This is an optimization exercise on Yosys and OpenROAD, whose aim is small area and a short achievable clock period, not a production implementation.
At most, simulation tests tie the RTL to the original design; equivalence was not proved.
Not every run is shown, and edits may drop behaviour that the tests do not exercise.
Function not checked in runs 3 to 8 and 10 to 12: the RTL went through the layout flow alone.

[flow/constraint.sdc]
create_clock -name core_clock -period 90.0 [get_ports {clk}]
set_input_delay 18.0000 -clock core_clock [delete_from_list [all_inputs] [get_ports {clk}]]
set_output_delay 18.0000 -clock core_clock [all_outputs]
set_load 0.01 [all_outputs]
[flow/design.v]
module alu_top (
    input             clk,
    input      [15:0] a,
    input      [15:0] b,
    input      [2:0]  opcode,
    input      [1:0]  mode,
    output reg [31:0] result,
    output reg        eq
);
    reg [15:0] a_q;
    reg [15:0] b_q;
    reg [2:0]  opcode_q;
    reg [1:0]  mode_q;
    wire [31:0] alu_out;
    wire        alu_eq;
    ALU u_alu (.a(a_q), .b(b_q), .opcode(opcode_q), .mode(mode_q),
               .outALU(alu_out), .eq(alu_eq));
    always @(posedge clk) begin
        a_q      <= a;
        b_q      <= b;
        opcode_q <= opcode;
        mode_q   <= mode;
        result   <= alu_out;
        eq       <= alu_eq;
    end
endmodule

`timescale 1ns / 1ps
module logic_unit(a,b,opcode,outlu,eq);
input [15:0] a;
input [15:0] b;
input [2:0] opcode;
output [31:0] outlu;
output eq;
reg [31:0] outlu;
reg eq;
always@(a,b,opcode)
begin
	case(opcode)
	3'b000: outlu = {16'h0000, (a & b)};
	3'b001: outlu = {16'h0000, (a | b)};
	3'b010: outlu = {16'h0000, (a ^ b)};
	3'b011: outlu = {16'h0000, (~ a)};	
	default outlu = 32'h00000000;
	endcase
end
always@(a,b)
begin
	if( a == b) begin
	eq = 1;
	end
	else begin
	eq = 0;
	end
end
endmodule
`timescale 1ns / 1ps
module arith(a,b,opcode,outau);
input [15:0] a;
input [15:0] b;
input [2:0] opcode;
output [31:0] outau;
reg [31:0] outau;
always@(a,b,opcode)
begin
	case(opcode)
	3'b000: outau = {16'h0000, a + b};
	3'b001: outau = a * b;
	3'b010: if (a > b) begin
		outau = a - b;
		end
		else begin
		outau = b - a;
		end
	3'b011: if (a > b) begin
		outau = (b == 16'h0000) ? 32'hFFFFFFFF : a / b;
		end
		else begin
		outau = (a == 16'h0000) ? 32'hFFFFFFFF : b / a;
		end
	3'b100: outau = a + 1;
	3'b101: outau = a - 1;
	default outau = 32'h00000000;
	endcase
end
endmodule
`timescale 1ns / 1ps
module crypto(a,opcode,outcu);
input [15:0] a;
input [2:0] opcode;
output reg [31:0] outcu;
integer i;
always@(a,opcode)
begin
	outcu = 32'h00000000;
	case(opcode)
    3'b000: outcu = (a>>1) ^ a;
    3'b001: begin
        for (i=0; i<16; i=i+1) begin
        outcu[i] = ^(a>>i);  
    end
    end
	default outcu = 32'h00000000;
	endcase
end   
endmodule
`timescale 1ns / 1ps
module ALU( a, b, opcode, mode, outALU, eq);
input [15:0] a;
input [15:0] b;
input [2:0] opcode;
input [1:0] mode;
output [31:0] outALU;
output  eq;
reg [31:0] outALU;
reg eq;
wire [31:0] outau;
wire [31:0] outlu;
wire [31:0] outcu;
wire teq;
arith a1 (.a(a), .b(b), .opcode(opcode), .outau(outau));
logic_unit l1 (.a(a), .b(b), .opcode(opcode), .outlu(outlu), .eq(teq));
crypto d1 (.a(a),.opcode(opcode), .outcu(outcu));
always@(*)
begin
	if(mode == 2'b00) begin
	outALU = outlu;
	end
	else if (mode == 2'b01) begin
	outALU = outau;
	end
	else if (mode == 2'b10) begin
	outALU = outcu;
	end
	else begin
	outALU = 32'h00000000;
	end
	eq = teq;
end
endmodule
[flow/config.mk]
export PLATFORM = sky130hd
export DESIGN_NAME = alu_top
export DESIGN_NICKNAME = alu_top
export VERILOG_FILES = /design/flow/design.v
export SDC_FILE = /design/flow/constraint.sdc
export NUM_CORES = 4
export LEC_CHECK = 0
export CAP_MARGIN = 20
export CORE_MARGIN = 2
export CORE_UTILIZATION = 40
export SLEW_MARGIN = 20
[flow/run.sh]
#!/bin/bash
# synth_recipe.tcl (not shown) runs the flow's synth.tcl, then flattens the netlist and writes it again
# the make line also repeats each setting of config.mk as NAME=value (left out here)
make -C /OpenROAD-flow-scripts/flow DESIGN_CONFIG=/design/flow/config.mk WORK_HOME=/design/flow/orfs CLKGATE_MAP_FILE= SYNTH_SCRIPT=/design/flow/synth_recipe.tcl finish
==> metrics.cfg, run 1 <==
[synth]
yosys.area.top_type = ha_1
syn_area_um2 = 58300
synth_area_per_cell_um2 = 7.24
netlist_instances = 8059
yosysSeqAreaShare_pct = 2.40
ys_seq_elements = 70

[critical_path]
cp.required_ns = 90.27
crit_top_cell = o21a_1
rrSetupSlack_ns = 4.77
critical_path_arrival_ns = 85.50
worstSetupStartpointType = register
critPathKind = register to register

[place]
place_ws_ns = -1.74
port_buffers = 70
placed_cells_incl_taps = 10426
gp_congestion = 0.981

[floorplan]
chipHeight_um = 386
die_w_um = 386
start_util_pct = 40.2
coreArea_um2 = 145000
num_io_pins = 71
std_cell_rows = 140

[cells_and_area]
syn_to_final_growth_pct = 18.2
mostFrequentLayoutCells = 974 x ha_1, 777 x nand2_1, 761 x buf_4
final_common_cell = ha_1

[worst_hold_path]
hp-class = register to register
min_from = mode_q[1]
hold_end = result[1]

[run_status]
outcome = finished clean

[global_route]
grt_pass1_vias = 61295
antenna_found_initial = 14
grt_max_degree = 58
overflow = 0
grt_pass1_wl_um = 354000
grt.total_usage_pct = 30.0

[cts]
postCtsHoldBufs = 0
cts.sinks = 70
numCtsBuffers = 9
clock_path_buffers = 2
cts_tree = done

[timing]
min_period_over_period_pct = 94.7
max_freq_mhz = 11.7
report.final.hold_viol_count = 0
worstMarginPinSlew_ns = 0.938
setup_viol = 0
drv_slew = 0
period_needed_ns = 85.23

[job]
cap_violations = 0

[drt]
drcViolationCount = 0
vias = 64886

==> run 1: flip-flops by register name (all words and copies together) (netlist names) <==
signal    cells
result       32
a_q          16
b_q          16
opcode_q      3
mode_q        2
eq            1
==> run 1: worst max path at each step <==
| stage | start | to | slack (ns) |
|---|---|---|---|
| 6_report | a_q[1] | result[0] | 4.77 |
| 3_5_place_dp | a_q[7] | result[0] | -1.74 |
| 3_3_place_gp | a_q[12] | result[0] | 0.04 |
| 4_1_cts | a_q[4] | result[0] | 0.005 |
| 5_1_grt | a_q[10] | result[0] | -0.47 |
| 2_1_floorplan | a_q[10] | result[0] | 0.05 |
==> run 1: cells in the mapped netlist (169+ instances only) <==
master	instances
nor2_1	737
ha_1	995
xnor2_1	293
fa_1	197
nor3_1	454
o31ai_1	205
clkbuf_1	183
o21ai_0	333
a21oi_1	567
nand3_1	169
inv_1	419
nand2_1	798
o21a_1	429
==> run 1: layout make-up <==
class	count	area, µm²
Antenna cell	9	22.5
Fill cell	14569	76300
Clock inverter	7	82.6
Multi-Input combinational cell	7316	56400
Tap cell	1917	2400
Inverter	435	1660
Sequential cell	70	1410
Clock buffer	9	225
Timing Repair Buffer	855	6750
==> run 1: metrics by stage <==
step	util, %	TNS [ns]	cell area (µm²)	hold WS, ns
after CTS	45.4	0	66000	0.944
after floorplan	-	0	58700	0.586
final	47.5	0	68900	0.956
after global routing	47.5	-0.471	68900	0.989
after detailed placement	45.1	-1.74	65400	0.908
after global placement	45.0	0	65400	0.907
==> run 1: logic make-up (layout without fill, tap and decap cells) <==
family | count (synthesis) | after routing | share of synthesized area, %
DFF | 70 | 70 | 2.40
buffers and inverters | 694 | 1306 | 4.66
xor gates and xnor gates | 449 | 449 | 6.77
muxes | 252 | 252 | 4.86
other | 1 | 25 | 0.00643
and+or+nand+nor | 2930 | 2935 | 24.3
AOI/OAI and AO/OA | 2468 | 2469 | 28.9
adders and majority gates | 1195 | 1195 | 28.2
==> run 1: what timing repair did <==
action / in CTS / in global routing
setup endpoints to repair: 1 / 3
gates resized for setup: 32 / 430
setup buffers: 9 / 151
pin swaps: 9 / 155
gates cloned: 4 / 3
==> run 1: routing by layer <==
metal  part of all wire, %  global-route usage, %
met5                 0.019                      0
met4                   3.8                   9.33
met3                   7.4                   4.59
met2                    44                   48.6
met1                    45                   40.7
==> run 1: tightest hold or removal path: cells and delay by family (launching register included) <==
family          cells  cell delay (ns)
compound gates      1             0.13
flops               1             0.37
simple gates        2             0.39
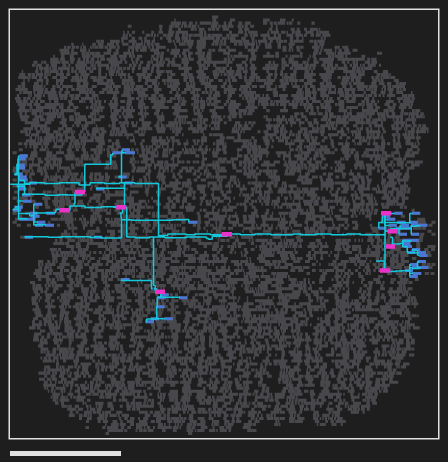
Figure 1: run 1, clock wires, drivers and flops.
Bar = 100 µm.
Blue is flip-flops, count 70. Magenta is cells driving clock nets, count 9. Cyan is clock wires, length 1,700 µm.
There are 10 routed clock nets.

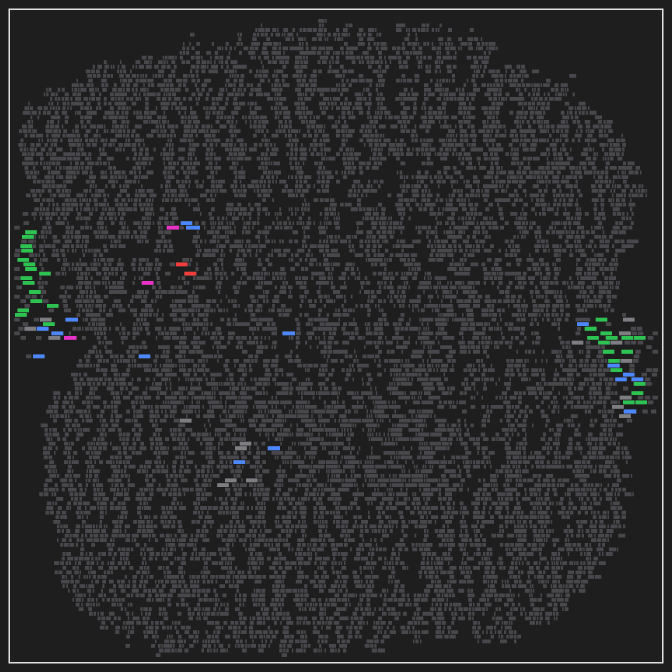
Figure 2: run 1, register map, names as in the netlist.
Other sequential cells in the stronger gray, the rest of the logic in the fainter gray.
Magenta is opcode_q, sequential cells 3. Green is result, sequential cells 32, where a horizontal strip, middle. Red is mode_q, sequential cells 2. Blue is a_q, sequential cells 16.
final core occ: 47.5%
FF/Latch Area: 1410 µm²
sequential share of cell area: 2.05%

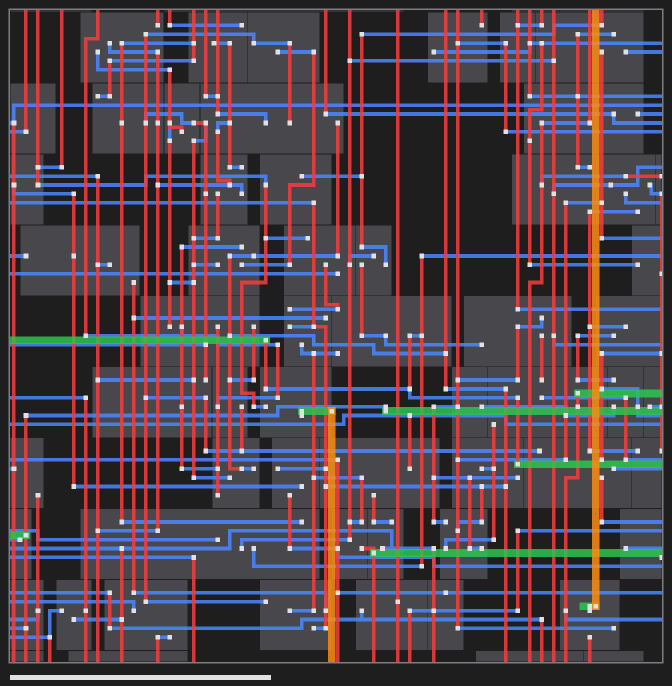
Figure 3: run 1, zoomed window.
Bar = 10 µm. Window x 277 to 302, y 277 to 302 µm. Cells in gray, sequential cells in the stronger gray; small squares are vias.
Blue is met1. Green is met3. Orange is met4. Red is met2.
49 logic cells have their middle in the window. Sequential cells in the window: 0. Most frequent: ha_1 (6), buf_4 (6), nor2_1 (5).

Figure 4. Routing congestion map (run 1).
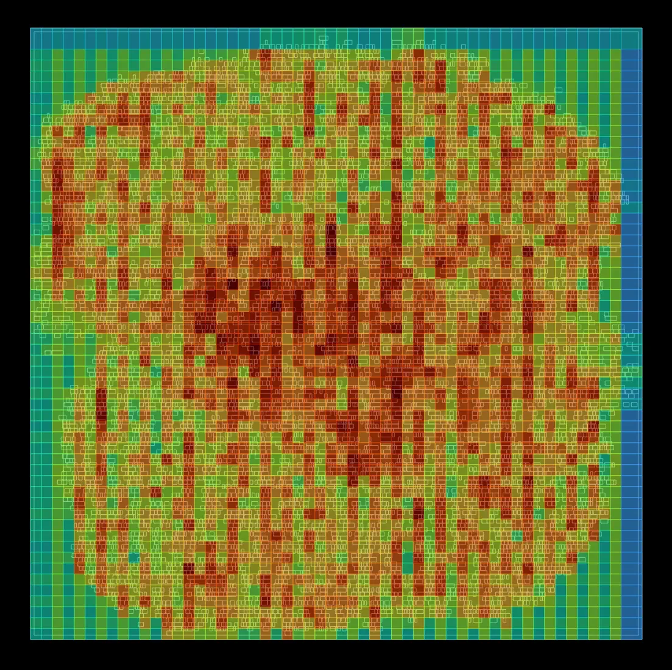

--- run 2 (diff from run 1) ---
==> flow/design.v (replaced) <==
module alu_top (
    input             clk,
    input      [15:0] a,
    input      [15:0] b,
    input      [2:0]  opcode,
    input      [1:0]  mode,
    output reg [31:0] result,
    output reg        eq
);
    reg [15:0] a_q;
    reg [15:0] b_q;
    reg [2:0]  opcode_q;
    reg [1:0]  mode_q;
    wire [31:0] alu_out;
    wire        alu_eq;
    ALU u_alu (.a(a_q), .b(b_q), .opcode(opcode_q), .mode(mode_q),
               .outALU(alu_out), .eq(alu_eq));
    always @(posedge clk) begin
        a_q      <= a;
        b_q      <= b;
        opcode_q <= opcode;
        mode_q   <= mode;
        result   <= alu_out;
        eq       <= alu_eq;
    end
endmodule

module logic_unit(a, b, opcode, outlu, eq);
input  [15:0] a;
input  [15:0] b;
input  [2:0]  opcode;
output reg [15:0] outlu;
output eq;
wire [15:0] x = a ^ b;
assign eq = ~|x;
always @(*) begin
    case (opcode)
    3'b000:  outlu = a & b;
    3'b001:  outlu = a | b;
    3'b010:  outlu = x;
    3'b011:  outlu = ~a;
    default: outlu = 16'h0000;
    endcase
end
endmodule
module arith(a, b, opcode, outau);
input  [15:0] a;
input  [15:0] b;
input  [2:0]  opcode;
output reg [31:0] outau;
wire gt = a > b;
wire absop = (opcode == 3'b010);
wire inc   = (opcode == 3'b100);
wire dec   = (opcode == 3'b101);
wire [15:0] y = a ^ {16{absop & ~gt}};
wire [15:0] x = (b & {16{~(inc | dec)}}) ^ {16{(absop & gt) | dec}};
wire [16:0] s = y + x + (absop | inc);
wire [31:0] prod = a * b;
wire [15:0] q;
wire dz;
divu dv (.a(a), .b(b), .gt(gt), .q(q), .dz(dz));
always @(*) begin
    case (opcode)
    3'b000:  outau = {16'h0000, s[15:0]};
    3'b001:  outau = prod;
    3'b010:  outau = {16'h0000, s[15:0]};
    3'b011:  outau = {{16{dz}}, q};
    3'b100:  outau = {15'h0000, s[16:0]};
    3'b101:  outau = {{16{~s[16]}}, s[15:0]};
    default: outau = 32'h00000000;
    endcase
end
endmodule
module divu(a, b, gt, q, dz);
input  [15:0] a;
input  [15:0] b;
input  gt;
output [15:0] q;
output dz;
wire [15:0] n = gt ? a : b;
wire [15:0] d = gt ? b : a;
wire [16:0] za, zb;
assign za[16] = 1'b1;
assign zb[16] = 1'b1;
genvar k, j;
generate for (k = 15; k >= 0; k = k - 1) begin : zp
    assign za[k] = za[k+1] & ~a[k];
    assign zb[k] = zb[k+1] & ~b[k];
end endgenerate
wire [16:0] hz = za | zb;
assign dz = hz[0];
wire [15:0] r [0:15];
generate for (j = 0; j < 16; j = j + 1) begin : row
    wire [j:0] t;
    if (j == 0) begin : f
        assign t = n[15];
    end else begin : m
        assign t = {r[j-1][j-1:0], n[15-j]};
    end
    wire [j+1:0] df = {1'b0, t} - {1'b0, d[j:0]};
    wire qb = hz[j+1] & ~df[j+1];
    assign q[15-j] = qb;
    if (j < 15) begin : keep
        assign r[j] = qb ? df[j:0] : t;
    end
end endgenerate
endmodule
module crypto(a, opcode, outcu);
input  [15:0] a;
input  [2:0]  opcode;
output reg [15:0] outcu;
wire [15:0] g2b;
assign g2b[15] = a[15];
genvar i;
generate for (i = 14; i >= 0; i = i - 1) begin : pfx
    assign g2b[i] = g2b[i+1] ^ a[i];
end endgenerate
always @(*) begin
    case (opcode)
    3'b000:  outcu = (a >> 1) ^ a;
    3'b001:  outcu = g2b;
    default: outcu = 16'h0000;
    endcase
end
endmodule
module ALU(a, b, opcode, mode, outALU, eq);
input  [15:0] a;
input  [15:0] b;
input  [2:0]  opcode;
input  [1:0]  mode;
output reg [31:0] outALU;
output eq;
wire [31:0] outau;
wire [15:0] outlu;
wire [15:0] outcu;
arith      a1 (.a(a), .b(b), .opcode(opcode), .outau(outau));
logic_unit l1 (.a(a), .b(b), .opcode(opcode), .outlu(outlu), .eq(eq));
crypto     d1 (.a(a), .opcode(opcode), .outcu(outcu));
always @(*) begin
    case (mode)
    2'b00:   outALU = {16'h0000, outlu};
    2'b01:   outALU = outau;
    2'b10:   outALU = {16'h0000, outcu};
    default: outALU = 32'h00000000;
    endcase
end
endmodule
--- a/flow/config.mk
+++ b/flow/config.mk
@@ -5,7 +5,8 @@
 export SDC_FILE = /design/flow/constraint.sdc
 export NUM_CORES = 4
 export LEC_CHECK = 0
+export ABC_AREA = 1
 export CAP_MARGIN = 20
 export CORE_MARGIN = 2
-export CORE_UTILIZATION = 40
+export CORE_UTILIZATION = 55
 export SLEW_MARGIN = 20
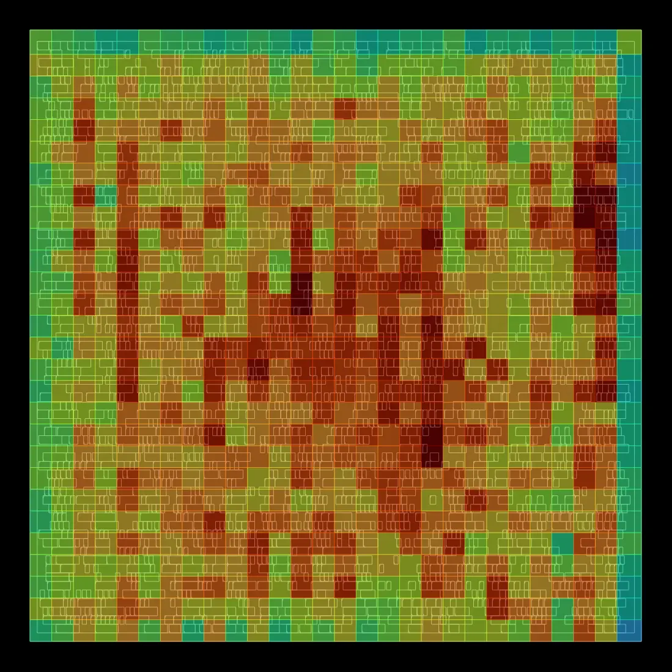
Figure 5: run 2, routing congestion map.
met1 GRT Util: 43.3%
grt met2 use: 54.6%

==> run 2 against run 1 <==
Clock-buffer cell count unchanged. Still clean. Hold slack got worse by 0.25 ns. Synthesized area fell by 66%.
==> metrics.cfg, run 2 <==
[timing]
period_needed_ns = 33.75
min_period_over_period_pct = 37.5
drv_slew = 0
clock_skew_ns = 0.0127
worstMarginPinSlew_ns = 1.14
report.final.hold_viol_count = 0
setup_viol = 0
max_freq_mhz = 29.6
tns_ns = 0

[critical_path]
cp.required_ns = 90.26
crit_top_cell = nand2_1
crit_start = b_q[15]
critPathKind = register to register
cpMaxStageDelayCell = dfxtp_1
crit_buf_inv = 19
critical_path_arrival_ns = 34.01
rrSetupSlack_ns = 56.25
r2r_end = result[0]
worstSetupStartpointType = register

[cts]
path_clk_slew_ns = 0.07
clock_path_buffers = 2
numCtsBuffers = 9
cts.sinks = 70
cts_resized = 0
cts_setup_buffers = 0
cts_tree = done
h-tree-depth = 3
postCtsHoldBufs = 0

[floorplan]
chipHeight_um = 194
std_cell_rows = 69
start_util_pct = 55.8
die_area_um2 = 37600
coreArea_um2 = 35600
num_io_pins = 71
die_w_um = 194

[global_route]
grt_pass1_vias = 18241
overflow = 0
grt.total_usage_pct = 33.1
grt_pass1_wl_um = 98200
antenna_found_initial = 1
grt_max_degree = 41

[synth]
yosys.area.top_type = fa_1
synth_common_cells = 636 x nand2_1, 564 x inv_1, 310 x ha_1
netlist_instances = 2776
synth_top_area_share_pct = 21.1
synth.most_common_cell = nand2_1
yosysSeqAreaShare_pct = 7.06
syn_area_um2 = 19900
ys_seq_elements = 70
synth-edff-count = 0
synth_area_per_cell_um2 = 7.15

[cells_and_area]
final_area_um2 = 21400
syn_to_final_growth_pct = 7.80
antenna_cells = 0
largest_reg_flops = 32
regMostFlops = result
fin_nets = 3360
fillers = 3415
final-seq-area_um2 = 1400
final_layout_size_suffix_gt1_share_pct = 5.16
reg_top3 = result x32, a_q x16, b_q x16
mostFrequentLayoutCells = 636 x nand2_1, 564 x inv_1, 310 x ha_1
multi_input_area_um2 = 15900
final_common_cell = nand2_1

[worst_hold_path]
hold_end = result[0]
worstHoldPathCells = 2
min_from = mode_q[0]
hp-class = register to register

[place]
placed_area_um2 = 21100
dp_hpwl_um = 47500
gp_congestion = 0.995
port_buffers = 70

[drt]
dr_wl_met2_um = 27500
wl_met3_um = 3980
top_layer = met5
ant_nets = 0
met1_length_um = 26000
drt_iter0_drc = 1270
routed_wl_um = 60400
drcViolationCount = 0
first_pass_iters = 5
vias = 18034

[job]
cap_violations = 0

[run_status]
outcome = finished clean

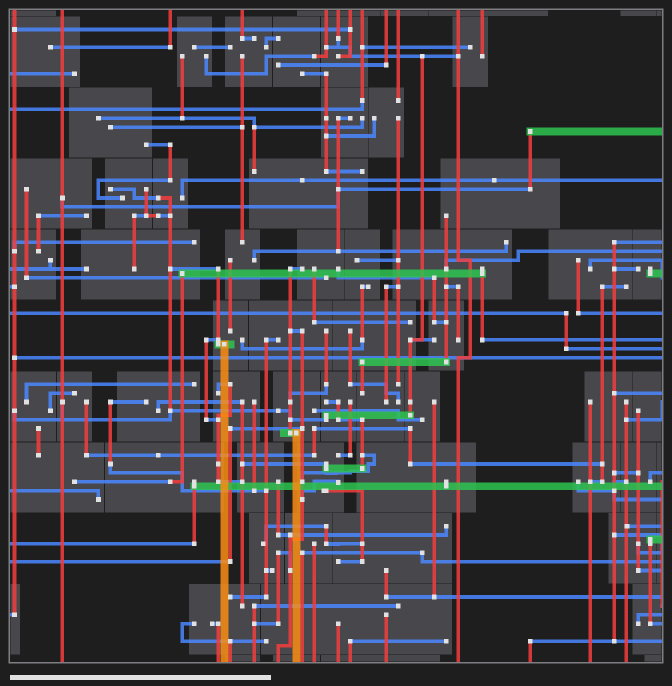
Figure 6: run 2, zoomed window.
Bar = 10 µm. Window x 133 to 158, y 133 to 158 µm. Cells in gray, sequential cells in the stronger gray; small squares are vias.
Blue is met1. Orange is met4. Red is met2. Green is met3.
49 logic cells have their middle in the window. Most frequent: ha_1 (10), nand2_1 (9), o21ai_0 (8). Sequential cells in the window: 0.

## run 2: stage by stage
step	instances	utilization (%)	hold WS (ns)	setup WS [ns]
finish	3269	60.2	0.704	56.25
global route	3269	60.2	0.738	52.40
CTS	3269	60.2	0.713	56.41
detailed placement	3253	59.2	0.693	56.49
global placement	3253	59.2	0.704	57.81
floorplan	2776	-	0.517	62.57
## run 2: cells by family after synthesis
group / share of synthesized area, %
AO/OA/AOI/OAI: 13.0
XOR/XNOR: 6.35
adder cells (fa/ha/maj): 40.6
buffers and inverters: 13.2
flip-flops: 7.06
multiplexers: 0.252
AND/OR/NAND/NOR: 19.5
## run 2: worst min-delay path, stage by stage (launching register included)
cell	delay, ns
dfxtp_1	0.35
inv_1	0.14
o311ai_0	0.15
## run 2: how the worst max path moves through the flow
stage | slack, ns | cells past startpoint | endpoint
after floorplan | 62.57 | 201 | result[0]
after global placement | 57.81 | 197 | result[0]
after detailed placement | 56.49 | 197 | result[0]
after CTS | 56.41 | 197 | result[0]
after global routing | 52.40 | 197 | result[0]
final | 56.25 | 197 | result[0]
## run 2: area by class of cell
| type | instances | share of cell area, % |
|---|---|---|
| multi-input combinational | 2029 | 74.1 |
| inverter | 572 | 10.0 |
| timing repair buffer | 121 | 5.06 |
| tap | 461 | 2.69 |
| clock buffer | 9 | 1.05 |
| clock inverter | 7 | 0.561 |
| sequential | 70 | 6.55 |
## run 2: layer usage
metal | up-vias | global-route usage (%)
met5 | - | 0
li1 | 8716 | -
met2 | 602 | 54.6
met3 | 157 | 4.63
met4 | 2 | 14.4
met1 | 8557 | 43.3
Figure 7. Clock wires, drivers and flops (run 2).
Bar = 50 µm.
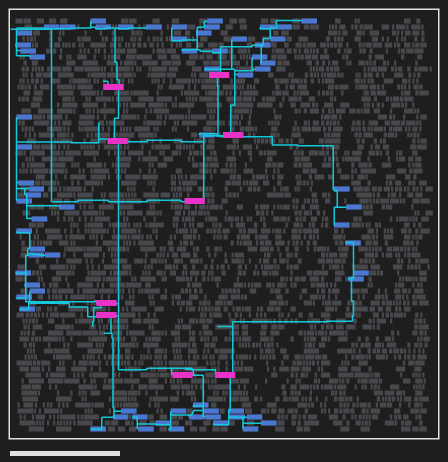

==> run 3: a larger rewrite; changed files in full <==
==> flow/design.v <==
module alu_top (
    input             clk,
    input      [15:0] a,
    input      [15:0] b,
    input      [2:0]  opcode,
    input      [1:0]  mode,
    output reg [31:0] result,
    output reg        eq
);
    reg [15:0] a_q;
    reg [15:0] b_q;
    reg [2:0]  opcode_q;
    reg [1:0]  mode_q;
    wire [31:0] alu_out;
    wire        alu_eq;
    ALU u_alu (.a(a_q), .b(b_q), .opcode(opcode_q), .mode(mode_q),
               .outALU(alu_out), .eq(alu_eq));
    always @(posedge clk) begin
        a_q      <= a;
        b_q      <= b;
        opcode_q <= opcode;
        mode_q   <= mode;
        result   <= alu_out;
        eq       <= alu_eq;
    end
endmodule

module logic_unit(a, b, opcode, outlu, eq);
input  [15:0] a;
input  [15:0] b;
input  [2:0]  opcode;
output reg [15:0] outlu;
output eq;
wire [15:0] x = a ^ b;
assign eq = ~|x;
always @(*) begin
    case (opcode)
    3'b000:  outlu = a & b;
    3'b001:  outlu = a | b;
    3'b010:  outlu = x;
    3'b011:  outlu = ~a;
    default: outlu = 16'h0000;
    endcase
end
endmodule
module arith(a, b, opcode, outau);
input  [15:0] a;
input  [15:0] b;
input  [2:0]  opcode;
output reg [31:0] outau;
wire gt = a > b;
wire absop = (opcode == 3'b010);
wire inc   = (opcode == 3'b100);
wire dec   = (opcode == 3'b101);
wire [15:0] y = a ^ {16{absop & ~gt}};
wire [15:0] x = (b & {16{~(inc | dec)}}) ^ {16{(absop & gt) | dec}};
wire [15:0] s;
wire co;
add16 ad (.a(y), .b(x), .ci(absop | inc), .s(s), .co(co));
wire [31:0] prod;
mul16 mu (.a(a), .b(b), .p(prod));
wire [15:0] q;
wire dz;
div16 dv (.a(a), .b(b), .gt(gt), .q(q), .dz(dz));
always @(*) begin
    case (opcode)
    3'b000:  outau = {16'h0000, s};
    3'b001:  outau = prod;
    3'b010:  outau = {16'h0000, s};
    3'b011:  outau = {{16{dz}}, q};
    3'b100:  outau = {15'h0000, co, s};
    3'b101:  outau = {{16{~co}}, s};
    default: outau = 32'h00000000;
    endcase
end
endmodule
module add16(a, b, ci, s, co);
input  [15:0] a;
input  [15:0] b;
input  ci;
output [15:0] s;
output co;
wire [16:0] c;
assign c[0] = ci;
genvar k;
generate for (k = 0; k < 16; k = k + 1) begin : rb
    fa u (.x(a[k]), .y(b[k]), .z(c[k]), .c(c[k+1]), .s(s[k]));
end endgenerate
assign co = c[16];
endmodule
module div16(a, b, gt, q, dz);
input  [15:0] a;
input  [15:0] b;
input  gt;
output [15:0] q;
output dz;
wire [15:0] n = gt ? a : b;
wire [15:0] d = gt ? b : a;
wire [16:0] za, zb;
assign za[16] = 1'b1;
assign zb[16] = 1'b1;
genvar k, j;
generate for (k = 15; k >= 0; k = k - 1) begin : zp
    assign za[k] = za[k+1] & ~a[k];
    assign zb[k] = zb[k+1] & ~b[k];
end endgenerate
wire [16:0] hz = za | zb;
assign dz = hz[0];
wire [17:0] d3;
wire [16:0] c3;
assign d3[0] = d[0];
assign c3[1] = 1'b0;
generate for (k = 1; k < 16; k = k + 1) begin : m3
    fa u (.x(d[k]), .y(d[k-1]), .z(c3[k]), .c(c3[k+1]), .s(d3[k]));
end endgenerate
ha m3h (.x(d[15]), .y(c3[16]), .c(d3[17]), .s(d3[16]));
wire [15:0] r [0:7];
generate for (j = 0; j < 8; j = j + 1) begin : st
    localparam W = 2*j + 2;
    wire h3 = (a <= ((1 << W) - 1) / 3) | (b <= ((1 << W) - 1) / 3);
    wire [W-1:0] t;
    if (j == 0) begin : f
        assign t = n[15:14];
    end else begin : m
        assign t = {r[j-1][W-3:0], n[15-2*j:14-2*j]};
    end
    wire [1:0] qq;
    wire [W-1:0] rr;
    dstep #(.W(W), .LAST(j == 7)) u (.t(t), .d(d[W-1:0]), .d3(d3[W-1:0]),
        .h1(hz[W]), .h2(hz[W-1]), .h3(h3), .q(qq), .r(rr));
    assign q[15-2*j:14-2*j] = qq;
    assign r[j] = rr;
end endgenerate
endmodule
module dstep #(parameter W = 2, parameter LAST = 0) (t, d, d3, h1, h2, h3, q, r);
input  [W-1:0] t;
input  [W-1:0] d;
input  [W-1:0] d3;
input  h1, h2, h3;
output [1:0] q;
output [W-1:0] r;
wire [W:0] s1 = {1'b0, t} - {1'b0, d};
wire [W:0] s2 = {1'b0, t} - {1'b0, d[W-2:0], 1'b0};
wire [W:0] s3 = {1'b0, t} - {1'b0, d3};
wire ge1 = h1 & ~s1[W];
wire ge2 = h2 & ~s2[W];
wire ge3 = h3 & ~s3[W];
assign q = {ge2, ge3 | (ge1 & ~ge2)};
generate if (LAST) begin : l
    assign r = {W{1'b0}};
end else begin : n
    assign r = ge3 ? s3[W-1:0] : ge2 ? s2[W-1:0] : ge1 ? s1[W-1:0] : t;
end endgenerate
endmodule
module mul16(a, b, p);
input  [15:0] a;
input  [15:0] b;
output [31:0] p;
wire [16:0] s [0:15];
wire [15:0] c [0:15];
genvar i, k;
generate
for (k = 0; k < 16; k = k + 1) begin : r0
    assign s[0][k] = a[k] & b[0];
end
assign s[0][16] = 1'b0;
for (i = 1; i < 16; i = i + 1) begin : row
    for (k = 0; k < 16; k = k + 1) begin : col
        wire x = a[k] & b[i];
        if (i == 1 && k == 15) begin : n
            assign s[i][k] = x;
            assign c[i][k] = 1'b0;
        end else if (i == 1) begin : h1
            ha u (.x(x), .y(s[0][k+1]), .c(c[i][k]), .s(s[i][k]));
        end else if (k == 15) begin : h2
            ha u (.x(x), .y(c[i-1][k]), .c(c[i][k]), .s(s[i][k]));
        end else begin : f
            fa u (.x(x), .y(s[i-1][k+1]), .z(c[i-1][k]), .c(c[i][k]), .s(s[i][k]));
        end
    end
    assign s[i][16] = 1'b0;
end
for (i = 0; i < 16; i = i + 1) begin : lo
    assign p[i] = s[i][0];
end
wire [16:0] rc;
for (k = 0; k < 16; k = k + 1) begin : fin
    if (k == 0) begin : h
        ha u (.x(s[15][1]), .y(c[15][0]), .c(rc[1]), .s(p[16]));
    end else if (k == 15) begin : t
        assign p[31] = c[15][15] ^ rc[15];
    end else begin : f
        fa u (.x(s[15][k+1]), .y(c[15][k]), .z(rc[k]), .c(rc[k+1]), .s(p[16+k]));
    end
end
endgenerate
endmodule
module fa(x, y, z, c, s);
input x, y, z;
output c, s;
assign s = x ^ y ^ z;
assign c = (x & y) | (x & z) | (y & z);
endmodule
module ha(x, y, c, s);
input x, y;
output c, s;
assign s = x ^ y;
assign c = x & y;
endmodule
module crypto(a, opcode, outcu);
input  [15:0] a;
input  [2:0]  opcode;
output reg [15:0] outcu;
wire [15:0] g2b;
assign g2b[15] = a[15];
genvar i;
generate for (i = 14; i >= 0; i = i - 1) begin : pfx
    assign g2b[i] = g2b[i+1] ^ a[i];
end endgenerate
always @(*) begin
    case (opcode)
    3'b000:  outcu = (a >> 1) ^ a;
    3'b001:  outcu = g2b;
    default: outcu = 16'h0000;
    endcase
end
endmodule
module ALU(a, b, opcode, mode, outALU, eq);
input  [15:0] a;
input  [15:0] b;
input  [2:0]  opcode;
input  [1:0]  mode;
output reg [31:0] outALU;
output eq;
wire [31:0] outau;
wire [15:0] outlu;
wire [15:0] outcu;
arith      a1 (.a(a), .b(b), .opcode(opcode), .outau(outau));
logic_unit l1 (.a(a), .b(b), .opcode(opcode), .outlu(outlu), .eq(eq));
crypto     d1 (.a(a), .opcode(opcode), .outcu(outcu));
always @(*) begin
    case (mode)
    2'b00:   outALU = {16'h0000, outlu};
    2'b01:   outALU = outau;
    2'b10:   outALU = {16'h0000, outcu};
    default: outALU = 32'h00000000;
    endcase
end
endmodule
==> flow/config.mk <==
export PLATFORM = sky130hd
export DESIGN_NAME = alu_top
export DESIGN_NICKNAME = alu_top
export VERILOG_FILES = /design/flow/design.v
export SDC_FILE = /design/flow/constraint.sdc
export NUM_CORES = 4
export LEC_CHECK = 0
export ABC_AREA = 1
export CAP_MARGIN = 20
export CORE_MARGIN = 2
export CORE_UTILIZATION = 70
export PLACE_DENSITY = 0.8
export SLEW_MARGIN = 20
export SYNTH_HIERARCHICAL = 1
export SYNTH_MINIMUM_KEEP_SIZE = 0
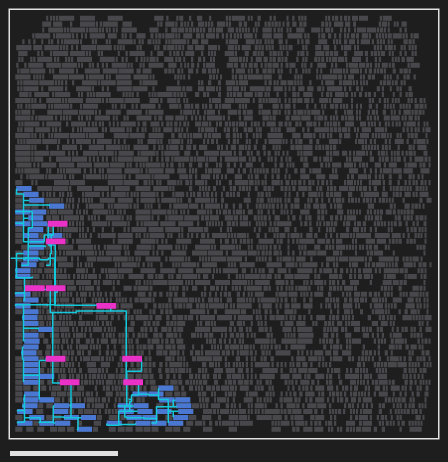
Figure 8: run 3, clock wires, drivers and flops.
Bar = 50 µm.
Blue is flip-flops, count 70. Cyan is clock wires, length 794 µm. Magenta is cells driving clock nets, count 9.
There are 10 routed clock nets.

==> run 3 against run 2 <==
Still clean on timing, DRC and antenna. Sequential share of layout area decreased by 1.4 points. Clock skew decreased by 0.0050 ns. Worst setup slack improved by 15 ns. Global-route usage increased by 4.7 points. Final cell count increased by 38%.
==> metrics.cfg, run 3 <==
[timing]
clock_skew_ns = 0.00769
report.final.hold_viol_count = 0
tns_ns = 0
max_freq_mhz = 52.1
worstMarginPinSlew_ns = 1.22

[cells_and_area]
reg_top3 = result x32, a_q x16, b_q x16
final_layout_size_suffix_gt1_share_pct = 7.40
regMostFlops = result
fin_nets = 4589
mostFrequentLayoutCells = 1,187 x nand2_1, 801 x inv_1, 312 x nand3_1
final_common_cell = nand2_1
final_area_um2 = 27200
largest_reg_flops = 32
antenna_cells = 0
syn_to_final_growth_pct = 2.83

[worst_hold_path]
hp-class = register to register

[place]
port_buffers = 70
placed_area_um2 = 26900
gp_congestion = 0.977

[critical_path]
crit_buf_inv = 1
cpMaxStageDelayCell = clkdlybuf4s50_1
cp.required_ns = 72.00
critical_path_arrival_ns = 1.21
cp-endpoint = result[28]
rrSetupSlack_ns = 73.75
critPathKind = register to output port
cp.depth = 1

[cts]
path_clk_slew_ns = 0.06
h-tree-depth = 3
cts.sinks = 70
cts_setup_buffers = 0
clock_path_buffers = 2

[synth]
synth_area_per_cell_um2 = 6.59
syn_area_um2 = 26400
netlist_instances = 4010

[global_route]
grt_max_degree = 65
overflow = 0
grt_pass1_vias = 23923

[floorplan]
chipHeight_um = 198
die_area_um2 = 39300
die_w_um = 198
std_cell_rows = 71
num_io_pins = 71

[drt]
routed_wl_um = 72100
drcViolationCount = 0
first_pass_iters = 6
vias = 24667

[run_status]
outcome = finished clean

[job]
cap_violations = 0

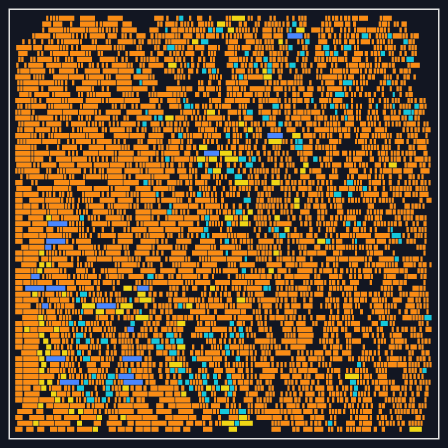
Figure 9: run 3, drive-strength map.
Cyan is drive 2, cells 182, share 4.6%. Orange is drive 1 or less, cells 3,704, share 93%. Blue is drive 6 and up, cells 18, share 0.45%. Yellow is drive 3 to 4, cells 96, share 2.4%.

-- run 3: layout make-up --
class | instances | area (µm²)
tap | 511 | 639
inverter | 849 | 3210
fill | 3261 | 10200
sequential | 70 | 1400
clock inverter | 7 | 57.6
multi-input combinational | 2947 | 20600
clock buffer | 9 | 225
timing repair buffer | 118 | 1070
-- run 3: worst min path at each step --
| stage | end | from | cells past startpoint | slack [ns] |
|---|---|---|---|---|
| 4_1_cts | result[8] | mode_q[1] | 2 | 0.93 |
| 3_5_place_dp | result[8] | mode_q[1] | 2 | 0.92 |
| 3_3_place_gp | result[10] | mode_q[1] | 2 | 0.93 |
| 5_1_grt | result[11] | mode_q[1] | 2 | 0.99 |
| 2_1_floorplan | result[29] | mode_q[0] | 3 | 0.60 |
| 6_report | result[8] | mode_q[1] | 2 | 0.96 |
-- run 3: worst min-delay path, stage by stage, from the launching register on --
cell,delay (ns)
dfxtp_1,0.61
nand3_1,0.22
nand3_1,0.08
-- run 3: stage by stage --
stage / hold slack, ns / util (%) / instances
CTS: 0.927 / 72.6 / 4510
finish: 0.961 / 72.7 / 4511
global placement: 0.933 / 71.9 / 4494
floorplan: 0.603 / - / 4010
detailed placement: 0.923 / 71.9 / 4494
global route: 0.990 / 72.7 / 4511
-- run 3: per-layer routing --
| layer | vias to the layer above | wire length (µm) | global-route usage, % |
|---|---|---|---|
| met5 | - | 0 | 0 |
| met4 | 0 | 4410 | 20.4 |
| met2 | 915 | 33700 | 63.9 |
| met1 | 11348 | 28800 | 47.0 |
| li1 | 12163 | - | - |
| met3 | 241 | 5230 | 4.62 |
Figure 10. Cell outlines without signal wires (run 3).
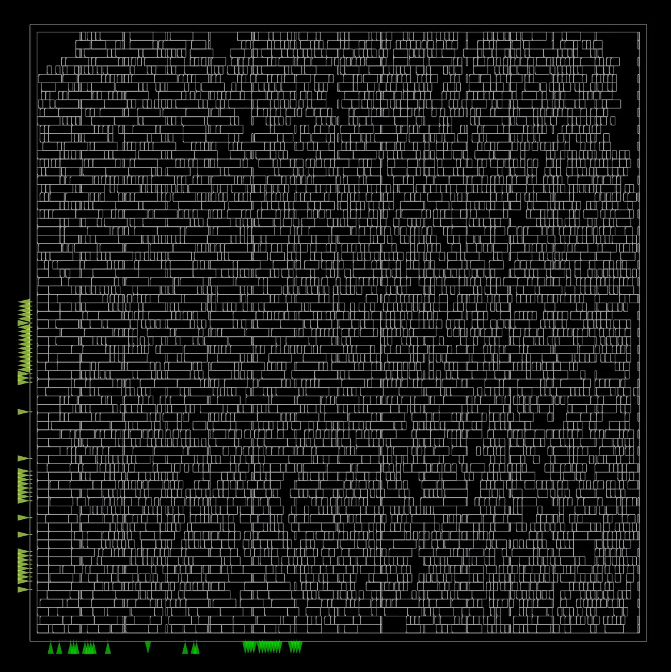

--- run 4 (diff from run 3) ---
--- a/flow/config.mk
+++ b/flow/config.mk
@@ -8,8 +8,7 @@
 export ABC_AREA = 1
 export CAP_MARGIN = 20
 export CORE_MARGIN = 2
-export CORE_UTILIZATION = 70
-export PLACE_DENSITY = 0.8
+export CORE_UTILIZATION = 45
 export SLEW_MARGIN = 20
 export SYNTH_HIERARCHICAL = 1
 export SYNTH_MINIMUM_KEEP_SIZE = 0
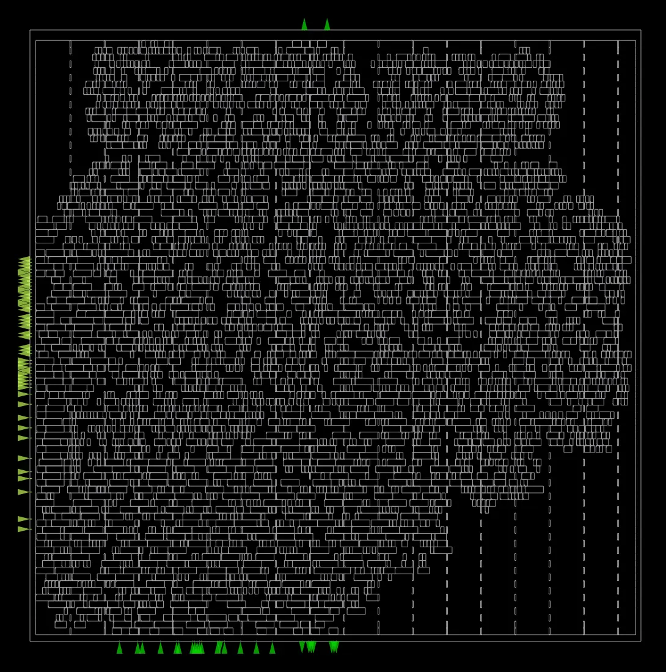
Figure 11: run 4, cell outlines without signal wires.
non-filler cells, final: 4,773
tap cells: 765

==> run 4 against run 3 <==
Critical endpoint is now result[20]. Worst setup slack got worse by 0.029 ns. Non-clock buffer count increased by 8. Still clean on timing, DRC and antenna. Utilization decreased by 25 points. Synthesized cell count unchanged.
==> metrics.cfg, run 4 <==
[cts]
cts_resized = 0
cts_tree = done
h-tree-depth = 3
clock_path_buffers = 2
path_clk_slew_ns = 0.08
cts_setup_buffers = 0
numCtsBuffers = 9
postCtsHoldBufs = 0
cts.sinks = 70

[cells_and_area]
fin_nets = 4597
largest_reg_flops = 32
antenna_cells = 0
multi_input_area_um2 = 20600
regMostFlops = result
final_layout_size_suffix_gt1_share_pct = 7.58
fillers = 6195
final_common_cell = nand2_1
mostFrequentLayoutCells = 1,187 x nand2_1, 801 x inv_1, 312 x nand3_1

[synth]
netlist_instances = 4010
synth_area_per_cell_um2 = 6.59
syn_area_um2 = 26400

[floorplan]
coreArea_um2 = 57900
start_util_pct = 45.6
num_io_pins = 71
die_area_um2 = 60700
chipHeight_um = 246

[critical_path]
critPathKind = register to output port
worstSetupStartpointType = register
crit_buf_inv = 1
critical_path_arrival_ns = 1.24
cp.required_ns = 72.00

[timing]
min_period_over_period_pct = 21.4
max_freq_mhz = 52.0
worstMarginPinSlew_ns = 1.01
report.final.hold_viol_count = 0
period_needed_ns = 19.24
tns_ns = 0
setup_viol = 0
clock_skew_ns = 0.0221

[drt]
ant_nets = 0
drt_iter0_drc = 2049
drcViolationCount = 0
first_pass_iters = 6
routed_wl_um = 80800

[global_route]
overflow = 0
antenna_found_initial = 0
grt_pass1_wl_um = 130000
grt_max_degree = 65
grt.total_usage_pct = 27.3
grt_pass1_vias = 23324

[run_status]
outcome = finished clean

[place]
port_buffers = 70
dp_hpwl_um = 63500
placed_cells_incl_taps = 4757
gp_congestion = 0.909

[worst_hold_path]
hp-class = register to register

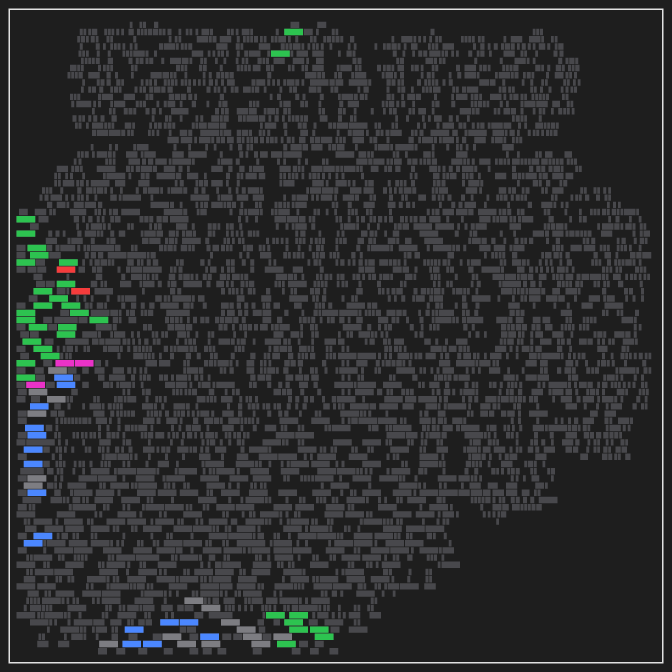
Figure 12: run 4, register map, names as in the netlist.
Other sequential cells in the stronger gray, the rest of the logic in the fainter gray.
Green is result, sequential cells 32. Red is mode_q, sequential cells 2. Magenta is opcode_q, sequential cells 3. Blue is a_q, sequential cells 16.

[run 4: worst paths after layout]
check	from	endpoint	slack [ns]	depth (start not counted)
hold / removal	mode_q[0]	result[5]	0.84	3
hold reg to reg	mode_q[0]	result[5]	0.84	3
setup / recovery	result[20]	result[20]	70.76	1
setup reg to reg	b_q[2]	result[0]	73.69	91
[run 4: cell type report]
cell class	instances	share of cell area, %
inverter	849	11.6
clock inverter	5	0.299
timing repair buffer	126	4.06
tap	765	3.47
clock buffer	11	0.880
sequential	70	5.08
multi-input combinational	2947	74.6
[run 4: layer usage]
metal  vias up  wire length, µm  global-route usage (%)
li1      12171                -                       -
met1     11312            37200                    38.6
met2       710            36200                    44.7
met3       116             5040                    2.60
met4         0             2360                    6.70
met5         -                0                       0
[run 4: through the flow]
stage	area, µm²	hold WS, ns	setup WS, ns	util (%)
floorplan	26400	0.603	71.67	-
CTS	27600	0.819	70.75	47.6
global placement	27300	0.812	71.16	47.1
detailed placement	27300	0.799	71.16	47.1
finish	27600	0.838	70.76	47.6
global route	27600	0.851	70.73	47.6
Figure 13. Clock wires, drivers and flops (run 4).
Bar = 50 µm.
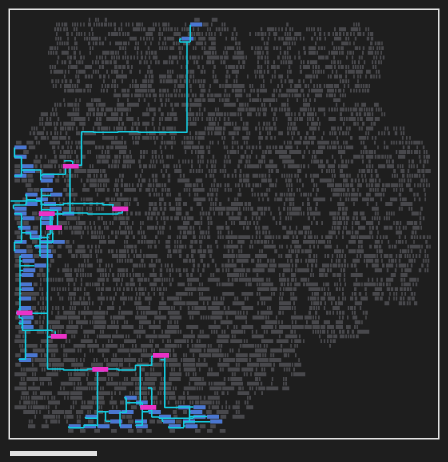

--- run 5 (changed files replaced; the others as in run 4) ---
==> flow/design.v <==
module alu_top (
    input             clk,
    input      [15:0] a,
    input      [15:0] b,
    input      [2:0]  opcode,
    input      [1:0]  mode,
    output reg [31:0] result,
    output reg        eq
);
    reg [15:0] a_q;
    reg [15:0] b_q;
    reg [2:0]  opcode_q;
    reg [1:0]  mode_q;
    wire [31:0] alu_out;
    wire        alu_eq;
    ALU u_alu (.a(a_q), .b(b_q), .opcode(opcode_q), .mode(mode_q),
               .outALU(alu_out), .eq(alu_eq));
    always @(posedge clk) begin
        a_q      <= a;
        b_q      <= b;
        opcode_q <= opcode;
        mode_q   <= mode;
        result   <= alu_out;
        eq       <= alu_eq;
    end
endmodule

module logic_unit(a, b, x, eq);
input  [15:0] a;
input  [15:0] b;
output [15:0] x;
output eq;
assign x = a ^ b;
assign eq = ~|x;
endmodule
module arith(a, b, sub, inc, dec, s, co, p, q, dz);
input  [15:0] a;
input  [15:0] b;
input  sub, inc, dec;
output [15:0] s;
output co;
output [31:0] p;
output [15:0] q;
output dz;
wire gt = a > b;
wire [15:0] y = a ^ {16{sub & ~gt}};
wire [15:0] x = (b & {16{~(inc | dec)}}) ^ {16{(sub & gt) | dec}};
add16 ad (.a(y), .b(x), .ci(sub | inc), .s(s), .co(co));
mul16 mu (.a(a), .b(b), .p(p));
div16 dv (.a(a), .b(b), .gt(gt), .q(q), .dz(dz));
endmodule
module add16(a, b, ci, s, co);
input  [15:0] a;
input  [15:0] b;
input  ci;
output [15:0] s;
output co;
wire [16:0] c;
assign c[0] = ci;
genvar k;
generate for (k = 0; k < 16; k = k + 1) begin : rb
    fa u (.x(a[k]), .y(b[k]), .z(c[k]), .c(c[k+1]), .s(s[k]));
end endgenerate
assign co = c[16];
endmodule
module div16(a, b, gt, q, dz);
input  [15:0] a;
input  [15:0] b;
input  gt;
output [15:0] q;
output dz;
wire [15:0] n = gt ? a : b;
wire [15:0] d = gt ? b : a;
wire [16:0] za, zb;
assign za[16] = 1'b1;
assign zb[16] = 1'b1;
genvar k, j;
generate for (k = 15; k >= 0; k = k - 1) begin : zp
    assign za[k] = za[k+1] & ~a[k];
    assign zb[k] = zb[k+1] & ~b[k];
end endgenerate
wire [16:0] hz = za | zb;
assign dz = hz[0];
wire [17:0] d3;
wire [16:0] c3;
assign d3[0] = d[0];
assign c3[1] = 1'b0;
generate for (k = 1; k < 16; k = k + 1) begin : m3
    fa u (.x(d[k]), .y(d[k-1]), .z(c3[k]), .c(c3[k+1]), .s(d3[k]));
end endgenerate
ha m3h (.x(d[15]), .y(c3[16]), .c(d3[17]), .s(d3[16]));
wire [15:0] r [0:7];
generate for (j = 0; j < 8; j = j + 1) begin : st
    localparam W = 2*j + 2;
    wire h3 = (a <= ((1 << W) - 1) / 3) | (b <= ((1 << W) - 1) / 3);
    wire [W-1:0] t;
    if (j == 0) begin : f
        assign t = n[15:14];
    end else begin : m
        assign t = {r[j-1][W-3:0], n[15-2*j:14-2*j]};
    end
    wire [1:0] qq;
    wire [W-1:0] rr;
    dstep #(.W(W), .LAST(j == 7)) u (.t(t), .d(d[W-1:0]), .d3(d3[W-1:0]),
        .h1(hz[W]), .h2(hz[W-1]), .h3(h3), .q(qq), .r(rr));
    assign q[15-2*j:14-2*j] = qq;
    assign r[j] = rr;
end endgenerate
endmodule
module dstep #(parameter W = 2, parameter LAST = 0) (t, d, d3, h1, h2, h3, q, r);
input  [W-1:0] t;
input  [W-1:0] d;
input  [W-1:0] d3;
input  h1, h2, h3;
output [1:0] q;
output [W-1:0] r;
wire [W:0] s1 = {1'b0, t} - {1'b0, d};
wire [W:0] s2 = {1'b0, t} - {1'b0, d[W-2:0], 1'b0};
wire [W:0] s3 = {1'b0, t} - {1'b0, d3};
wire ge1 = h1 & ~s1[W];
wire ge2 = h2 & ~s2[W];
wire ge3 = h3 & ~s3[W];
assign q = {ge2, ge3 | (ge1 & ~ge2)};
generate if (LAST) begin : l
    assign r = {W{1'b0}};
end else begin : n
    assign r = ge3 ? s3[W-1:0] : ge2 ? s2[W-1:0] : ge1 ? s1[W-1:0] : t;
end endgenerate
endmodule
module mul16(a, b, p);
input  [15:0] a;
input  [15:0] b;
output [31:0] p;
wire [15:0] an = ~a;
wire [15:0] bn = ~b;
wire [16:0] s [0:15];
wire [15:0] c [0:15];
genvar i, k;
generate
for (k = 0; k < 16; k = k + 1) begin : r0
    nor2 g (.a(an[k]), .b(bn[0]), .y(s[0][k]));
end
assign s[0][16] = 1'b0;
for (i = 1; i < 16; i = i + 1) begin : row
    for (k = 0; k < 16; k = k + 1) begin : col
        wire x;
        nor2 g (.a(an[k]), .b(bn[i]), .y(x));
        if (i == 1 && k == 15) begin : n
            assign s[i][k] = x;
            assign c[i][k] = 1'b0;
        end else if (i == 1) begin : h1
            ha u (.x(x), .y(s[0][k+1]), .c(c[i][k]), .s(s[i][k]));
        end else if (k == 15) begin : h2
            ha u (.x(x), .y(c[i-1][k]), .c(c[i][k]), .s(s[i][k]));
        end else begin : f
            fa u (.x(x), .y(s[i-1][k+1]), .z(c[i-1][k]), .c(c[i][k]), .s(s[i][k]));
        end
    end
    assign s[i][16] = 1'b0;
end
for (i = 0; i < 16; i = i + 1) begin : lo
    assign p[i] = s[i][0];
end
wire [16:0] rc;
for (k = 0; k < 16; k = k + 1) begin : fin
    if (k == 0) begin : h
        ha u (.x(s[15][1]), .y(c[15][0]), .c(rc[1]), .s(p[16]));
    end else if (k == 15) begin : t
        assign p[31] = c[15][15] ^ rc[15];
    end else begin : f
        fa u (.x(s[15][k+1]), .y(c[15][k]), .z(rc[k]), .c(rc[k+1]), .s(p[16+k]));
    end
end
endgenerate
endmodule
module fa(x, y, z, c, s);
input x, y, z;
output c, s;
assign s = x ^ y ^ z;
assign c = (x & y) | (x & z) | (y & z);
endmodule
module ha(x, y, c, s);
input x, y;
output c, s;
assign s = x ^ y;
assign c = x & y;
endmodule
module nor2(a, b, y);
input a, b;
output y;
assign y = ~(a | b);
endmodule
module crypto(a, g2b);
input  [15:0] a;
output [15:0] g2b;
assign g2b[15] = a[15];
genvar i;
generate for (i = 14; i >= 0; i = i - 1) begin : pfx
    assign g2b[i] = g2b[i+1] ^ a[i];
end endgenerate
endmodule
module ALU(a, b, opcode, mode, outALU, eq);
input  [15:0] a;
input  [15:0] b;
input  [2:0]  opcode;
input  [1:0]  mode;
output [31:0] outALU;
output eq;
wire [15:0] x;       
wire [15:0] g2b;     
logic_unit l1 (.a(a), .b(b), .x(x), .eq(eq));
crypto     d1 (.a(a), .g2b(g2b));
wire m0 = (mode == 2'b00);
wire m1 = (mode == 2'b01);
wire m2 = (mode == 2'b10);
wire op_and = m0 & (opcode == 3'b000);
wire op_or  = m0 & (opcode == 3'b001);
wire op_xor = m0 & (opcode == 3'b010);
wire op_not = m0 & (opcode == 3'b011);
wire op_add = m1 & (opcode == 3'b000);
wire op_mul = m1 & (opcode == 3'b001);
wire op_sub = m1 & (opcode == 3'b010);
wire op_div = m1 & (opcode == 3'b011);
wire op_inc = m1 & (opcode == 3'b100);
wire op_dec = m1 & (opcode == 3'b101);
wire op_gen = m2 & (opcode == 3'b000);
wire op_gde = m2 & (opcode == 3'b001);
wire [15:0] s;       
wire co;
wire [31:0] p;       
wire [15:0] q;       
wire dz;             
arith a1 (.a(a), .b(b), .sub(op_sub), .inc(op_inc), .dec(op_dec),
          .s(s), .co(co), .p(p), .q(q), .dz(dz));
wire sel_s = op_add | op_sub | op_inc | op_dec;
wire tt0 = op_not;
wire tt1 = op_or | op_xor | op_not;
wire tt2 = op_or | op_xor;
wire tt3 = op_and | op_or;
wire [15:0] gen = a ^ {1'b0, a[15:1]};
genvar i;
generate for (i = 0; i < 16; i = i + 1) begin : lo
    wire lg = a[i] ? (b[i] ? tt3 : tt2) : (b[i] ? tt1 : tt0);
    assign outALU[i] = lg | (sel_s & s[i]) | (op_mul & p[i]) | (op_div & q[i])
                     | (op_gen & gen[i]) | (op_gde & g2b[i]);
end endgenerate
wire hi1 = (op_div & dz) | (op_dec & ~co);
assign outALU[16] = (op_mul & p[16]) | hi1 | (op_inc & co);
assign outALU[31:17] = ({15{op_mul}} & p[31:17]) | {15{hi1}};
endmodule
==> flow/config.mk <==
export PLATFORM = sky130hd
export DESIGN_NAME = alu_top
export DESIGN_NICKNAME = alu_top
export VERILOG_FILES = /design/flow/design.v
export SDC_FILE = /design/flow/constraint.sdc
export NUM_CORES = 4
export LEC_CHECK = 0
export ABC_AREA = 0
export ABC_CLOCK_PERIOD_IN_PS = 20000
export CAP_MARGIN = 20
export CORE_MARGIN = 2
export CORE_UTILIZATION = 70
export PLACE_DENSITY = 0.8
export SLEW_MARGIN = 20
export SYNTH_HIERARCHICAL = 1
export SYNTH_MINIMUM_KEEP_SIZE = 0
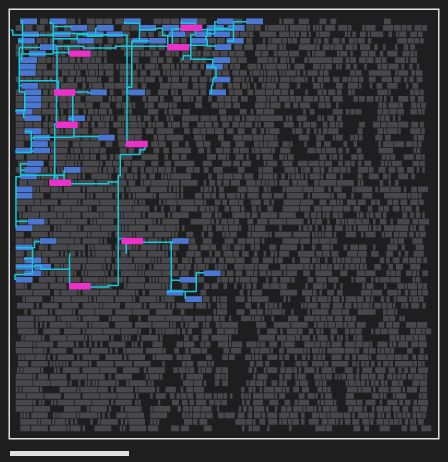
Figure 14: run 5, clock wires, drivers and flops.
Bar = 50 µm.
Blue is flip-flops, count 70. Cyan is clock wires, length 1,030 µm. Magenta is cells driving clock nets, count 9.
There are 10 routed clock nets.
Clock Skew: 0.0103 ns
later-pin clock latency in the skew report: 0.35 ns

==> run 5 against run 4 <==
Critical path depth rose by 65. Final area decreased by 17%. Non-clock buffer count decreased by 26. Clock-buffer cell count decreased by 2. Worst setup slack got worse by 1.3 ns. Via count decreased by 19%. Register-to-register slack lost 4.2 ns. Critical endpoint is now result[0]. Die area down 46%. Highest routed layer unchanged.
==> metrics.cfg, run 5 <==
[place]
gp_congestion = 0.964
port_buffers = 70
placed_cells_incl_taps = 2913
dp_hpwl_um = 49800

[cells_and_area]
regMostFlops = result
reg_top3 = result x32, a_q x16, b_q x16
mostFrequentLayoutCells = 358 x nor2_1, 275 x fa_1, 249 x ha_1
antenna_cells = 0
final_layout_size_suffix_gt1_share_pct = 6.28
final_common_cell = nor2_1
syn_to_final_growth_pct = 5.91
fin_nets = 3090
largest_reg_flops = 32
post-route-util_pct = 75.3
fin_cells = 2928

[run_status]
outcome = finished clean

[global_route]
grt_pass1_wl_um = 105000
grt.total_usage_pct = 40.1
grt_pass1_vias = 20077
grt_max_degree = 55
antenna_found_initial = 1
overflow = 0

[floorplan]
die_area_um2 = 32500
std_cell_rows = 64
num_io_pins = 71
die_w_um = 180
coreArea_um2 = 30600
chipHeight_um = 180
start_util_pct = 71.1

[critical_path]
critical_path_arrival_ns = 20.72
cp.required_ns = 90.23
worstPathMaxFanout = 33
critPathKind = register to register
cpMaxStageDelayCell = nor4_1
rrSetupSlack_ns = 69.50
r2r_end = result[0]
r2r-start = b_q[15]
slowest_delay_ns = 0.94
worstSetupStartpointType = register
crit_top_cell = ha_1
r2r_cells = 66

[cts]
cts_root_buffer = clkbuf_16
cts_resized = 0
numCtsBuffers = 9
path_clk_slew_ns = 0.06
cts_tree = done
postCtsHoldBufs = 0
cts_setup_buffers = 0
clock_path_buffers = 2
cts.sinks = 70
h-tree-depth = 3

[drt]
wire_per_inst_um = 22.0
drt_iter0_drc = 1544
vias = 19720
first_pass_iters = 6
ant_nets = 0
drcViolationCount = 0
routed_wl_um = 64500
via_per_inst = 6.73

[worst_hold_path]
hold_end = result[2]
hp-class = register to register
worstHoldPathCells = 4
min_from = a_q[3]

[job]
cap_violations = 0

[timing]
drv_slew = 0
grt_setup_unrepaired = no
max_freq_mhz = 48.8
report.final.hold_viol_count = 0
tns_ns = 0
worstMarginPinSlew_ns = 1.11
worst_hold_slack_ns = 0.824
min_period_over_period_pct = 22.8
period_needed_ns = 20.50
setup_viol = 0

[synth]
netlist_instances = 2498
syn_area_um2 = 21700
synth_area_per_cell_um2 = 8.70

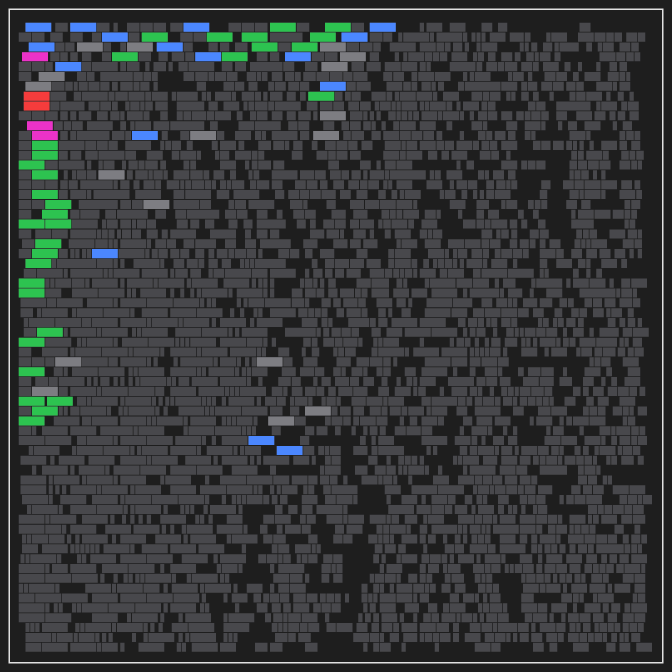
Figure 15: run 5, register map, names as in the netlist.
Other sequential cells in the stronger gray, the rest of the logic in the fainter gray.
Green is result, sequential cells 32. Blue is a_q, sequential cells 16. Magenta is opcode_q, sequential cells 3. Red is mode_q, sequential cells 2.

[run 5: worst max-delay path: cells and delay by family (launching register included)]
family / cells / cell delay (ns)
muxes: 8 / 3.17
AOI/OAI and AO/OA: 27 / 7.13
adders and majority gates: 10 / 3.99
DFF: 1 / 0.76
buffers and inverters: 5 / 1.13
and+or+nand+nor: 16 / 4.12
[run 5: metal layers]
metal / vias up / GRT usage (%) / part of all wire, %
met5: - / 0 / 0
met4: 0 / 22.2 / 5.7
met3: 261 / 6.87 / 8.6
met2: 987 / 68.3 / 48
met1: 9607 / 48.5 / 37
li1: 8865 / - / -
[run 5: final cells by class]
class                   count  area [µm²]
flip-flops and latches     70        1400
multi-input cells        2126       19000
clock inverters             6        86.3
fillers                  2225        7570
clock buffers               9         225
repair buffers            100         933
inverters                 221         830
well taps                 396         495
[run 5: worst max-delay path by stage]
stage                        from   endpoint  slack, ns  cells past startpoint
final                     b_q[15]  result[0]      69.50                     66
after global routing      b_q[15]  result[0]      68.56                     66
after CTS                 b_q[15]  result[0]      69.63                     65
after detailed placement  b_q[15]  result[0]      69.76                     65
after global placement    b_q[11]  result[0]      70.18                     65
after floorplan                eq         eq      71.67                      0
[run 5: metrics by stage]
stage / instance area (µm²) / setup WS, ns
2_1_floorplan: 21700 / 71.67
6_report: 23000 / 69.50
4_1_cts: 23000 / 69.63
3_3_place_gp: 22700 / 70.18
5_1_grt: 23000 / 68.56
3_5_place_dp: 22700 / 69.76
Figure 16. Cell outlines without signal wires (run 5).
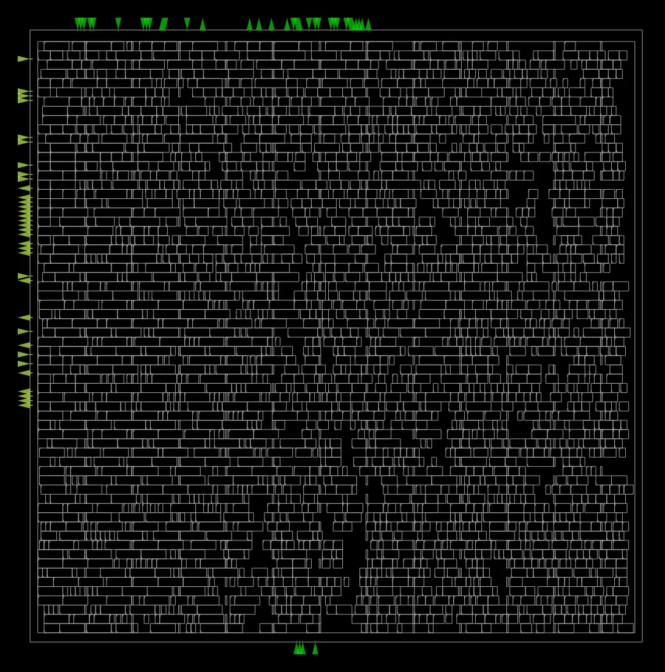

--- run 6 (diff from run 5) ---
--- a/flow/config.mk
+++ b/flow/config.mk
@@ -7,10 +7,10 @@
 export LEC_CHECK = 0
 export ABC_AREA = 0
 export ABC_CLOCK_PERIOD_IN_PS = 20000
-export CAP_MARGIN = 20
+export CAP_MARGIN = 60
 export CORE_MARGIN = 2
 export CORE_UTILIZATION = 70
 export PLACE_DENSITY = 0.8
-export SLEW_MARGIN = 20
+export SLEW_MARGIN = 70
 export SYNTH_HIERARCHICAL = 1
 export SYNTH_MINIMUM_KEEP_SIZE = 0
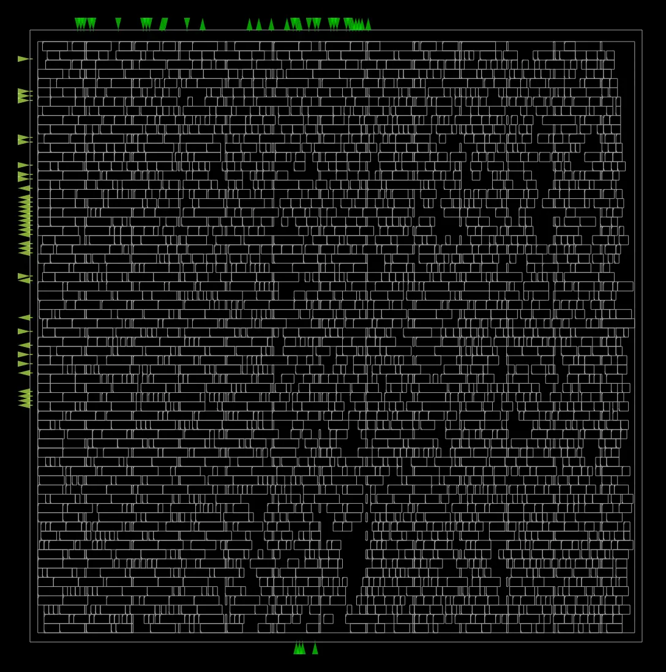
Figure 17: run 6, cell outlines without signal wires.
core region area: 30,600 µm²
tap cells: 396
sequential share of cell area: 6.03%
final core occ: 77.1%

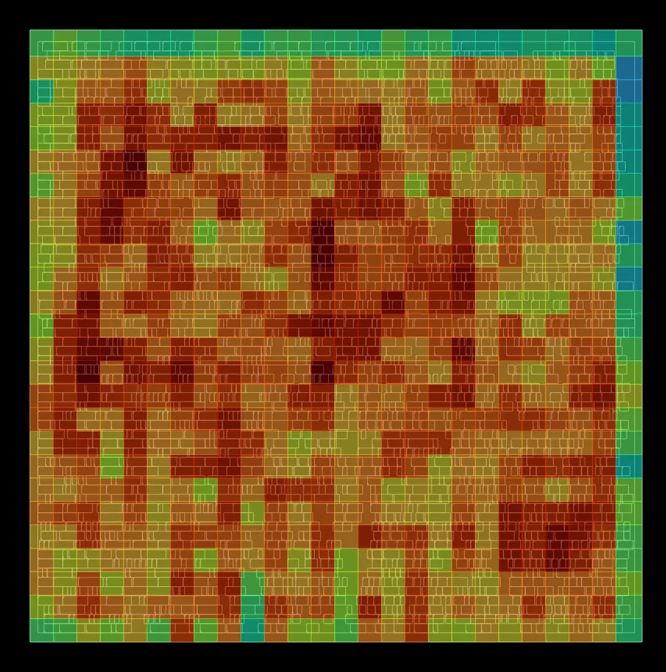
Figure 18: run 6, routing congestion map.
grt peak-use layer: met2
grt met2 use: 70.6%
per-cell routed wire length: 22.4 µm

==> run 6 against run 5 <==
First-iteration DRC count up 1.9%. Utilization up 1.8 points. Via count up 1.1%. Clock-buffer cell count unchanged.
==> metrics.cfg, run 6 <==
[synth]
netlist_instances = 2498
syn_area_um2 = 21700

[worst_hold_path]
min_from = a_q[3]
hp-class = register to register

[floorplan]
num_io_pins = 71
chipHeight_um = 180
start_util_pct = 71.1
die_area_um2 = 32500
die_w_um = 180
std_cell_rows = 64

[timing]
max_freq_mhz = 52.0
worstMarginPinSlew_ns = 0.482
report.final.hold_viol_count = 0
grt_setup_unrepaired = no
drv_slew = 0
worst_hold_slack_ns = 0.821
setup_viol = 0
min_period_over_period_pct = 21.4
clock_skew_ns = 0.00988
tns_ns = 0

[drt]
first_pass_iters = 5
vias = 19943
routed_wl_um = 66000
via_per_inst = 6.76
drt_iter0_drc = 1574
ant_nets = 0
drcViolationCount = 0

[cts]
cts.sinks = 70
clock_latency_ns = 0.35
cts_root_buffer = clkbuf_16
h-tree-depth = 3
cts_setup_buffers = 0
clock_path_buffers = 2
cts_resized = 0
path_clk_slew_ns = 0.06
numCtsBuffers = 9
cts_tree = done

[cells_and_area]
reg_top3 = result x32, a_q x16, b_q x16
fin_nets = 3110
syn_to_final_growth_pct = 8.47
mostFrequentLayoutCells = 356 x nor2_1, 269 x fa_1, 249 x ha_1
regMostFlops = result
final_common_cell = nor2_1
antenna_cells = 0
final_area_um2 = 23600
fin_cells = 2948
final_layout_size_suffix_gt1_share_pct = 10.7

[global_route]
antenna_found_initial = 2
grt_pass1_vias = 20515
grt_max_degree = 55
overflow = 0
grt.total_usage_pct = 40.9
grt_pass1_wl_um = 107000

[critical_path]
critPathTopFamily = buffers and inverters
critPathKind = register to output port
worstPathMaxFanout = 1
critical_path_arrival_ns = 1.24
r2r-start = b_q[11]
crit_chain = clkdlybuf4s50_1
worstSetupStartpointType = register
cp.required_ns = 72.00
crit_start = result[12]
slowest_delay_ns = 0.57
cpMaxStageDelayCell = clkdlybuf4s50_1
rrSetupSlack_ns = 70.90

[place]
gp_congestion = 0.964
port_buffers = 70
placed_area_um2 = 23100
placed_cells_incl_taps = 2928

[job]
cap_violations = 0

[run_status]
outcome = finished clean

-- run 6: cell types whose count changed in the layout (fill, tap and decap cells not counted), sizes merged --
cell / change
buf: +16
clkbuf: +3
clkinv: +2
clkinvlp: -1
dlymetal6s2s: +1
inv: -1
-- run 6: final cells by class --
cell class / instances / area (µm²)
Clock buffer: 9 / 225
Clock inverter: 6 / 87.6
Fill cell: 2108 / 7010
Inverter: 221 / 831
Multi-Input combinational cell: 2126 / 19500
Sequential cell: 70 / 1420
Tap cell: 396 / 495
Timing Repair Buffer: 120 / 1060
-- run 6: worst paths after layout --
path,to,depth (start not counted)
worst min-delay path,result[2],4
worst max-delay path,result[12],1
worst min register to register,result[2],4
worst max register to register,result[0],70
-- run 6: layer usage --
metal  vias to the layer above  share of wire, %  GRT usage [%]
li1                       8915                 -              -
met1                      9747                38           49.4
met2                       997                49           70.6
met3                       280               7.9           6.69
met4                         4               5.7           20.9
met5                         -             0.039              0
-- run 6: metrics by stage --
stage / worst slack (ns) / utilization, %
final: 70.76 / 77.1
after global placement: 70.18 / 74.1
after floorplan: 71.67 / -
after global routing: 70.24 / 77.1
after detailed placement: 71.03 / 75.6
after CTS: 70.76 / 76.7
Figure 19. Zoomed window (run 6).
Bar = 10 µm. Window x 123 to 148, y 123 to 148 µm. Cells in gray, sequential cells in the stronger gray; small squares are vias.
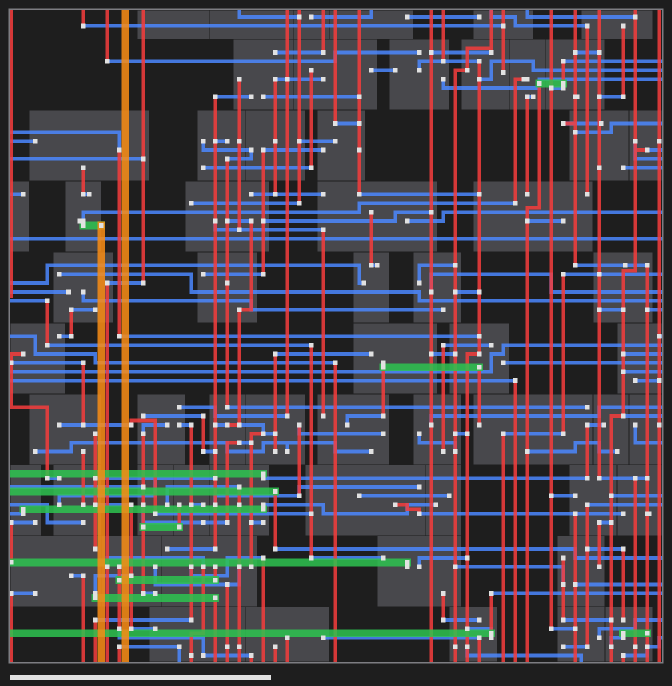

--- run 7 (diff from run 6) ---
==> flow/flow/run.sh (new file) <==
#!/bin/bash
# Standard layout, with the resizer's setup repair aimed at a period close to
# what the design's I/O paths allow (the clock and constraints are unchanged).
set -euo pipefail
export SETUP_SLACK_MARGIN=70.6
bash standard.sh > standard_flow.log 2>&1
==> flow/standard.sh (new file) <==
#!/bin/bash
# synth_recipe.tcl (not shown) runs the flow's synth.tcl, then flattens the netlist and writes it again
# the make line also repeats each setting of config.mk as NAME=value (left out here)
make -C /OpenROAD-flow-scripts/flow DESIGN_CONFIG=/design/flow/config.mk WORK_HOME=/design/flow/orfs CLKGATE_MAP_FILE= SYNTH_SCRIPT=/design/flow/synth_recipe.tcl "${@:-finish}"
--- a/flow/config.mk
+++ b/flow/config.mk
@@ -7,10 +7,10 @@
 export LEC_CHECK = 0
 export ABC_AREA = 0
 export ABC_CLOCK_PERIOD_IN_PS = 20000
-export CAP_MARGIN = 60
+export CAP_MARGIN = 20
 export CORE_MARGIN = 2
 export CORE_UTILIZATION = 70
 export PLACE_DENSITY = 0.8
-export SLEW_MARGIN = 70
+export SLEW_MARGIN = 20
 export SYNTH_HIERARCHICAL = 1
 export SYNTH_MINIMUM_KEEP_SIZE = 0
removed: flow/run.sh
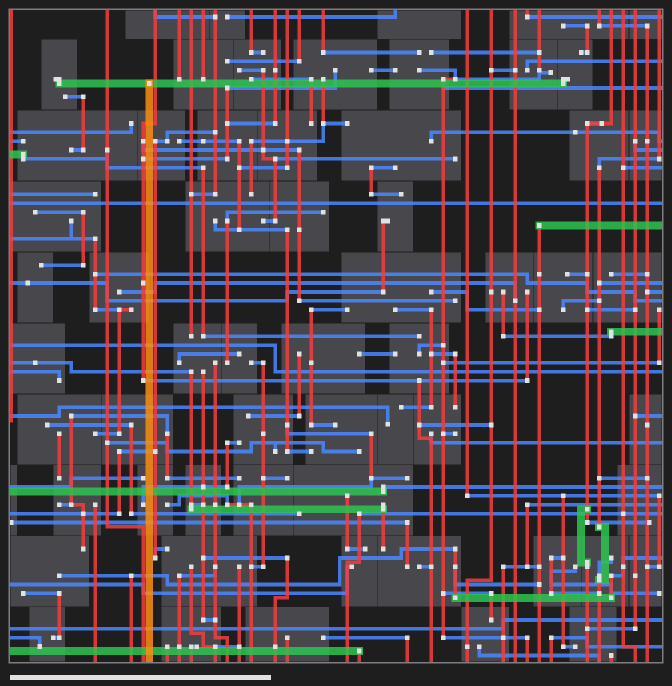
Figure 20: run 7, zoomed window.
Bar = 10 µm. Window x 123 to 148, y 123 to 148 µm. Cells in gray, sequential cells in the stronger gray; small squares are vias.
Orange is met4. Blue is met1. Red is met2. Green is met3.
Sequential cells in the window: 0. 51 logic cells have their middle in the window. Most frequent: inv_1 (7), ha_1 (6), o21ai_0 (5).

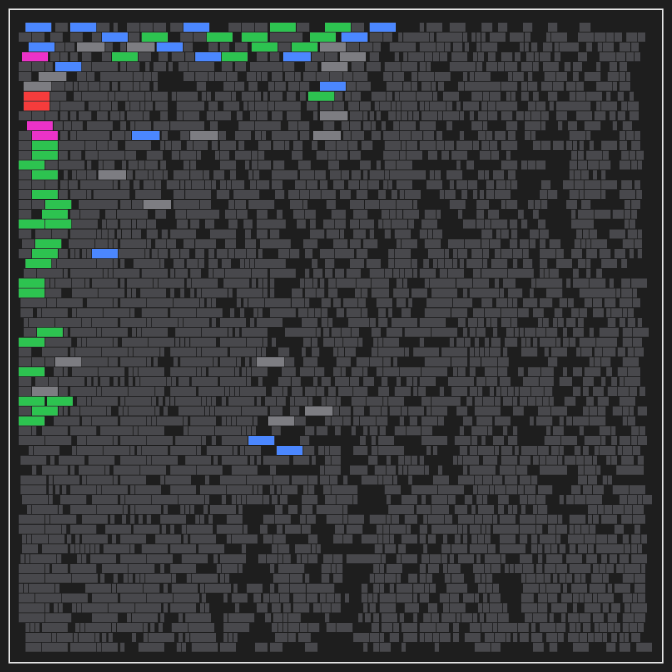
Figure 21: run 7, register map, names as in the netlist.
Other sequential cells in the stronger gray, the rest of the logic in the fainter gray.
Red is mode_q, sequential cells 2. Green is result, sequential cells 32. Blue is a_q, sequential cells 16. Magenta is opcode_q, sequential cells 3.

==> run 7 against run 6 <==
Register-to-register slack improved by 0.56 ns. Clock skew hardly changed. Worst setup slack better by 0.016 ns. Critical path depth unchanged. Wire length decreased by 1.1%.
==> metrics.cfg, run 7 <==
[place]
placed_area_um2 = 22700
port_buffers = 70
dp_hpwl_um = 49800
gp_congestion = 0.964
placed_cells_incl_taps = 2913

[timing]
tns_ns = 0
worstMarginPinSlew_ns = 1.13
clock_skew_ns = 0.00975
max-slew-margin-rel_pct = 25.0
max_freq_mhz = 52.0
min_period_over_period_pct = 21.4
period_needed_ns = 19.23
grt_setup_unrepaired = no
worst_hold_slack_ns = 0.826
report.final.hold_viol_count = 0
setup_viol = 0
drv_slew = 0

[worst_hold_path]
hp-class = register to register
hold_end = result[2]
min_from = a_q[3]
worstHoldPathCells = 4

[cts]
path_clk_slew_ns = 0.06
clock_latency_ns = 0.35
h-tree-depth = 3
numCtsBuffers = 9
cts.sinks = 70
clock_path_buffers = 2
cts_root_buffer = clkbuf_16
cts_tree = done

[floorplan]
std_cell_rows = 64
die_area_um2 = 32500
num_io_pins = 71
coreArea_um2 = 30600
chipHeight_um = 180
die_w_um = 180
start_util_pct = 71.1

[global_route]
grt_pass1_vias = 20094
overflow = 0
antenna_found_initial = 1
grt_max_degree = 55
grt.total_usage_pct = 40.2
grt_pass1_wl_um = 105000

[drt]
drcViolationCount = 0
ant_nets = 0
drt_iter0_drc = 1472
routed_wl_um = 65300
wire_per_inst_um = 22.2
vias = 19869
via_per_inst = 6.75
first_pass_iters = 5

[cells_and_area]
fin_nets = 3106
final_layout_size_suffix_gt1_share_pct = 7.81
largest_reg_flops = 32
regMostFlops = result
final_area_um2 = 23300
mostFrequentLayoutCells = 358 x nor2_1, 274 x fa_1, 249 x ha_1
reg_top3 = result x32, a_q x16, b_q x16
syn_to_final_growth_pct = 7.07
final_common_cell = nor2_1
antenna_cells = 0
fin_cells = 2944

[critical_path]
critical_path_arrival_ns = 1.23
crit_chain = clkdlybuf4s50_1
worstSetupStartpointType = register
worstPathMaxFanout = 1
critPathTopFamily = buffers and inverters
crit_buf_inv = 1
rrSetupSlack_ns = 71.46
cp.required_ns = 72.00
critPathKind = register to output port
cpMaxStageDelayCell = clkdlybuf4s50_1
r2r-start = b_q[15]
crit_start = result[12]
cp-end-kind = output port
r2r_cells = 66
r2r_end = result[0]
slowest_delay_ns = 0.55

[synth]
synth_area_per_cell_um2 = 8.70
yosys_warnings = 9
netlist_instances = 2498
syn_area_um2 = 21700

[run_status]
outcome = finished clean

[job]
cap_violations = 0

## run 7: tightest hold or removal path: cells and delay by family, from the launching register on
kind	cells	cell delay, ns
AOI/OAI and AO/OA	1	0.07
buffers and inverters	1	0.21
and+or+nand+nor	1	0.08
DFF	1	0.29
xor gates and xnor gates	1	0.15
## run 7: how the worst max path moves through the flow
stage                            end  slack, ns  cells past startpoint
after floorplan                   eq      71.67                      0
after global placement     result[0]      70.18                     65
after detailed placement   result[0]      69.76                     65
after CTS                  result[0]      70.64                     66
after global routing       result[0]      70.59                     66
final                     result[12]      70.77                      1
## run 7: area by class of cell
type / count / area [µm²]
timing repair buffer: 115 / 1050
clock buffer: 9 / 225
multi-input combinational: 2127 / 19200
sequential: 70 / 1420
tap: 396 / 495
clock inverter: 6 / 86.3
inverter: 221 / 833
fill: 2211 / 7320
## run 7: metrics by stage
stage	setup slack, ns	utilization [%]
floorplan	71.67	-
global placement	70.18	74.1
detailed placement	69.76	74.2
CTS	70.64	75.3
global route	70.59	76.1
finish	70.77	76.1
## run 7: routing by layer
| metal | global-route usage [%] | routed length, µm | share of wire [%] |
|---|---|---|---|
| met1 | 48.5 | 24300 | 37 |
| met2 | 68.3 | 31500 | 48 |
| met3 | 6.83 | 5520 | 8.4 |
| met4 | 22.5 | 4020 | 6.2 |
| met5 | 0 | 0 | 0 |
## run 7: repair_timing
item / in CTS / in global routing
pin swaps: 0 / 4
cloned: 0 / 1
hold buffers: 0 / 0
gates resized for setup: 14 / 22
endpoints found under the hold margin: 0 / 0
buffers inserted: 0 / 15
endpoints found under the setup margin: 2 / 2
Figure 22. Clock wires, drivers and flops (run 7).
Bar = 50 µm.
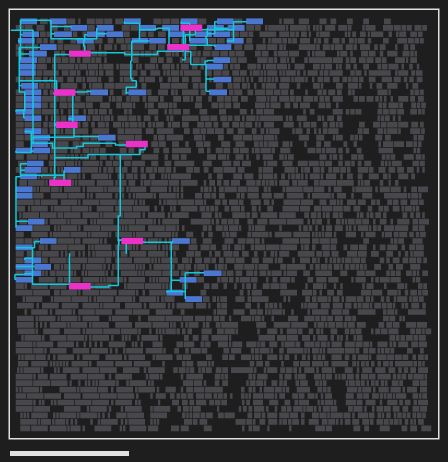

--- run 8 (diff from run 7) ---
==> flow/flow/run.sh (replaced) <==
#!/bin/bash
# Standard layout with two changes in how it is made (clock and constraints unchanged):
#  - ports are buffered with the smallest buffer, which the resizer upsizes where needed;
#  - the resizer's setup repair aims at a period close to what the I/O paths allow.
set -euo pipefail
export SETUP_SLACK_MARGIN=71.1
export BUFFER_PORTS_ARGS="-buffer_cell sky130_fd_sc_hd__buf_1"
bash standard.sh > standard_flow.log 2>&1
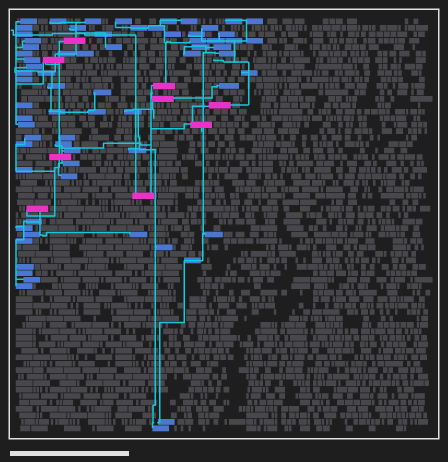
Figure 23: run 8, clock wires, drivers and flops.
Bar = 50 µm.
Magenta is cells driving clock nets, count 9. Cyan is clock wires, length 1,330 µm. Blue is flip-flops, count 70.
There are 10 routed clock nets.
Clock Skew: 0.0233 ns
later-pin clock latency in the skew report: 0.37 ns

==> run 8 against run 7 <==
Critical path depth unchanged. Clock-buffer cell count unchanged. Synthesized cell count unchanged. Hold slack better by 0.0016 ns. Register-to-register slack better by 0.31 ns. Wire length about the same. Via count down 0.56%.
==> metrics.cfg, run 8 <==
[critical_path]
crit_chain = buf_1
worstSetupStartpointType = register
worstPathMaxFanout = 1
cp.required_ns = 72.00
slowest_delay_ns = 0.31
critPathKind = register to output port
critPathTopFamily = flip-flops
crit_buf_inv = 1
critical_path_arrival_ns = 0.85
cp-end-kind = output port

[floorplan]
coreArea_um2 = 30600
die_area_um2 = 32500
num_io_pins = 71
chipHeight_um = 180
std_cell_rows = 64
start_util_pct = 71.1

[worst_hold_path]
hp-class = register to register

[timing]
worst_hold_slack_ns = 0.828
report.final.hold_viol_count = 0
period_needed_ns = 18.85
setup_viol = 0
max_freq_mhz = 53.0
min_period_over_period_pct = 20.9
max-slew-margin-rel_pct = 24.3
drv_slew = 0
grt_setup_unrepaired = no
worstMarginPinSlew_ns = 1.13

[cts]
h-tree-depth = 3
cts_root_buffer = clkbuf_16
numCtsBuffers = 9
cts.sinks = 70
cts_tree = done
path_clk_slew_ns = 0.07
postCtsHoldBufs = 0

[global_route]
grt_pass1_wl_um = 106000
overflow = 0
grt_max_degree = 55
grt_pass1_vias = 20315
antenna_found_initial = 3

[synth]
syn_area_um2 = 21700
netlist_instances = 2498

[cells_and_area]
fin_cells = 2941
fin_nets = 3101
final_layout_size_suffix_gt1_share_pct = 7.98
reg_top3 = result x32, a_q x16, b_q x16
fillers = 2309
mostFrequentLayoutCells = 357 x nor2_1, 274 x fa_1, 249 x ha_1
final_common_cell = nor2_1
largest_reg_flops = 32

[job]
cap_violations = 0

[drt]
drt_iter0_drc = 1506
wire_per_inst_um = 22.2
routed_wl_um = 65300
via_per_inst = 6.72
ant_nets = 0
drcViolationCount = 0

[place]
port_buffers = 70
gp_congestion = 0.985
dp_hpwl_um = 50500

[run_status]
outcome = finished clean

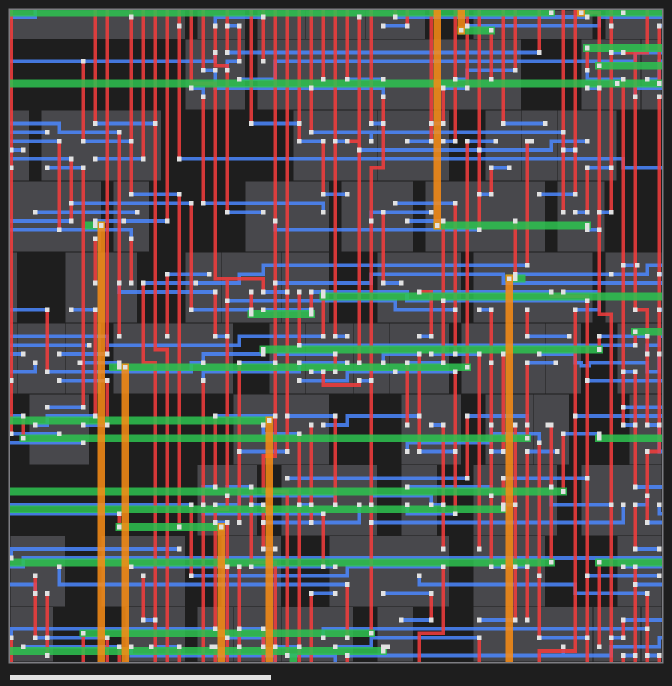
Figure 24: run 8, zoomed window.
Bar = 10 µm. Window x 123 to 148, y 123 to 148 µm. Cells in gray, sequential cells in the stronger gray; small squares are vias.
Blue is met1. Orange is met4. Red is met2. Green is met3.
57 logic cells have their middle in the window. Most frequent: inv_1 (9), ha_1 (7), o22ai_1 (5). Sequential cells in the window: 0.

-- run 8: cell type report --
class	instances	area (µm²)	share of cell area, %
antenna	1	2.50	0.0110
clock buffer	9	225	0.988
clock inverter	7	57.6	0.252
inverter	221	833	3.65
multi-input combinational	2127	19200	84.1
sequential	70	1420	6.24
tap	396	495	2.17
timing repair buffer	110	584	2.56
-- run 8: worst paths after layout --
kind	start	end	slack, ns	depth (start not counted)
setup / recovery	result[14]	result[14]	71.15	1
hold / removal	a_q[15]	result[15]	0.83	3
setup reg to reg	b_q[7]	result[0]	71.77	67
hold reg to reg	a_q[15]	result[15]	0.83	3
-- run 8: what timing repair did --
action                     4_1_cts  5_1_grt
pin swaps                        0        5
gates resized for setup         25       19
setup endpoints to repair        2        3
gates cloned                     0        1
buffers inserted                 0       12
-- run 8: routing by layer --
metal / vias to the layer above / track usage [%] / routed length (µm)
met2: 961 / 69.4 / 31400
li1: 8904 / - / -
met5: - / 0 / 27
met3: 254 / 5.98 / 4890
met4: 4 / 22.5 / 4070
met1: 9634 / 49.4 / 24900
-- run 8: stage by stage --
step,worst slack (ns),area (µm²),util (%)
3_3_place_gp,70.73,22200,72.7
2_1_floorplan,71.67,21700,-
4_1_cts,71.11,22600,73.8
6_report,71.15,22800,74.6
5_1_grt,71.09,22800,74.6
3_5_place_dp,70.09,22200,72.7
Figure 25. Cell outlines without signal wires (run 8).
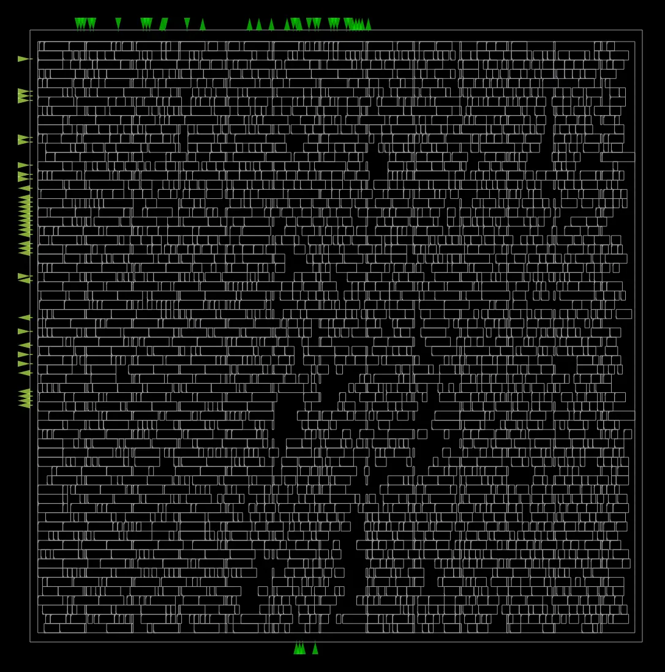

--- run 9 (diff from run 8) ---
--- a/flow/design.v
+++ b/flow/design.v
@@ -114,12 +114,42 @@
 input  h1, h2, h3;
 output [1:0] q;
 output [W-1:0] r;
-wire [W:0] s1 = {1'b0, t} - {1'b0, d};
-wire [W:0] s2 = {1'b0, t} - {1'b0, d[W-2:0], 1'b0};
-wire [W:0] s3 = {1'b0, t} - {1'b0, d3};
-wire ge1 = h1 & ~s1[W];
-wire ge2 = h2 & ~s2[W];
-wire ge3 = h3 & ~s3[W];
+function [W:0] subbk;
+    input [W-1:0] t;
+    input [W-1:0] d;
+    input integer n;
+    reg [W-1:0] g, p, gg, pp;
+    integer i, l;
+    begin
+        g = t & ~d;
+        p = ~(t ^ d);
+        g[0] = g[0] | p[0];
+        gg = g;
+        pp = p;
+        for (l = 1; l < W; l = l * 2)
+            for (i = 2*l - 1; i < n; i = i + 2*l) begin
+                gg[i] = gg[i] | (pp[i] & gg[i-l]);
+                pp[i] = pp[i] & pp[i-l];
+            end
+        for (l = H; l >= 1; l = l / 2)
+            for (i = 3*l - 1; i < n; i = i + 2*l) begin
+                gg[i] = gg[i] | (pp[i] & gg[i-l]);
+                pp[i] = pp[i] & pp[i-l];
+            end
+        subbk[W] = gg[n-1];
+        subbk[0] = ~p[0];
+        for (i = 1; i < W; i = i + 1)
+            subbk[i] = p[i] ^ gg[i-1];
+    end
+endfunction
+localparam H = (W > 8) ? 8 : (W > 4) ? 4 : (W > 2) ? 2 : 1;
+wire [W:0] s1 = subbk(t, d, W);
+wire [W:0] s2x = subbk({1'b0, t[W-1:1]}, {1'b0, d[W-2:0]}, W - 1);
+wire [W:0] s2 = {s2x[W], s2x[W-2:0], t[0]};
+wire [W:0] s3 = subbk(t, d3, W);
+wire ge1 = h1 & s1[W];
+wire ge2 = h2 & s2[W];
+wire ge3 = h3 & s3[W];
 assign q = {ge2, ge3 | (ge1 & ~ge2)};
 generate if (LAST) begin : l
     assign r = {W{1'b0}};
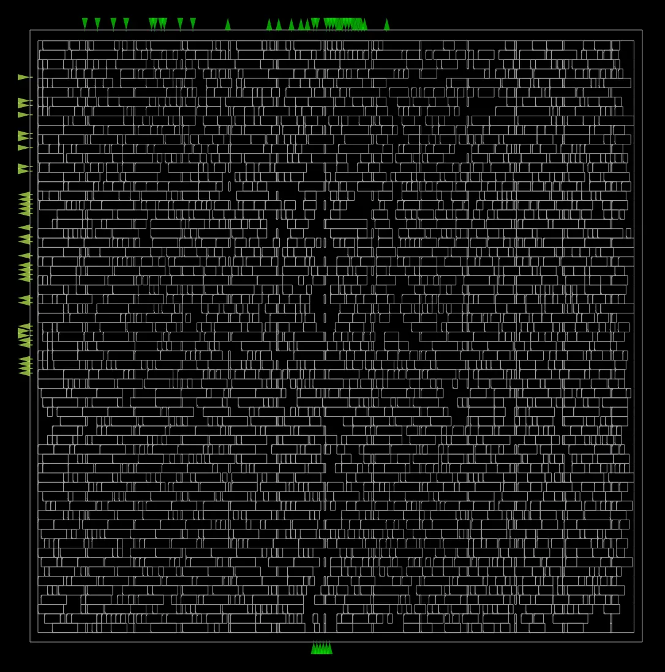
Figure 26: run 9, cell outlines without signal wires.
core region area: 29,600 µm²
non-filler cells, final: 2,708
tap cells: 390
sequential share of cell area: 6.58%

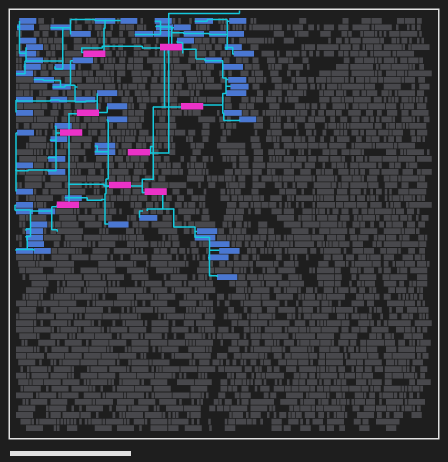
Figure 27: run 9, clock wires, drivers and flops.
Bar = 50 µm.
Cyan is clock wires, length 1,000 µm. Magenta is cells driving clock nets, count 9. Blue is flip-flops, count 70.
There are 10 routed clock nets.

==> run 9 against run 8 <==
Sequential share of layout area up 0.34 points. Non-clock buffer count is 32 higher. Utilization up 2.3 points. Worst setup slack better by 0.0018 ns. Final cell count decreased by 7.9%. Clock-buffer cell count increased by 1. Clock skew shrank 0.018 ns. Synthesized cell count shrank 10%. Sequential cell count stayed put. Critical endpoint unchanged.
==> metrics.cfg, run 9 <==
[run_status]
outcome = finished clean

[global_route]
grt_max_degree = 55
grt_pass1_wl_um = 99100
overflow = 0
antenna_found_initial = 2
grt_pass1_vias = 18406

[synth]
netlist_instances = 2240
yosys_warnings = 17
synth_area_per_cell_um2 = 9.38
syn_area_um2 = 21000

[cts]
path_clk_slew_ns = 0.06
postCtsHoldBufs = 0
numCtsBuffers = 9
cts_root_buffer = clkbuf_16
clock_latency_ns = 0.34
cts_tree = done
cts.sinks = 70

[worst_hold_path]
hold_end = result[15]
min_from = b_q[15]

[cells_and_area]
final_common_cell = fa_1
fin_nets = 2912
final_layout_size_suffix_gt1_share_pct = 12.8
multi_input_area_um2 = 18600
final-seq-area_um2 = 1500
regMostFlops = result
largest_reg_flops = 32
fillers = 2095
final_area_um2 = 22700

[drt]
via_per_inst = 6.53
ant_nets = 0
routed_wl_um = 62300
first_pass_iters = 6
drt_iter0_drc = 1478
wire_per_inst_um = 23.0

[critical_path]
cp.required_ns = 72.00
rrSetupSlack_ns = 71.85
critical_path_arrival_ns = 0.85
r2r_end = result[0]
critPathKind = register to output port
critPathTopFamily = flip-flops
worstPathMaxFanout = 1
r2r-start = b_q[6]
r2r_cells = 82
crit_chain = buf_1

[timing]
clock_skew_ns = 0.00569
min_period_over_period_pct = 20.9
worstMarginPinSlew_ns = 1.19
report.final.hold_viol_count = 0

[floorplan]
die_w_um = 177
die_area_um2 = 31400
start_util_pct = 71.0

[place]
gp_congestion = 0.966
dp_hpwl_um = 47800
placed_area_um2 = 21500

[job]
cap_violations = 0

run 9: layer usage:
layer  GRT usage (%)  up-vias  part of all wire, %
met5               0        -                    0
met4            20.4        0                  5.9
met3            7.97      224                  8.0
met2            69.0      774                   49
met1            49.6     8875                   37
li1                -     7821                    -
run 9: repair_timing:
action / in CTS / in global routing
setup buffers: 11 / 41
endpoints found under the hold margin: 0 / 0
cloned: 2 / 2
pin swaps: 10 / 18
gates resized for setup: 43 / 58
endpoints found under the setup margin: 4 / 2
run 9: final cells by class:
cell class,instances,area share (%)
repair inverters,1,0.0275
clock buffers,10,1.01
diodes,2,0.0220
inverters,248,4.18
clock inverters,6,0.407
multi-input cells,1839,81.9
flip-flops and latches,70,6.58
repair buffers,142,3.71
well taps,390,2.15
run 9: through the flow:
step	hold slack (ns)	worst slack (ns)	cells	utilization [%]
after floorplan	0.680	71.10	2240	-
after global routing	0.753	71.03	2708	76.9
after global placement	0.777	69.40	2633	72.7
after CTS	0.749	71.12	2663	74.9
after detailed placement	0.778	68.69	2634	72.7
final	0.714	71.15	2708	76.9
run 9: worst max-delay path by stage:
stage	slack, ns	depth (start not counted)	start	endpoint
after floorplan	71.10	93	b_q[1]	result[0]
after global placement	69.40	82	b_q[8]	result[0]
after detailed placement	68.69	83	b_q[8]	result[0]
after CTS	71.12	85	a_q[13]	result[0]
after global routing	71.03	86	b_q[6]	result[0]
final	71.15	1	result[14]	result[14]
Figure 28. Routing congestion map (run 9).
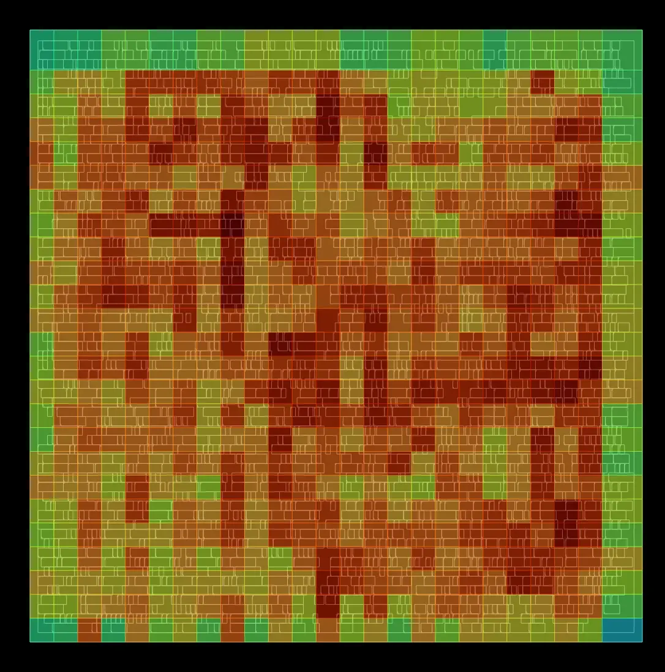

--- run 10 (diff from run 9) ---
--- a/flow/design.v
+++ b/flow/design.v
@@ -63,7 +63,7 @@
 end endgenerate
 assign co = c[16];
 endmodule
-module div16(a, b, gt, q, dz);
+module div16 #(parameter [15:0] PLAN = 16'h4155) (a, b, gt, q, dz);
 input  [15:0] a;
 input  [15:0] b;
 input  gt;
@@ -89,22 +89,40 @@
     fa u (.x(d[k]), .y(d[k-1]), .z(c3[k]), .c(c3[k+1]), .s(d3[k]));
 end endgenerate
 ha m3h (.x(d[15]), .y(c3[16]), .c(d3[17]), .s(d3[16]));
-wire [15:0] r [0:7];
-generate for (j = 0; j < 8; j = j + 1) begin : st
-    localparam W = 2*j + 2;
-    wire h3 = (a <= ((1 << W) - 1) / 3) | (b <= ((1 << W) - 1) / 3);
-    wire [W-1:0] t;
-    if (j == 0) begin : f
-        assign t = n[15:14];
-    end else begin : m
-        assign t = {r[j-1][W-3:0], n[15-2*j:14-2*j]};
+localparam [15:0] R4 = PLAN;
+wire [15:0] r [0:15];
+generate for (j = 0; j < 16; j = j + 1) begin : row
+    if (R4[j]) begin : s4
+        localparam W = j + 2;
+        wire h3 = (a <= ((1 << W) - 1) / 3) | (b <= ((1 << W) - 1) / 3);
+        wire [W-1:0] t;
+        if (j == 0) begin : f
+            assign t = n[15:14];
+        end else begin : m
+            assign t = {r[j-1][W-3:0], n[15-j:14-j]};
+        end
+        wire [1:0] qq;
+        wire [W-1:0] rr;
+        dstep #(.W(W), .LAST(j == 14)) u (.t(t), .d(d[W-1:0]), .d3(d3[W-1:0]),
+            .h1(hz[W]), .h2(hz[W-1]), .h3(h3), .q(qq), .r(rr));
+        assign q[15-j:14-j] = qq;
+        assign r[j] = rr;
+    end else if (j > 0 && R4[j-1]) begin : s4b
+        assign r[j] = r[j-1];
+    end else begin : s2
+        localparam W = j + 1;
+        wire [W-1:0] t;
+        if (j == 0) begin : f
+            assign t = n[15];
+        end else begin : m
+            assign t = {r[j-1][W-2:0], n[15-j]};
+        end
+        wire qq;
+        wire [W-1:0] rr;
+        rstep #(.W(W), .LAST(j == 15)) u (.t(t), .d(d[W-1:0]), .h(hz[W]), .q(qq), .r(rr));
+        assign q[15-j] = qq;
+        assign r[j] = rr;
     end
-    wire [1:0] qq;
-    wire [W-1:0] rr;
-    dstep #(.W(W), .LAST(j == 7)) u (.t(t), .d(d[W-1:0]), .d3(d3[W-1:0]),
-        .h1(hz[W]), .h2(hz[W-1]), .h3(h3), .q(qq), .r(rr));
-    assign q[15-2*j:14-2*j] = qq;
-    assign r[j] = rr;
 end endgenerate
 endmodule
 module dstep #(parameter W = 2, parameter LAST = 0) (t, d, d3, h1, h2, h3, q, r);
@@ -220,6 +238,49 @@
 output y;
 assign y = ~(a | b);
 endmodule
+module rstep #(parameter W = 2, parameter LAST = 0) (t, d, h, q, r);
+input  [W-1:0] t;
+input  [W-1:0] d;
+input  h;
+output q;
+output [W-1:0] r;
+function [W:0] subbk;
+    input [W-1:0] t;
+    input [W-1:0] d;
+    input integer n;
+    reg [W-1:0] g, p, gg, pp;
+    integer i, l;
+    begin
+        g = t & ~d;
+        p = ~(t ^ d);
+        g[0] = g[0] | p[0];
+        gg = g;
+        pp = p;
+        for (l = 1; l < W; l = l * 2)
+            for (i = 2*l - 1; i < n; i = i + 2*l) begin
+                gg[i] = gg[i] | (pp[i] & gg[i-l]);
+                pp[i] = pp[i] & pp[i-l];
+            end
+        for (l = H; l >= 1; l = l / 2)
+            for (i = 3*l - 1; i < n; i = i + 2*l) begin
+                gg[i] = gg[i] | (pp[i] & gg[i-l]);
+                pp[i] = pp[i] & pp[i-l];
+            end
+        subbk[W] = gg[n-1];
+        subbk[0] = ~p[0];
+        for (i = 1; i < W; i = i + 1)
+            subbk[i] = p[i] ^ gg[i-1];
+    end
+endfunction
+localparam H = (W > 8) ? 8 : (W > 4) ? 4 : (W > 2) ? 2 : 1;
+wire [W:0] s1 = subbk(t, d, W);
+assign q = h & s1[W];
+generate if (LAST) begin : l
+    assign r = {W{1'b0}};
+end else begin : n
+    assign r = q ? s1[W-1:0] : t;
+end endgenerate
+endmodule
 module crypto(a, g2b);
 input  [15:0] a;
 output [15:0] g2b;
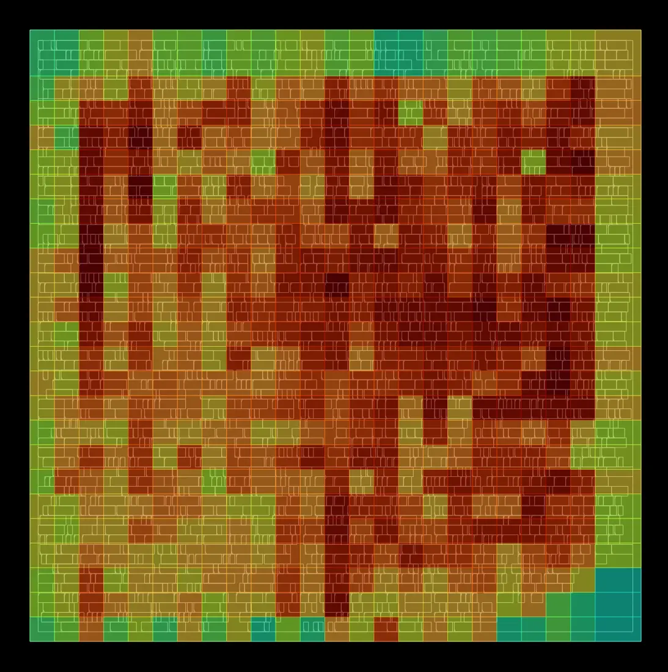
Figure 29: run 10, routing congestion map.
final core occ: 82.2%
per-cell routed wire length: 23.9 µm
Total Routing Usage GR: 42.3%
met3 usage: 8.21%

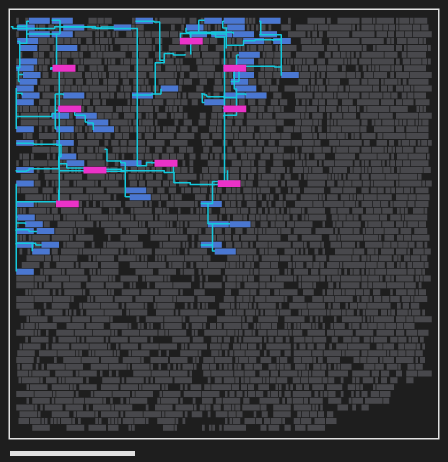
Figure 30: run 10, clock wires, drivers and flops.
Bar = 50 µm.
Magenta is cells driving clock nets, count 9. Blue is flip-flops, count 70. Cyan is clock wires, length 1,030 µm.
There are 10 routed clock nets.
Clock Skew: 0.00747 ns
later-pin clock latency in the skew report: 0.35 ns

==> run 10 against run 9 <==
Still clean on timing, DRC and antenna. Critical path depth rose by 92. Final area increased by 0.18%. Sequential cell count unchanged. Wire length increased by 0.38%. Sequential share of layout area is 0.081 points higher. Critical endpoint is now result[0]. Highest routed layer unchanged.
==> metrics.cfg, run 10 <==
[cells_and_area]
final_common_cell = fa_1
fillers = 1673
reg_top3 = result x32, a_q x16, b_q x16
syn_to_final_growth_pct = 15.8
mostFrequentLayoutCells = 305 x fa_1, 301 x nor2_1, 214 x inv_1

[timing]
period_needed_ns = 19.64
tns_ns = 0
setup_viol = 0
timing.final.ws_setup_ns = 70.36
min_period_over_period_pct = 21.8
worstMarginPinSlew_ns = 1.00

[drt]
vias = 17445
drt_iter0_drc = 1709
ant_nets = 0
first_pass_iters = 6
via_per_inst = 6.67
drcViolationCount = 0

[place]
dp_hpwl_um = 43100
port_buffers = 70
placed_cells_incl_taps = 2466

[global_route]
overflow = 0
grt_max_degree = 55
grt_pass1_vias = 17894
grt_pass1_wl_um = 95500

[floorplan]
std_cell_rows = 61
coreArea_um2 = 27700
num_io_pins = 71

[critical_path]
cpMaxStageDelayCell = fa_2
worstSetupStartpointType = register
rrSetupSlack_ns = 70.36
critical_path_arrival_ns = 19.86
cp.required_ns = 90.23
slowest_delay_ns = 0.57
cp-end-kind = register

[cts]
h-tree-depth = 3
postCtsHoldBufs = 0
path_clk_slew_ns = 0.06
cts_tree = done

[worst_hold_path]
hp-class = register to register

[synth]
yosys_warnings = 19

[run_status]
outcome = finished clean

run 10: final timing paths:
kind,startpoint,end,depth (start not counted)
worst max-delay path,a_q[6],result[0],93
worst min-delay path,a_q[2],result[2],3
worst max register to register,a_q[6],result[0],93
worst min register to register,a_q[2],result[2],3
run 10: worst max-delay path, delay by kind of cell (launching register included):
| family | cells | cell delay, ns |
|---|---|---|
| muxes | 4 | 1.17 |
| DFF | 1 | 0.42 |
| adders and majority gates | 19 | 6.10 |
| and+or+nand+nor | 23 | 3.87 |
| AOI/OAI and AO/OA | 33 | 6.31 |
| buffers and inverters | 14 | 1.56 |
run 10: layer usage:
metal / vias up / part of all wire (%) / track usage (%)
met1: 8617 / 36 / 51.4
met5: - / 0 / 0
li1: 7370 / - / -
met4: 0 / 7.6 / 27.1
met3: 356 / 9.3 / 8.21
met2: 1102 / 47 / 69.3
run 10: cell type report:
class                           count  share of cell area, %
Inverter                          234                   3.91
Timing Repair Buffer              211                   6.20
Antenna cell                        1                 0.0110
Sequential cell                    70                   6.67
Multi-Input combinational cell   1704                   79.7
Clock inverter                      7                  0.462
Clock buffer                        9                  0.989
Tap cell                          378                   2.08
run 10: per-stage QoR:
step / hold slack (ns) / utilization, % / instance area, µm²
4_1_cts: 0.772 / 80.2 / 22200
6_report: 0.788 / 82.2 / 22800
5_1_grt: 0.823 / 82.2 / 22800
3_5_place_dp: 0.767 / 74.6 / 20700
2_1_floorplan: 0.674 / - / 20400
3_3_place_gp: 0.773 / 74.6 / 20700
run 10: timing repair:
action / CTS / global route
gates resized for setup: 95 / 50
pin swaps: 45 / 35
setup endpoints to repair: 3 / 3
setup buffers: 88 / 34
cloned: 7 / 2
Figure 31. Cell outlines without signal wires (run 10).
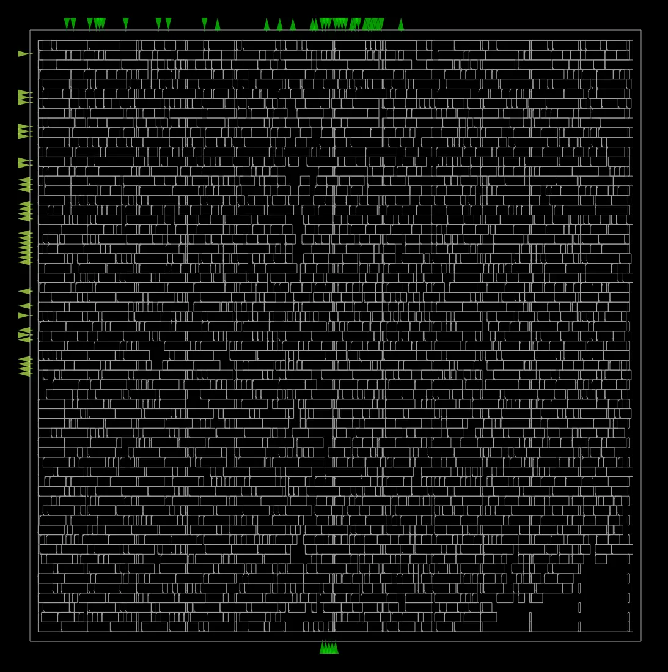

--- run 11 (diff from run 10) ---
--- a/flow/design.v
+++ b/flow/design.v
@@ -33,20 +33,20 @@
 assign x = a ^ b;
 assign eq = ~|x;
 endmodule
-module arith(a, b, sub, inc, dec, s, co, p, q, dz);
+module arith(a, b, sub, inc, dec, mul, s, co, p, q, dz);
 input  [15:0] a;
 input  [15:0] b;
-input  sub, inc, dec;
+input  sub, inc, dec, mul;
 output [15:0] s;
 output co;
-output [31:0] p;
+output [31:0] p;       
 output [15:0] q;
 output dz;
 wire gt = a > b;
 wire [15:0] y = a ^ {16{sub & ~gt}};
 wire [15:0] x = (b & {16{~(inc | dec)}}) ^ {16{(sub & gt) | dec}};
 add16 ad (.a(y), .b(x), .ci(sub | inc), .s(s), .co(co));
-mul16 mu (.a(a), .b(b), .p(p));
+mul16 mu (.a(a), .b(b), .en(mul), .p(p));
 div16 dv (.a(a), .b(b), .gt(gt), .q(q), .dz(dz));
 endmodule
 module add16(a, b, ci, s, co);
@@ -63,7 +63,7 @@
 end endgenerate
 assign co = c[16];
 endmodule
-module div16 #(parameter [15:0] PLAN = 16'h4155) (a, b, gt, q, dz);
+module div16 #(parameter [15:0] PLAN = 16'h5555) (a, b, gt, q, dz);
 input  [15:0] a;
 input  [15:0] b;
 input  gt;
@@ -89,12 +89,22 @@
     fa u (.x(d[k]), .y(d[k-1]), .z(c3[k]), .c(c3[k+1]), .s(d3[k]));
 end endgenerate
 ha m3h (.x(d[15]), .y(c3[16]), .c(d3[17]), .s(d3[16]));
+wire [8:0] l3;
+assign l3[0] = 1'b1;
+generate for (k = 1; k <= 8; k = k + 1) begin : l3c
+    assign l3[k] = ~d[2*k-1] & (~d[2*k-2] | l3[k-1]);
+end endgenerate
 localparam [15:0] R4 = PLAN;
 wire [15:0] r [0:15];
 generate for (j = 0; j < 16; j = j + 1) begin : row
     if (R4[j]) begin : s4
         localparam W = j + 2;
-        wire h3 = (a <= ((1 << W) - 1) / 3) | (b <= ((1 << W) - 1) / 3);
+        wire h3;
+        if (W % 2 == 0) begin : e
+            assign h3 = hz[W] & l3[W/2];
+        end else begin : o
+            assign h3 = (a <= ((1 << W) - 1) / 3) | (b <= ((1 << W) - 1) / 3);
+        end
         wire [W-1:0] t;
         if (j == 0) begin : f
             assign t = n[15:14];
@@ -175,12 +185,13 @@
     assign r = ge3 ? s3[W-1:0] : ge2 ? s2[W-1:0] : ge1 ? s1[W-1:0] : t;
 end endgenerate
 endmodule
-module mul16(a, b, p);
+module mul16(a, b, en, p);
 input  [15:0] a;
 input  [15:0] b;
+input  en;
 output [31:0] p;
 wire [15:0] an = ~a;
-wire [15:0] bn = ~b;
+wire [15:0] bn = ~(b & {16{en}});
 wire [16:0] s [0:15];
 wire [15:0] c [0:15];
 genvar i, k;
@@ -321,7 +332,7 @@
 wire [31:0] p;       
 wire [15:0] q;       
 wire dz;             
-arith a1 (.a(a), .b(b), .sub(op_sub), .inc(op_inc), .dec(op_dec),
+arith a1 (.a(a), .b(b), .sub(op_sub), .inc(op_inc), .dec(op_dec), .mul(op_mul),
           .s(s), .co(co), .p(p), .q(q), .dz(dz));
 wire sel_s = op_add | op_sub | op_inc | op_dec;
 wire tt0 = op_not;
@@ -332,10 +343,10 @@
 genvar i;
 generate for (i = 0; i < 16; i = i + 1) begin : lo
     wire lg = a[i] ? (b[i] ? tt3 : tt2) : (b[i] ? tt1 : tt0);
-    assign outALU[i] = lg | (sel_s & s[i]) | (op_mul & p[i]) | (op_div & q[i])
+    assign outALU[i] = lg | (sel_s & s[i]) | p[i] | (op_div & q[i])
                      | (op_gen & gen[i]) | (op_gde & g2b[i]);
 end endgenerate
 wire hi1 = (op_div & dz) | (op_dec & ~co);
-assign outALU[16] = (op_mul & p[16]) | hi1 | (op_inc & co);
-assign outALU[31:17] = ({15{op_mul}} & p[31:17]) | {15{hi1}};
+assign outALU[16] = p[16] | hi1 | (op_inc & co);
+assign outALU[31:17] = p[31:17] | {15{hi1}};
 endmodule
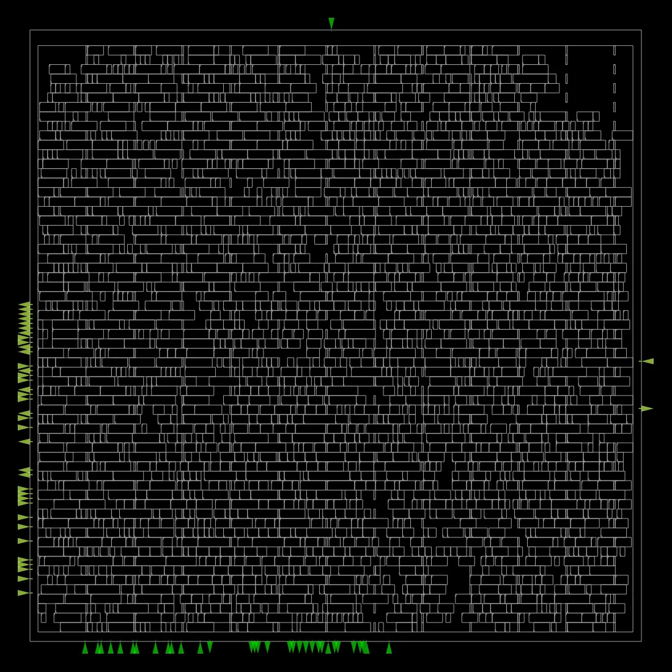
Figure 32: run 11, cell outlines without signal wires.
non-filler cells, final: 2,685
Row Count: 62

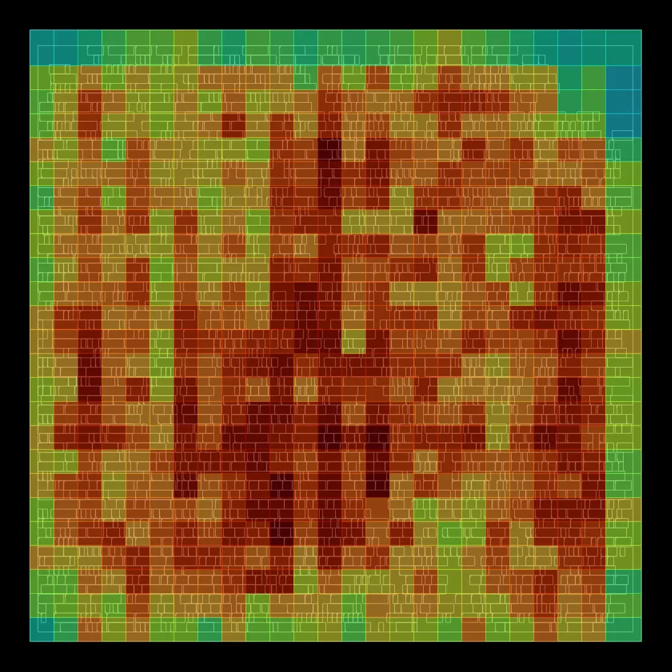
Figure 33: run 11, routing congestion map.
grt met2 use: 66.5%
met1 GRT Util: 48.5%
Total Routing Usage GR: 39.7%
met3 usage: 6.67%
final core occ: 77.9%

==> run 11 against run 10 <==
Still clean on timing, DRC and antenna. Non-clock buffer count down 56. Final area down 1.3%. Global-route usage down 2.7 points. Clock-buffer cell count up 2. Critical path depth down 92. Die area up 5.0%. Critical path type is now register to output port. Largest cell class unchanged.
==> metrics.cfg, run 11 <==
[run_status]
outcome = finished clean

[floorplan]
die_area_um2 = 30900
coreArea_um2 = 28900
die_w_um = 176
start_util_pct = 71.6
chipHeight_um = 176
num_io_pins = 71

[global_route]
overflow = 0
grt_pass1_vias = 17898
antenna_found_initial = 1
grt_pass1_wl_um = 95300
grt_max_degree = 70

[cells_and_area]
syn_to_final_growth_pct = 8.67
regMostFlops = result
largest_reg_flops = 32
reg_top3 = result x32, a_q x16, b_q x16
final_layout_size_suffix_gt1_share_pct = 13.9
mostFrequentLayoutCells = 336 x fa_1, 330 x nor2_1, 225 x inv_1

[timing]
worstMarginPinSlew_ns = 1.02
setup_viol = 0
clock_skew_ns = 0.00789
report.final.hold_viol_count = 0
tns_ns = 0
timing.final.ws_setup_ns = 71.12
max-slew-margin-rel_pct = 32.1
grt_setup_unrepaired = no
worst_hold_slack_ns = 0.691
period_needed_ns = 18.88
max_freq_mhz = 53.0

[critical_path]
rrSetupSlack_ns = 71.81
cp-end-kind = output port
crit_buf_inv = 1
crit_chain = buf_1
r2r_end = result[0]
critPathKind = register to output port
cp.depth = 1
critPathTopFamily = flip-flops
crit_start = result[0]
cp-endpoint = result[0]
cpMaxStageDelayCell = dfxtp_1
worstSetupStartpointType = register
worstPathMaxFanout = 1
slowest_delay_ns = 0.35

[drt]
wl_met3_um = 4930
drt_iter0_drc = 1528
met1_length_um = 22600
dr_wl_met2_um = 29400
routed_wl_um = 61500
wire_per_inst_um = 22.9
vias = 17646
first_pass_iters = 6
top_layer = met4
drcViolationCount = 0

[worst_hold_path]
hp-class = register to register
min_from = a_q[15]

[cts]
clock_latency_ns = 0.34
cts_tree = done
path_clk_slew_ns = 0.06
cts_root_buffer = clkbuf_16
cts.sinks = 70
h-tree-depth = 3
clock_path_buffers = 2
postCtsHoldBufs = 0

[synth]
synth_area_per_cell_um2 = 9.37
syn_area_um2 = 20700
netlist_instances = 2207
yosys_warnings = 17

[job]
cap_violations = 0

[place]
placed_cells_incl_taps = 2596
gp_congestion = 1.05
port_buffers = 70
place_ws_ns = 68.48
dp_hpwl_um = 47500

-- run 11: cell types whose count changed in the layout (fill, tap and decap cells not counted), moves of 31 or more --
cell     before  now
a22oi_1      32    1
a21oi_1      54   92
ha_1        163  224
buf_4       131   81
ha_4         37    1
fa_1        305  336
-- run 11: repair_timing --
item | 4_1_cts | 5_1_grt
buffers inserted | 17 | 51
setup endpoints to repair | 4 | 3
pin swaps | 13 | 17
gates cloned | 2 | 2
resized for setup | 32 | 70
-- run 11: how the worst min path moves through the flow --
stage	to	slack [ns]	depth (start not counted)
3_3_place_gp	result[15]	0.67	2
5_1_grt	result[15]	0.69	2
4_1_cts	result[0]	0.70	2
6_report	result[15]	0.69	2
2_1_floorplan	result[15]	0.61	3
3_5_place_dp	result[15]	0.69	2
-- run 11: final cells by class --
| type | count | area, µm² | area share (%) |
|---|---|---|---|
| inverter | 233 | 885 | 3.94 |
| sequential | 70 | 1500 | 6.69 |
| timing repair buffer | 155 | 961 | 4.28 |
| antenna | 1 | 2.50 | 0.0111 |
| clock inverter | 5 | 32.5 | 0.145 |
| multi-input combinational | 1826 | 18400 | 81.7 |
| tap | 384 | 480 | 2.14 |
| clock buffer | 11 | 243 | 1.08 |
-- run 11: worst register-to-register path: cells and delay by family (launching register included) --
family	cells	cell delay [ns]
AOI/OAI and AO/OA	32	6.45
adders and majority gates	16	5.86
buffers and inverters	14	1.55
DFF	1	0.36
muxes	2	0.72
and+or+nand+nor	19	3.14
-- run 11: per-stage QoR --
step	utilization, %	area, µm²
2_1_floorplan	-	20800
5_1_grt	77.9	22500
3_5_place_dp	73.5	21200
3_3_place_gp	73.5	21200
6_report	77.9	22500
4_1_cts	75.4	21800
-- run 11: per-layer routing --
| metal | vias up | global-route usage [%] |
|---|---|---|
| met5 | - | 0 |
| met4 | 0 | 23.3 |
| met3 | 293 | 6.67 |
| met2 | 879 | 66.5 |
| met1 | 8752 | 48.5 |
| li1 | 7722 | - |
Figure 34. Register map, names as in the netlist (run 11).
Other sequential cells in the stronger gray, the rest of the logic in the fainter gray.
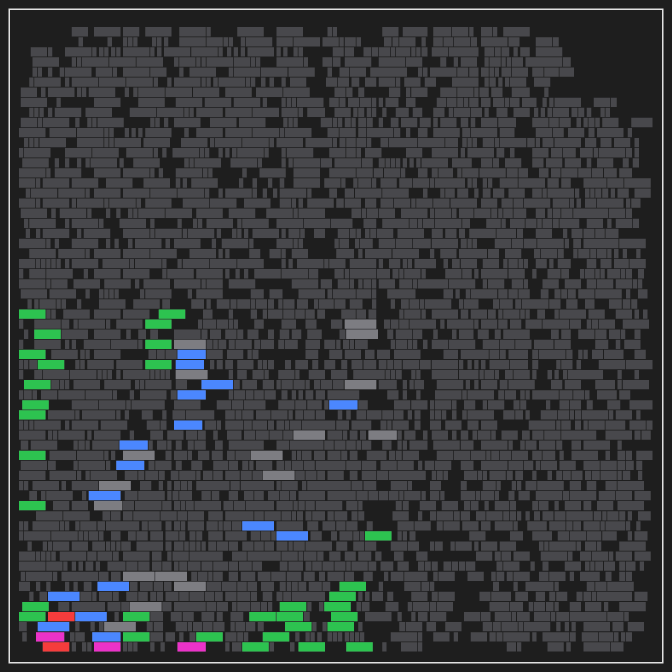

--- run 12 (diff from run 11) ---
--- a/flow/design.v
+++ b/flow/design.v
@@ -335,14 +335,12 @@
 arith a1 (.a(a), .b(b), .sub(op_sub), .inc(op_inc), .dec(op_dec), .mul(op_mul),
           .s(s), .co(co), .p(p), .q(q), .dz(dz));
 wire sel_s = op_add | op_sub | op_inc | op_dec;
-wire tt0 = op_not;
-wire tt1 = op_or | op_xor | op_not;
-wire tt2 = op_or | op_xor;
-wire tt3 = op_and | op_or;
+wire t_ab = op_and | op_or;
+wire t_x  = op_or | op_xor;
 wire [15:0] gen = a ^ {1'b0, a[15:1]};
 genvar i;
 generate for (i = 0; i < 16; i = i + 1) begin : lo
-    wire lg = a[i] ? (b[i] ? tt3 : tt2) : (b[i] ? tt1 : tt0);
+    wire lg = (t_ab & a[i] & b[i]) | (t_x & x[i]) | (op_not & ~a[i]);
     assign outALU[i] = lg | (sel_s & s[i]) | p[i] | (op_div & q[i])
                      | (op_gen & gen[i]) | (op_gde & g2b[i]);
 end endgenerate
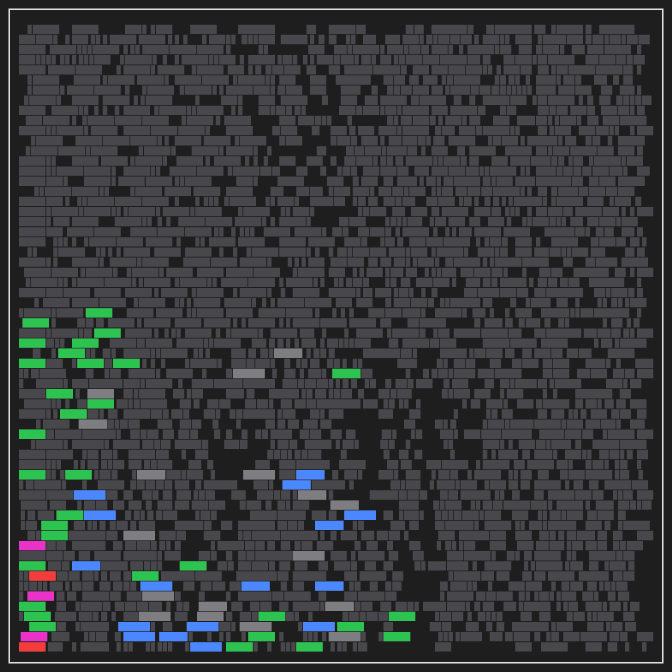
Figure 35: run 12, register map, names as in the netlist.
Other sequential cells in the stronger gray, the rest of the logic in the fainter gray.
Magenta is opcode_q, sequential cells 3. Red is mode_q, sequential cells 2. Green is result, sequential cells 32. Blue is a_q, sequential cells 16.

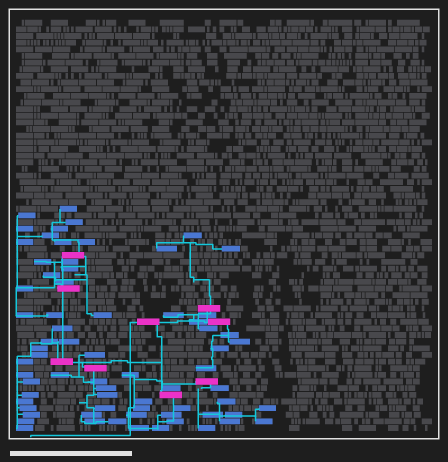
Figure 36: run 12, clock wires, drivers and flops.
Bar = 50 µm.
Cyan is clock wires, length 939 µm. Blue is flip-flops, count 70. Magenta is cells driving clock nets, count 9.
There are 10 routed clock nets.
Clock Skew: 0.0131 ns
later-pin clock latency in the skew report: 0.34 ns

==> run 12 against run 11 <==
Sequential cell count is the same. Still clean on timing, DRC and antenna. Critical path depth is the same. Die area shrank 0.74%. Wire length up 0.94%. Global-route usage increased by 1.0 points. Highest routed layer unchanged. Sequential share of layout area shrank 0.059 points. Utilization shrank 0.077 points. Hold slack worse by 0.11 ns. Clock skew grew 0.0052 ns.
==> metrics.cfg, run 12 <==
[run_status]
outcome = finished clean

[drt]
vias = 17351
drt_iter0_drc = 1518
ant_nets = 0
wire_per_inst_um = 23.3
first_pass_iters = 7
via_per_inst = 6.50

[critical_path]
critPathTopFamily = flip-flops
crit_buf_inv = 1
r2r-start = b_q[1]
critical_path_arrival_ns = 0.87
cp-end-kind = output port
crit_start = result[0]
cpMaxStageDelayCell = dfxtp_2
cp.required_ns = 72.00
crit_chain = buf_1
worstPathMaxFanout = 1
slowest_delay_ns = 0.37

[timing]
worstMarginPinSlew_ns = 1.16
max-slew-margin-rel_pct = 22.1
min_period_over_period_pct = 21.0
grt_setup_unrepaired = no
setup_viol = 0
timing.final.ws_setup_ns = 71.13

[cells_and_area]
multi_input_area_um2 = 18300
syn_to_final_growth_pct = 9.10
regMostFlops = result
reg_top3 = result x32, a_q x16, b_q x16
mostFrequentLayoutCells = 332 x fa_1, 305 x nor2_1, 225 x inv_1
fillers = 1959
final_common_cell = fa_1
fin_nets = 2882
final-seq-area_um2 = 1480

[global_route]
antenna_found_initial = 0
grt_pass1_vias = 18197
overflow = 0
grt_max_degree = 39

[place]
dp_hpwl_um = 48200
gp_congestion = 1.00
port_buffers = 70
place_ws_ns = 68.16

[cts]
path_clk_slew_ns = 0.07
numCtsBuffers = 9
cts_root_buffer = clkbuf_16
cts.sinks = 70
cts_tree = done
h-tree-depth = 3
clock_path_buffers = 2
postCtsHoldBufs = 0

[synth]
syn_area_um2 = 20500
yosys_warnings = 17
netlist_instances = 2200

[floorplan]
std_cell_rows = 62
die_area_um2 = 30700
chipHeight_um = 175
start_util_pct = 71.3

[worst_hold_path]
min_from = b_q[1]

-- run 12: final cells by class --
cell class | instances | area share, %
multi-input combinational | 1819 | 81.9
sequential | 70 | 6.63
inverter | 236 | 4.00
timing repair buffer | 145 | 3.91
tap | 384 | 2.15
clock buffer | 9 | 1.01
clock inverter | 7 | 0.363
antenna | 1 | 0.0112
-- run 12: per-stage QoR --
| stage | utilization (%) | area, µm² | cells | hold WS [ns] |
|---|---|---|---|---|
| after global placement | 73.0 | 21000 | 2588 | 0.619 |
| after CTS | 75.7 | 21800 | 2625 | 0.632 |
| after floorplan | - | 20700 | 2200 | 0.553 |
| after global routing | 77.8 | 22400 | 2670 | 0.604 |
| after detailed placement | 73.0 | 21000 | 2589 | 0.617 |
| final | 77.8 | 22400 | 2671 | 0.577 |
-- run 12: what timing repair did --
action / 4_1_cts / 5_1_grt
cloned: 2 / 1
setup endpoints to repair: 5 / 2
gates resized for setup: 76 / 60
pin swaps: 11 / 30
buffers inserted: 18 / 42
-- run 12: path summary, 6_finish.rpt --
path	end	slack, ns	cells after the start
worst max register to register	result[0]	71.50	89
worst min-delay path	result[1]	0.58	2
worst max-delay path	result[0]	71.13	1
worst min register to register	result[1]	0.58	2
-- run 12: metal layers --
layer / vias up / wire [µm] / global-route usage [%]
li1: 7619 / - / -
met4: 0 / 3230 / 18.3
met1: 8636 / 23700 / 51.9
met2: 872 / 30200 / 68.5
met3: 224 / 5030 / 6.40
met5: - / 0 / 0

static timing again, ports no longer ideal:
The flow's constraints put no driver on any port. The routed layouts listed below were extracted and timed again, unchanged, in two steps.
Step 1 sets driving cells, clkbuf_16 on the clock port and buf_2 on the other inputs (assumed; they add their load-dependent delay and slew).
Step 2 also shifts input and output timing later by t, the mid clock arrival at the registers, as if the neighbouring blocks saw the same clock.
a / b / c = ideal ports / drivers / drivers and shift; a / b = the first two.
run	t (ns)	setup WS [ns]	worst hold slack (ns)	worst register clock-pin slew, ns	cell pins on the clock port's net
run 1	0.468	4.772 / 4.772 / 4.772	0.956 / 0.956 / 0.956	0.09 / 0.09	1
run 2	0.418	56.255 / 56.255 / 56.255	0.704 / 0.704 / 0.704	0.07 / 0.07	1
run 3	0.364	70.789 / 70.756 / 71.120	0.961 / 0.961 / 0.961	0.06 / 0.06	1
run 4	0.392	70.760 / 70.726 / 71.118	0.838 / 0.838 / 0.838	0.08 / 0.08	1
run 5	0.388	69.503 / 69.503 / 69.503	0.824 / 0.824 / 0.824	0.06 / 0.06	1
run 6	0.384	70.759 / 70.718 / 70.902	0.821 / 0.821 / 0.821	0.06 / 0.06	1
run 7	0.388	70.775 / 70.734 / 71.122	0.826 / 0.826 / 0.826	0.06 / 0.06	1
run 8	0.403	71.146 / 71.098 / 71.501	0.828 / 0.828 / 0.828	0.08 / 0.08	1
run 9	0.382	71.148 / 71.107 / 71.489	0.714 / 0.714 / 0.714	0.06 / 0.06	1
run 10	0.391	70.364 / 70.364 / 70.364	0.788 / 0.788 / 0.788	0.06 / 0.06	1
run 11	0.380	71.117 / 71.076 / 71.456	0.691 / 0.691 / 0.691	0.06 / 0.06	1
run 12	0.372	71.131 / 71.094 / 71.466	0.577 / 0.577 / 0.577	0.07 / 0.07	1
After both steps setup and hold are still met in every run listed.
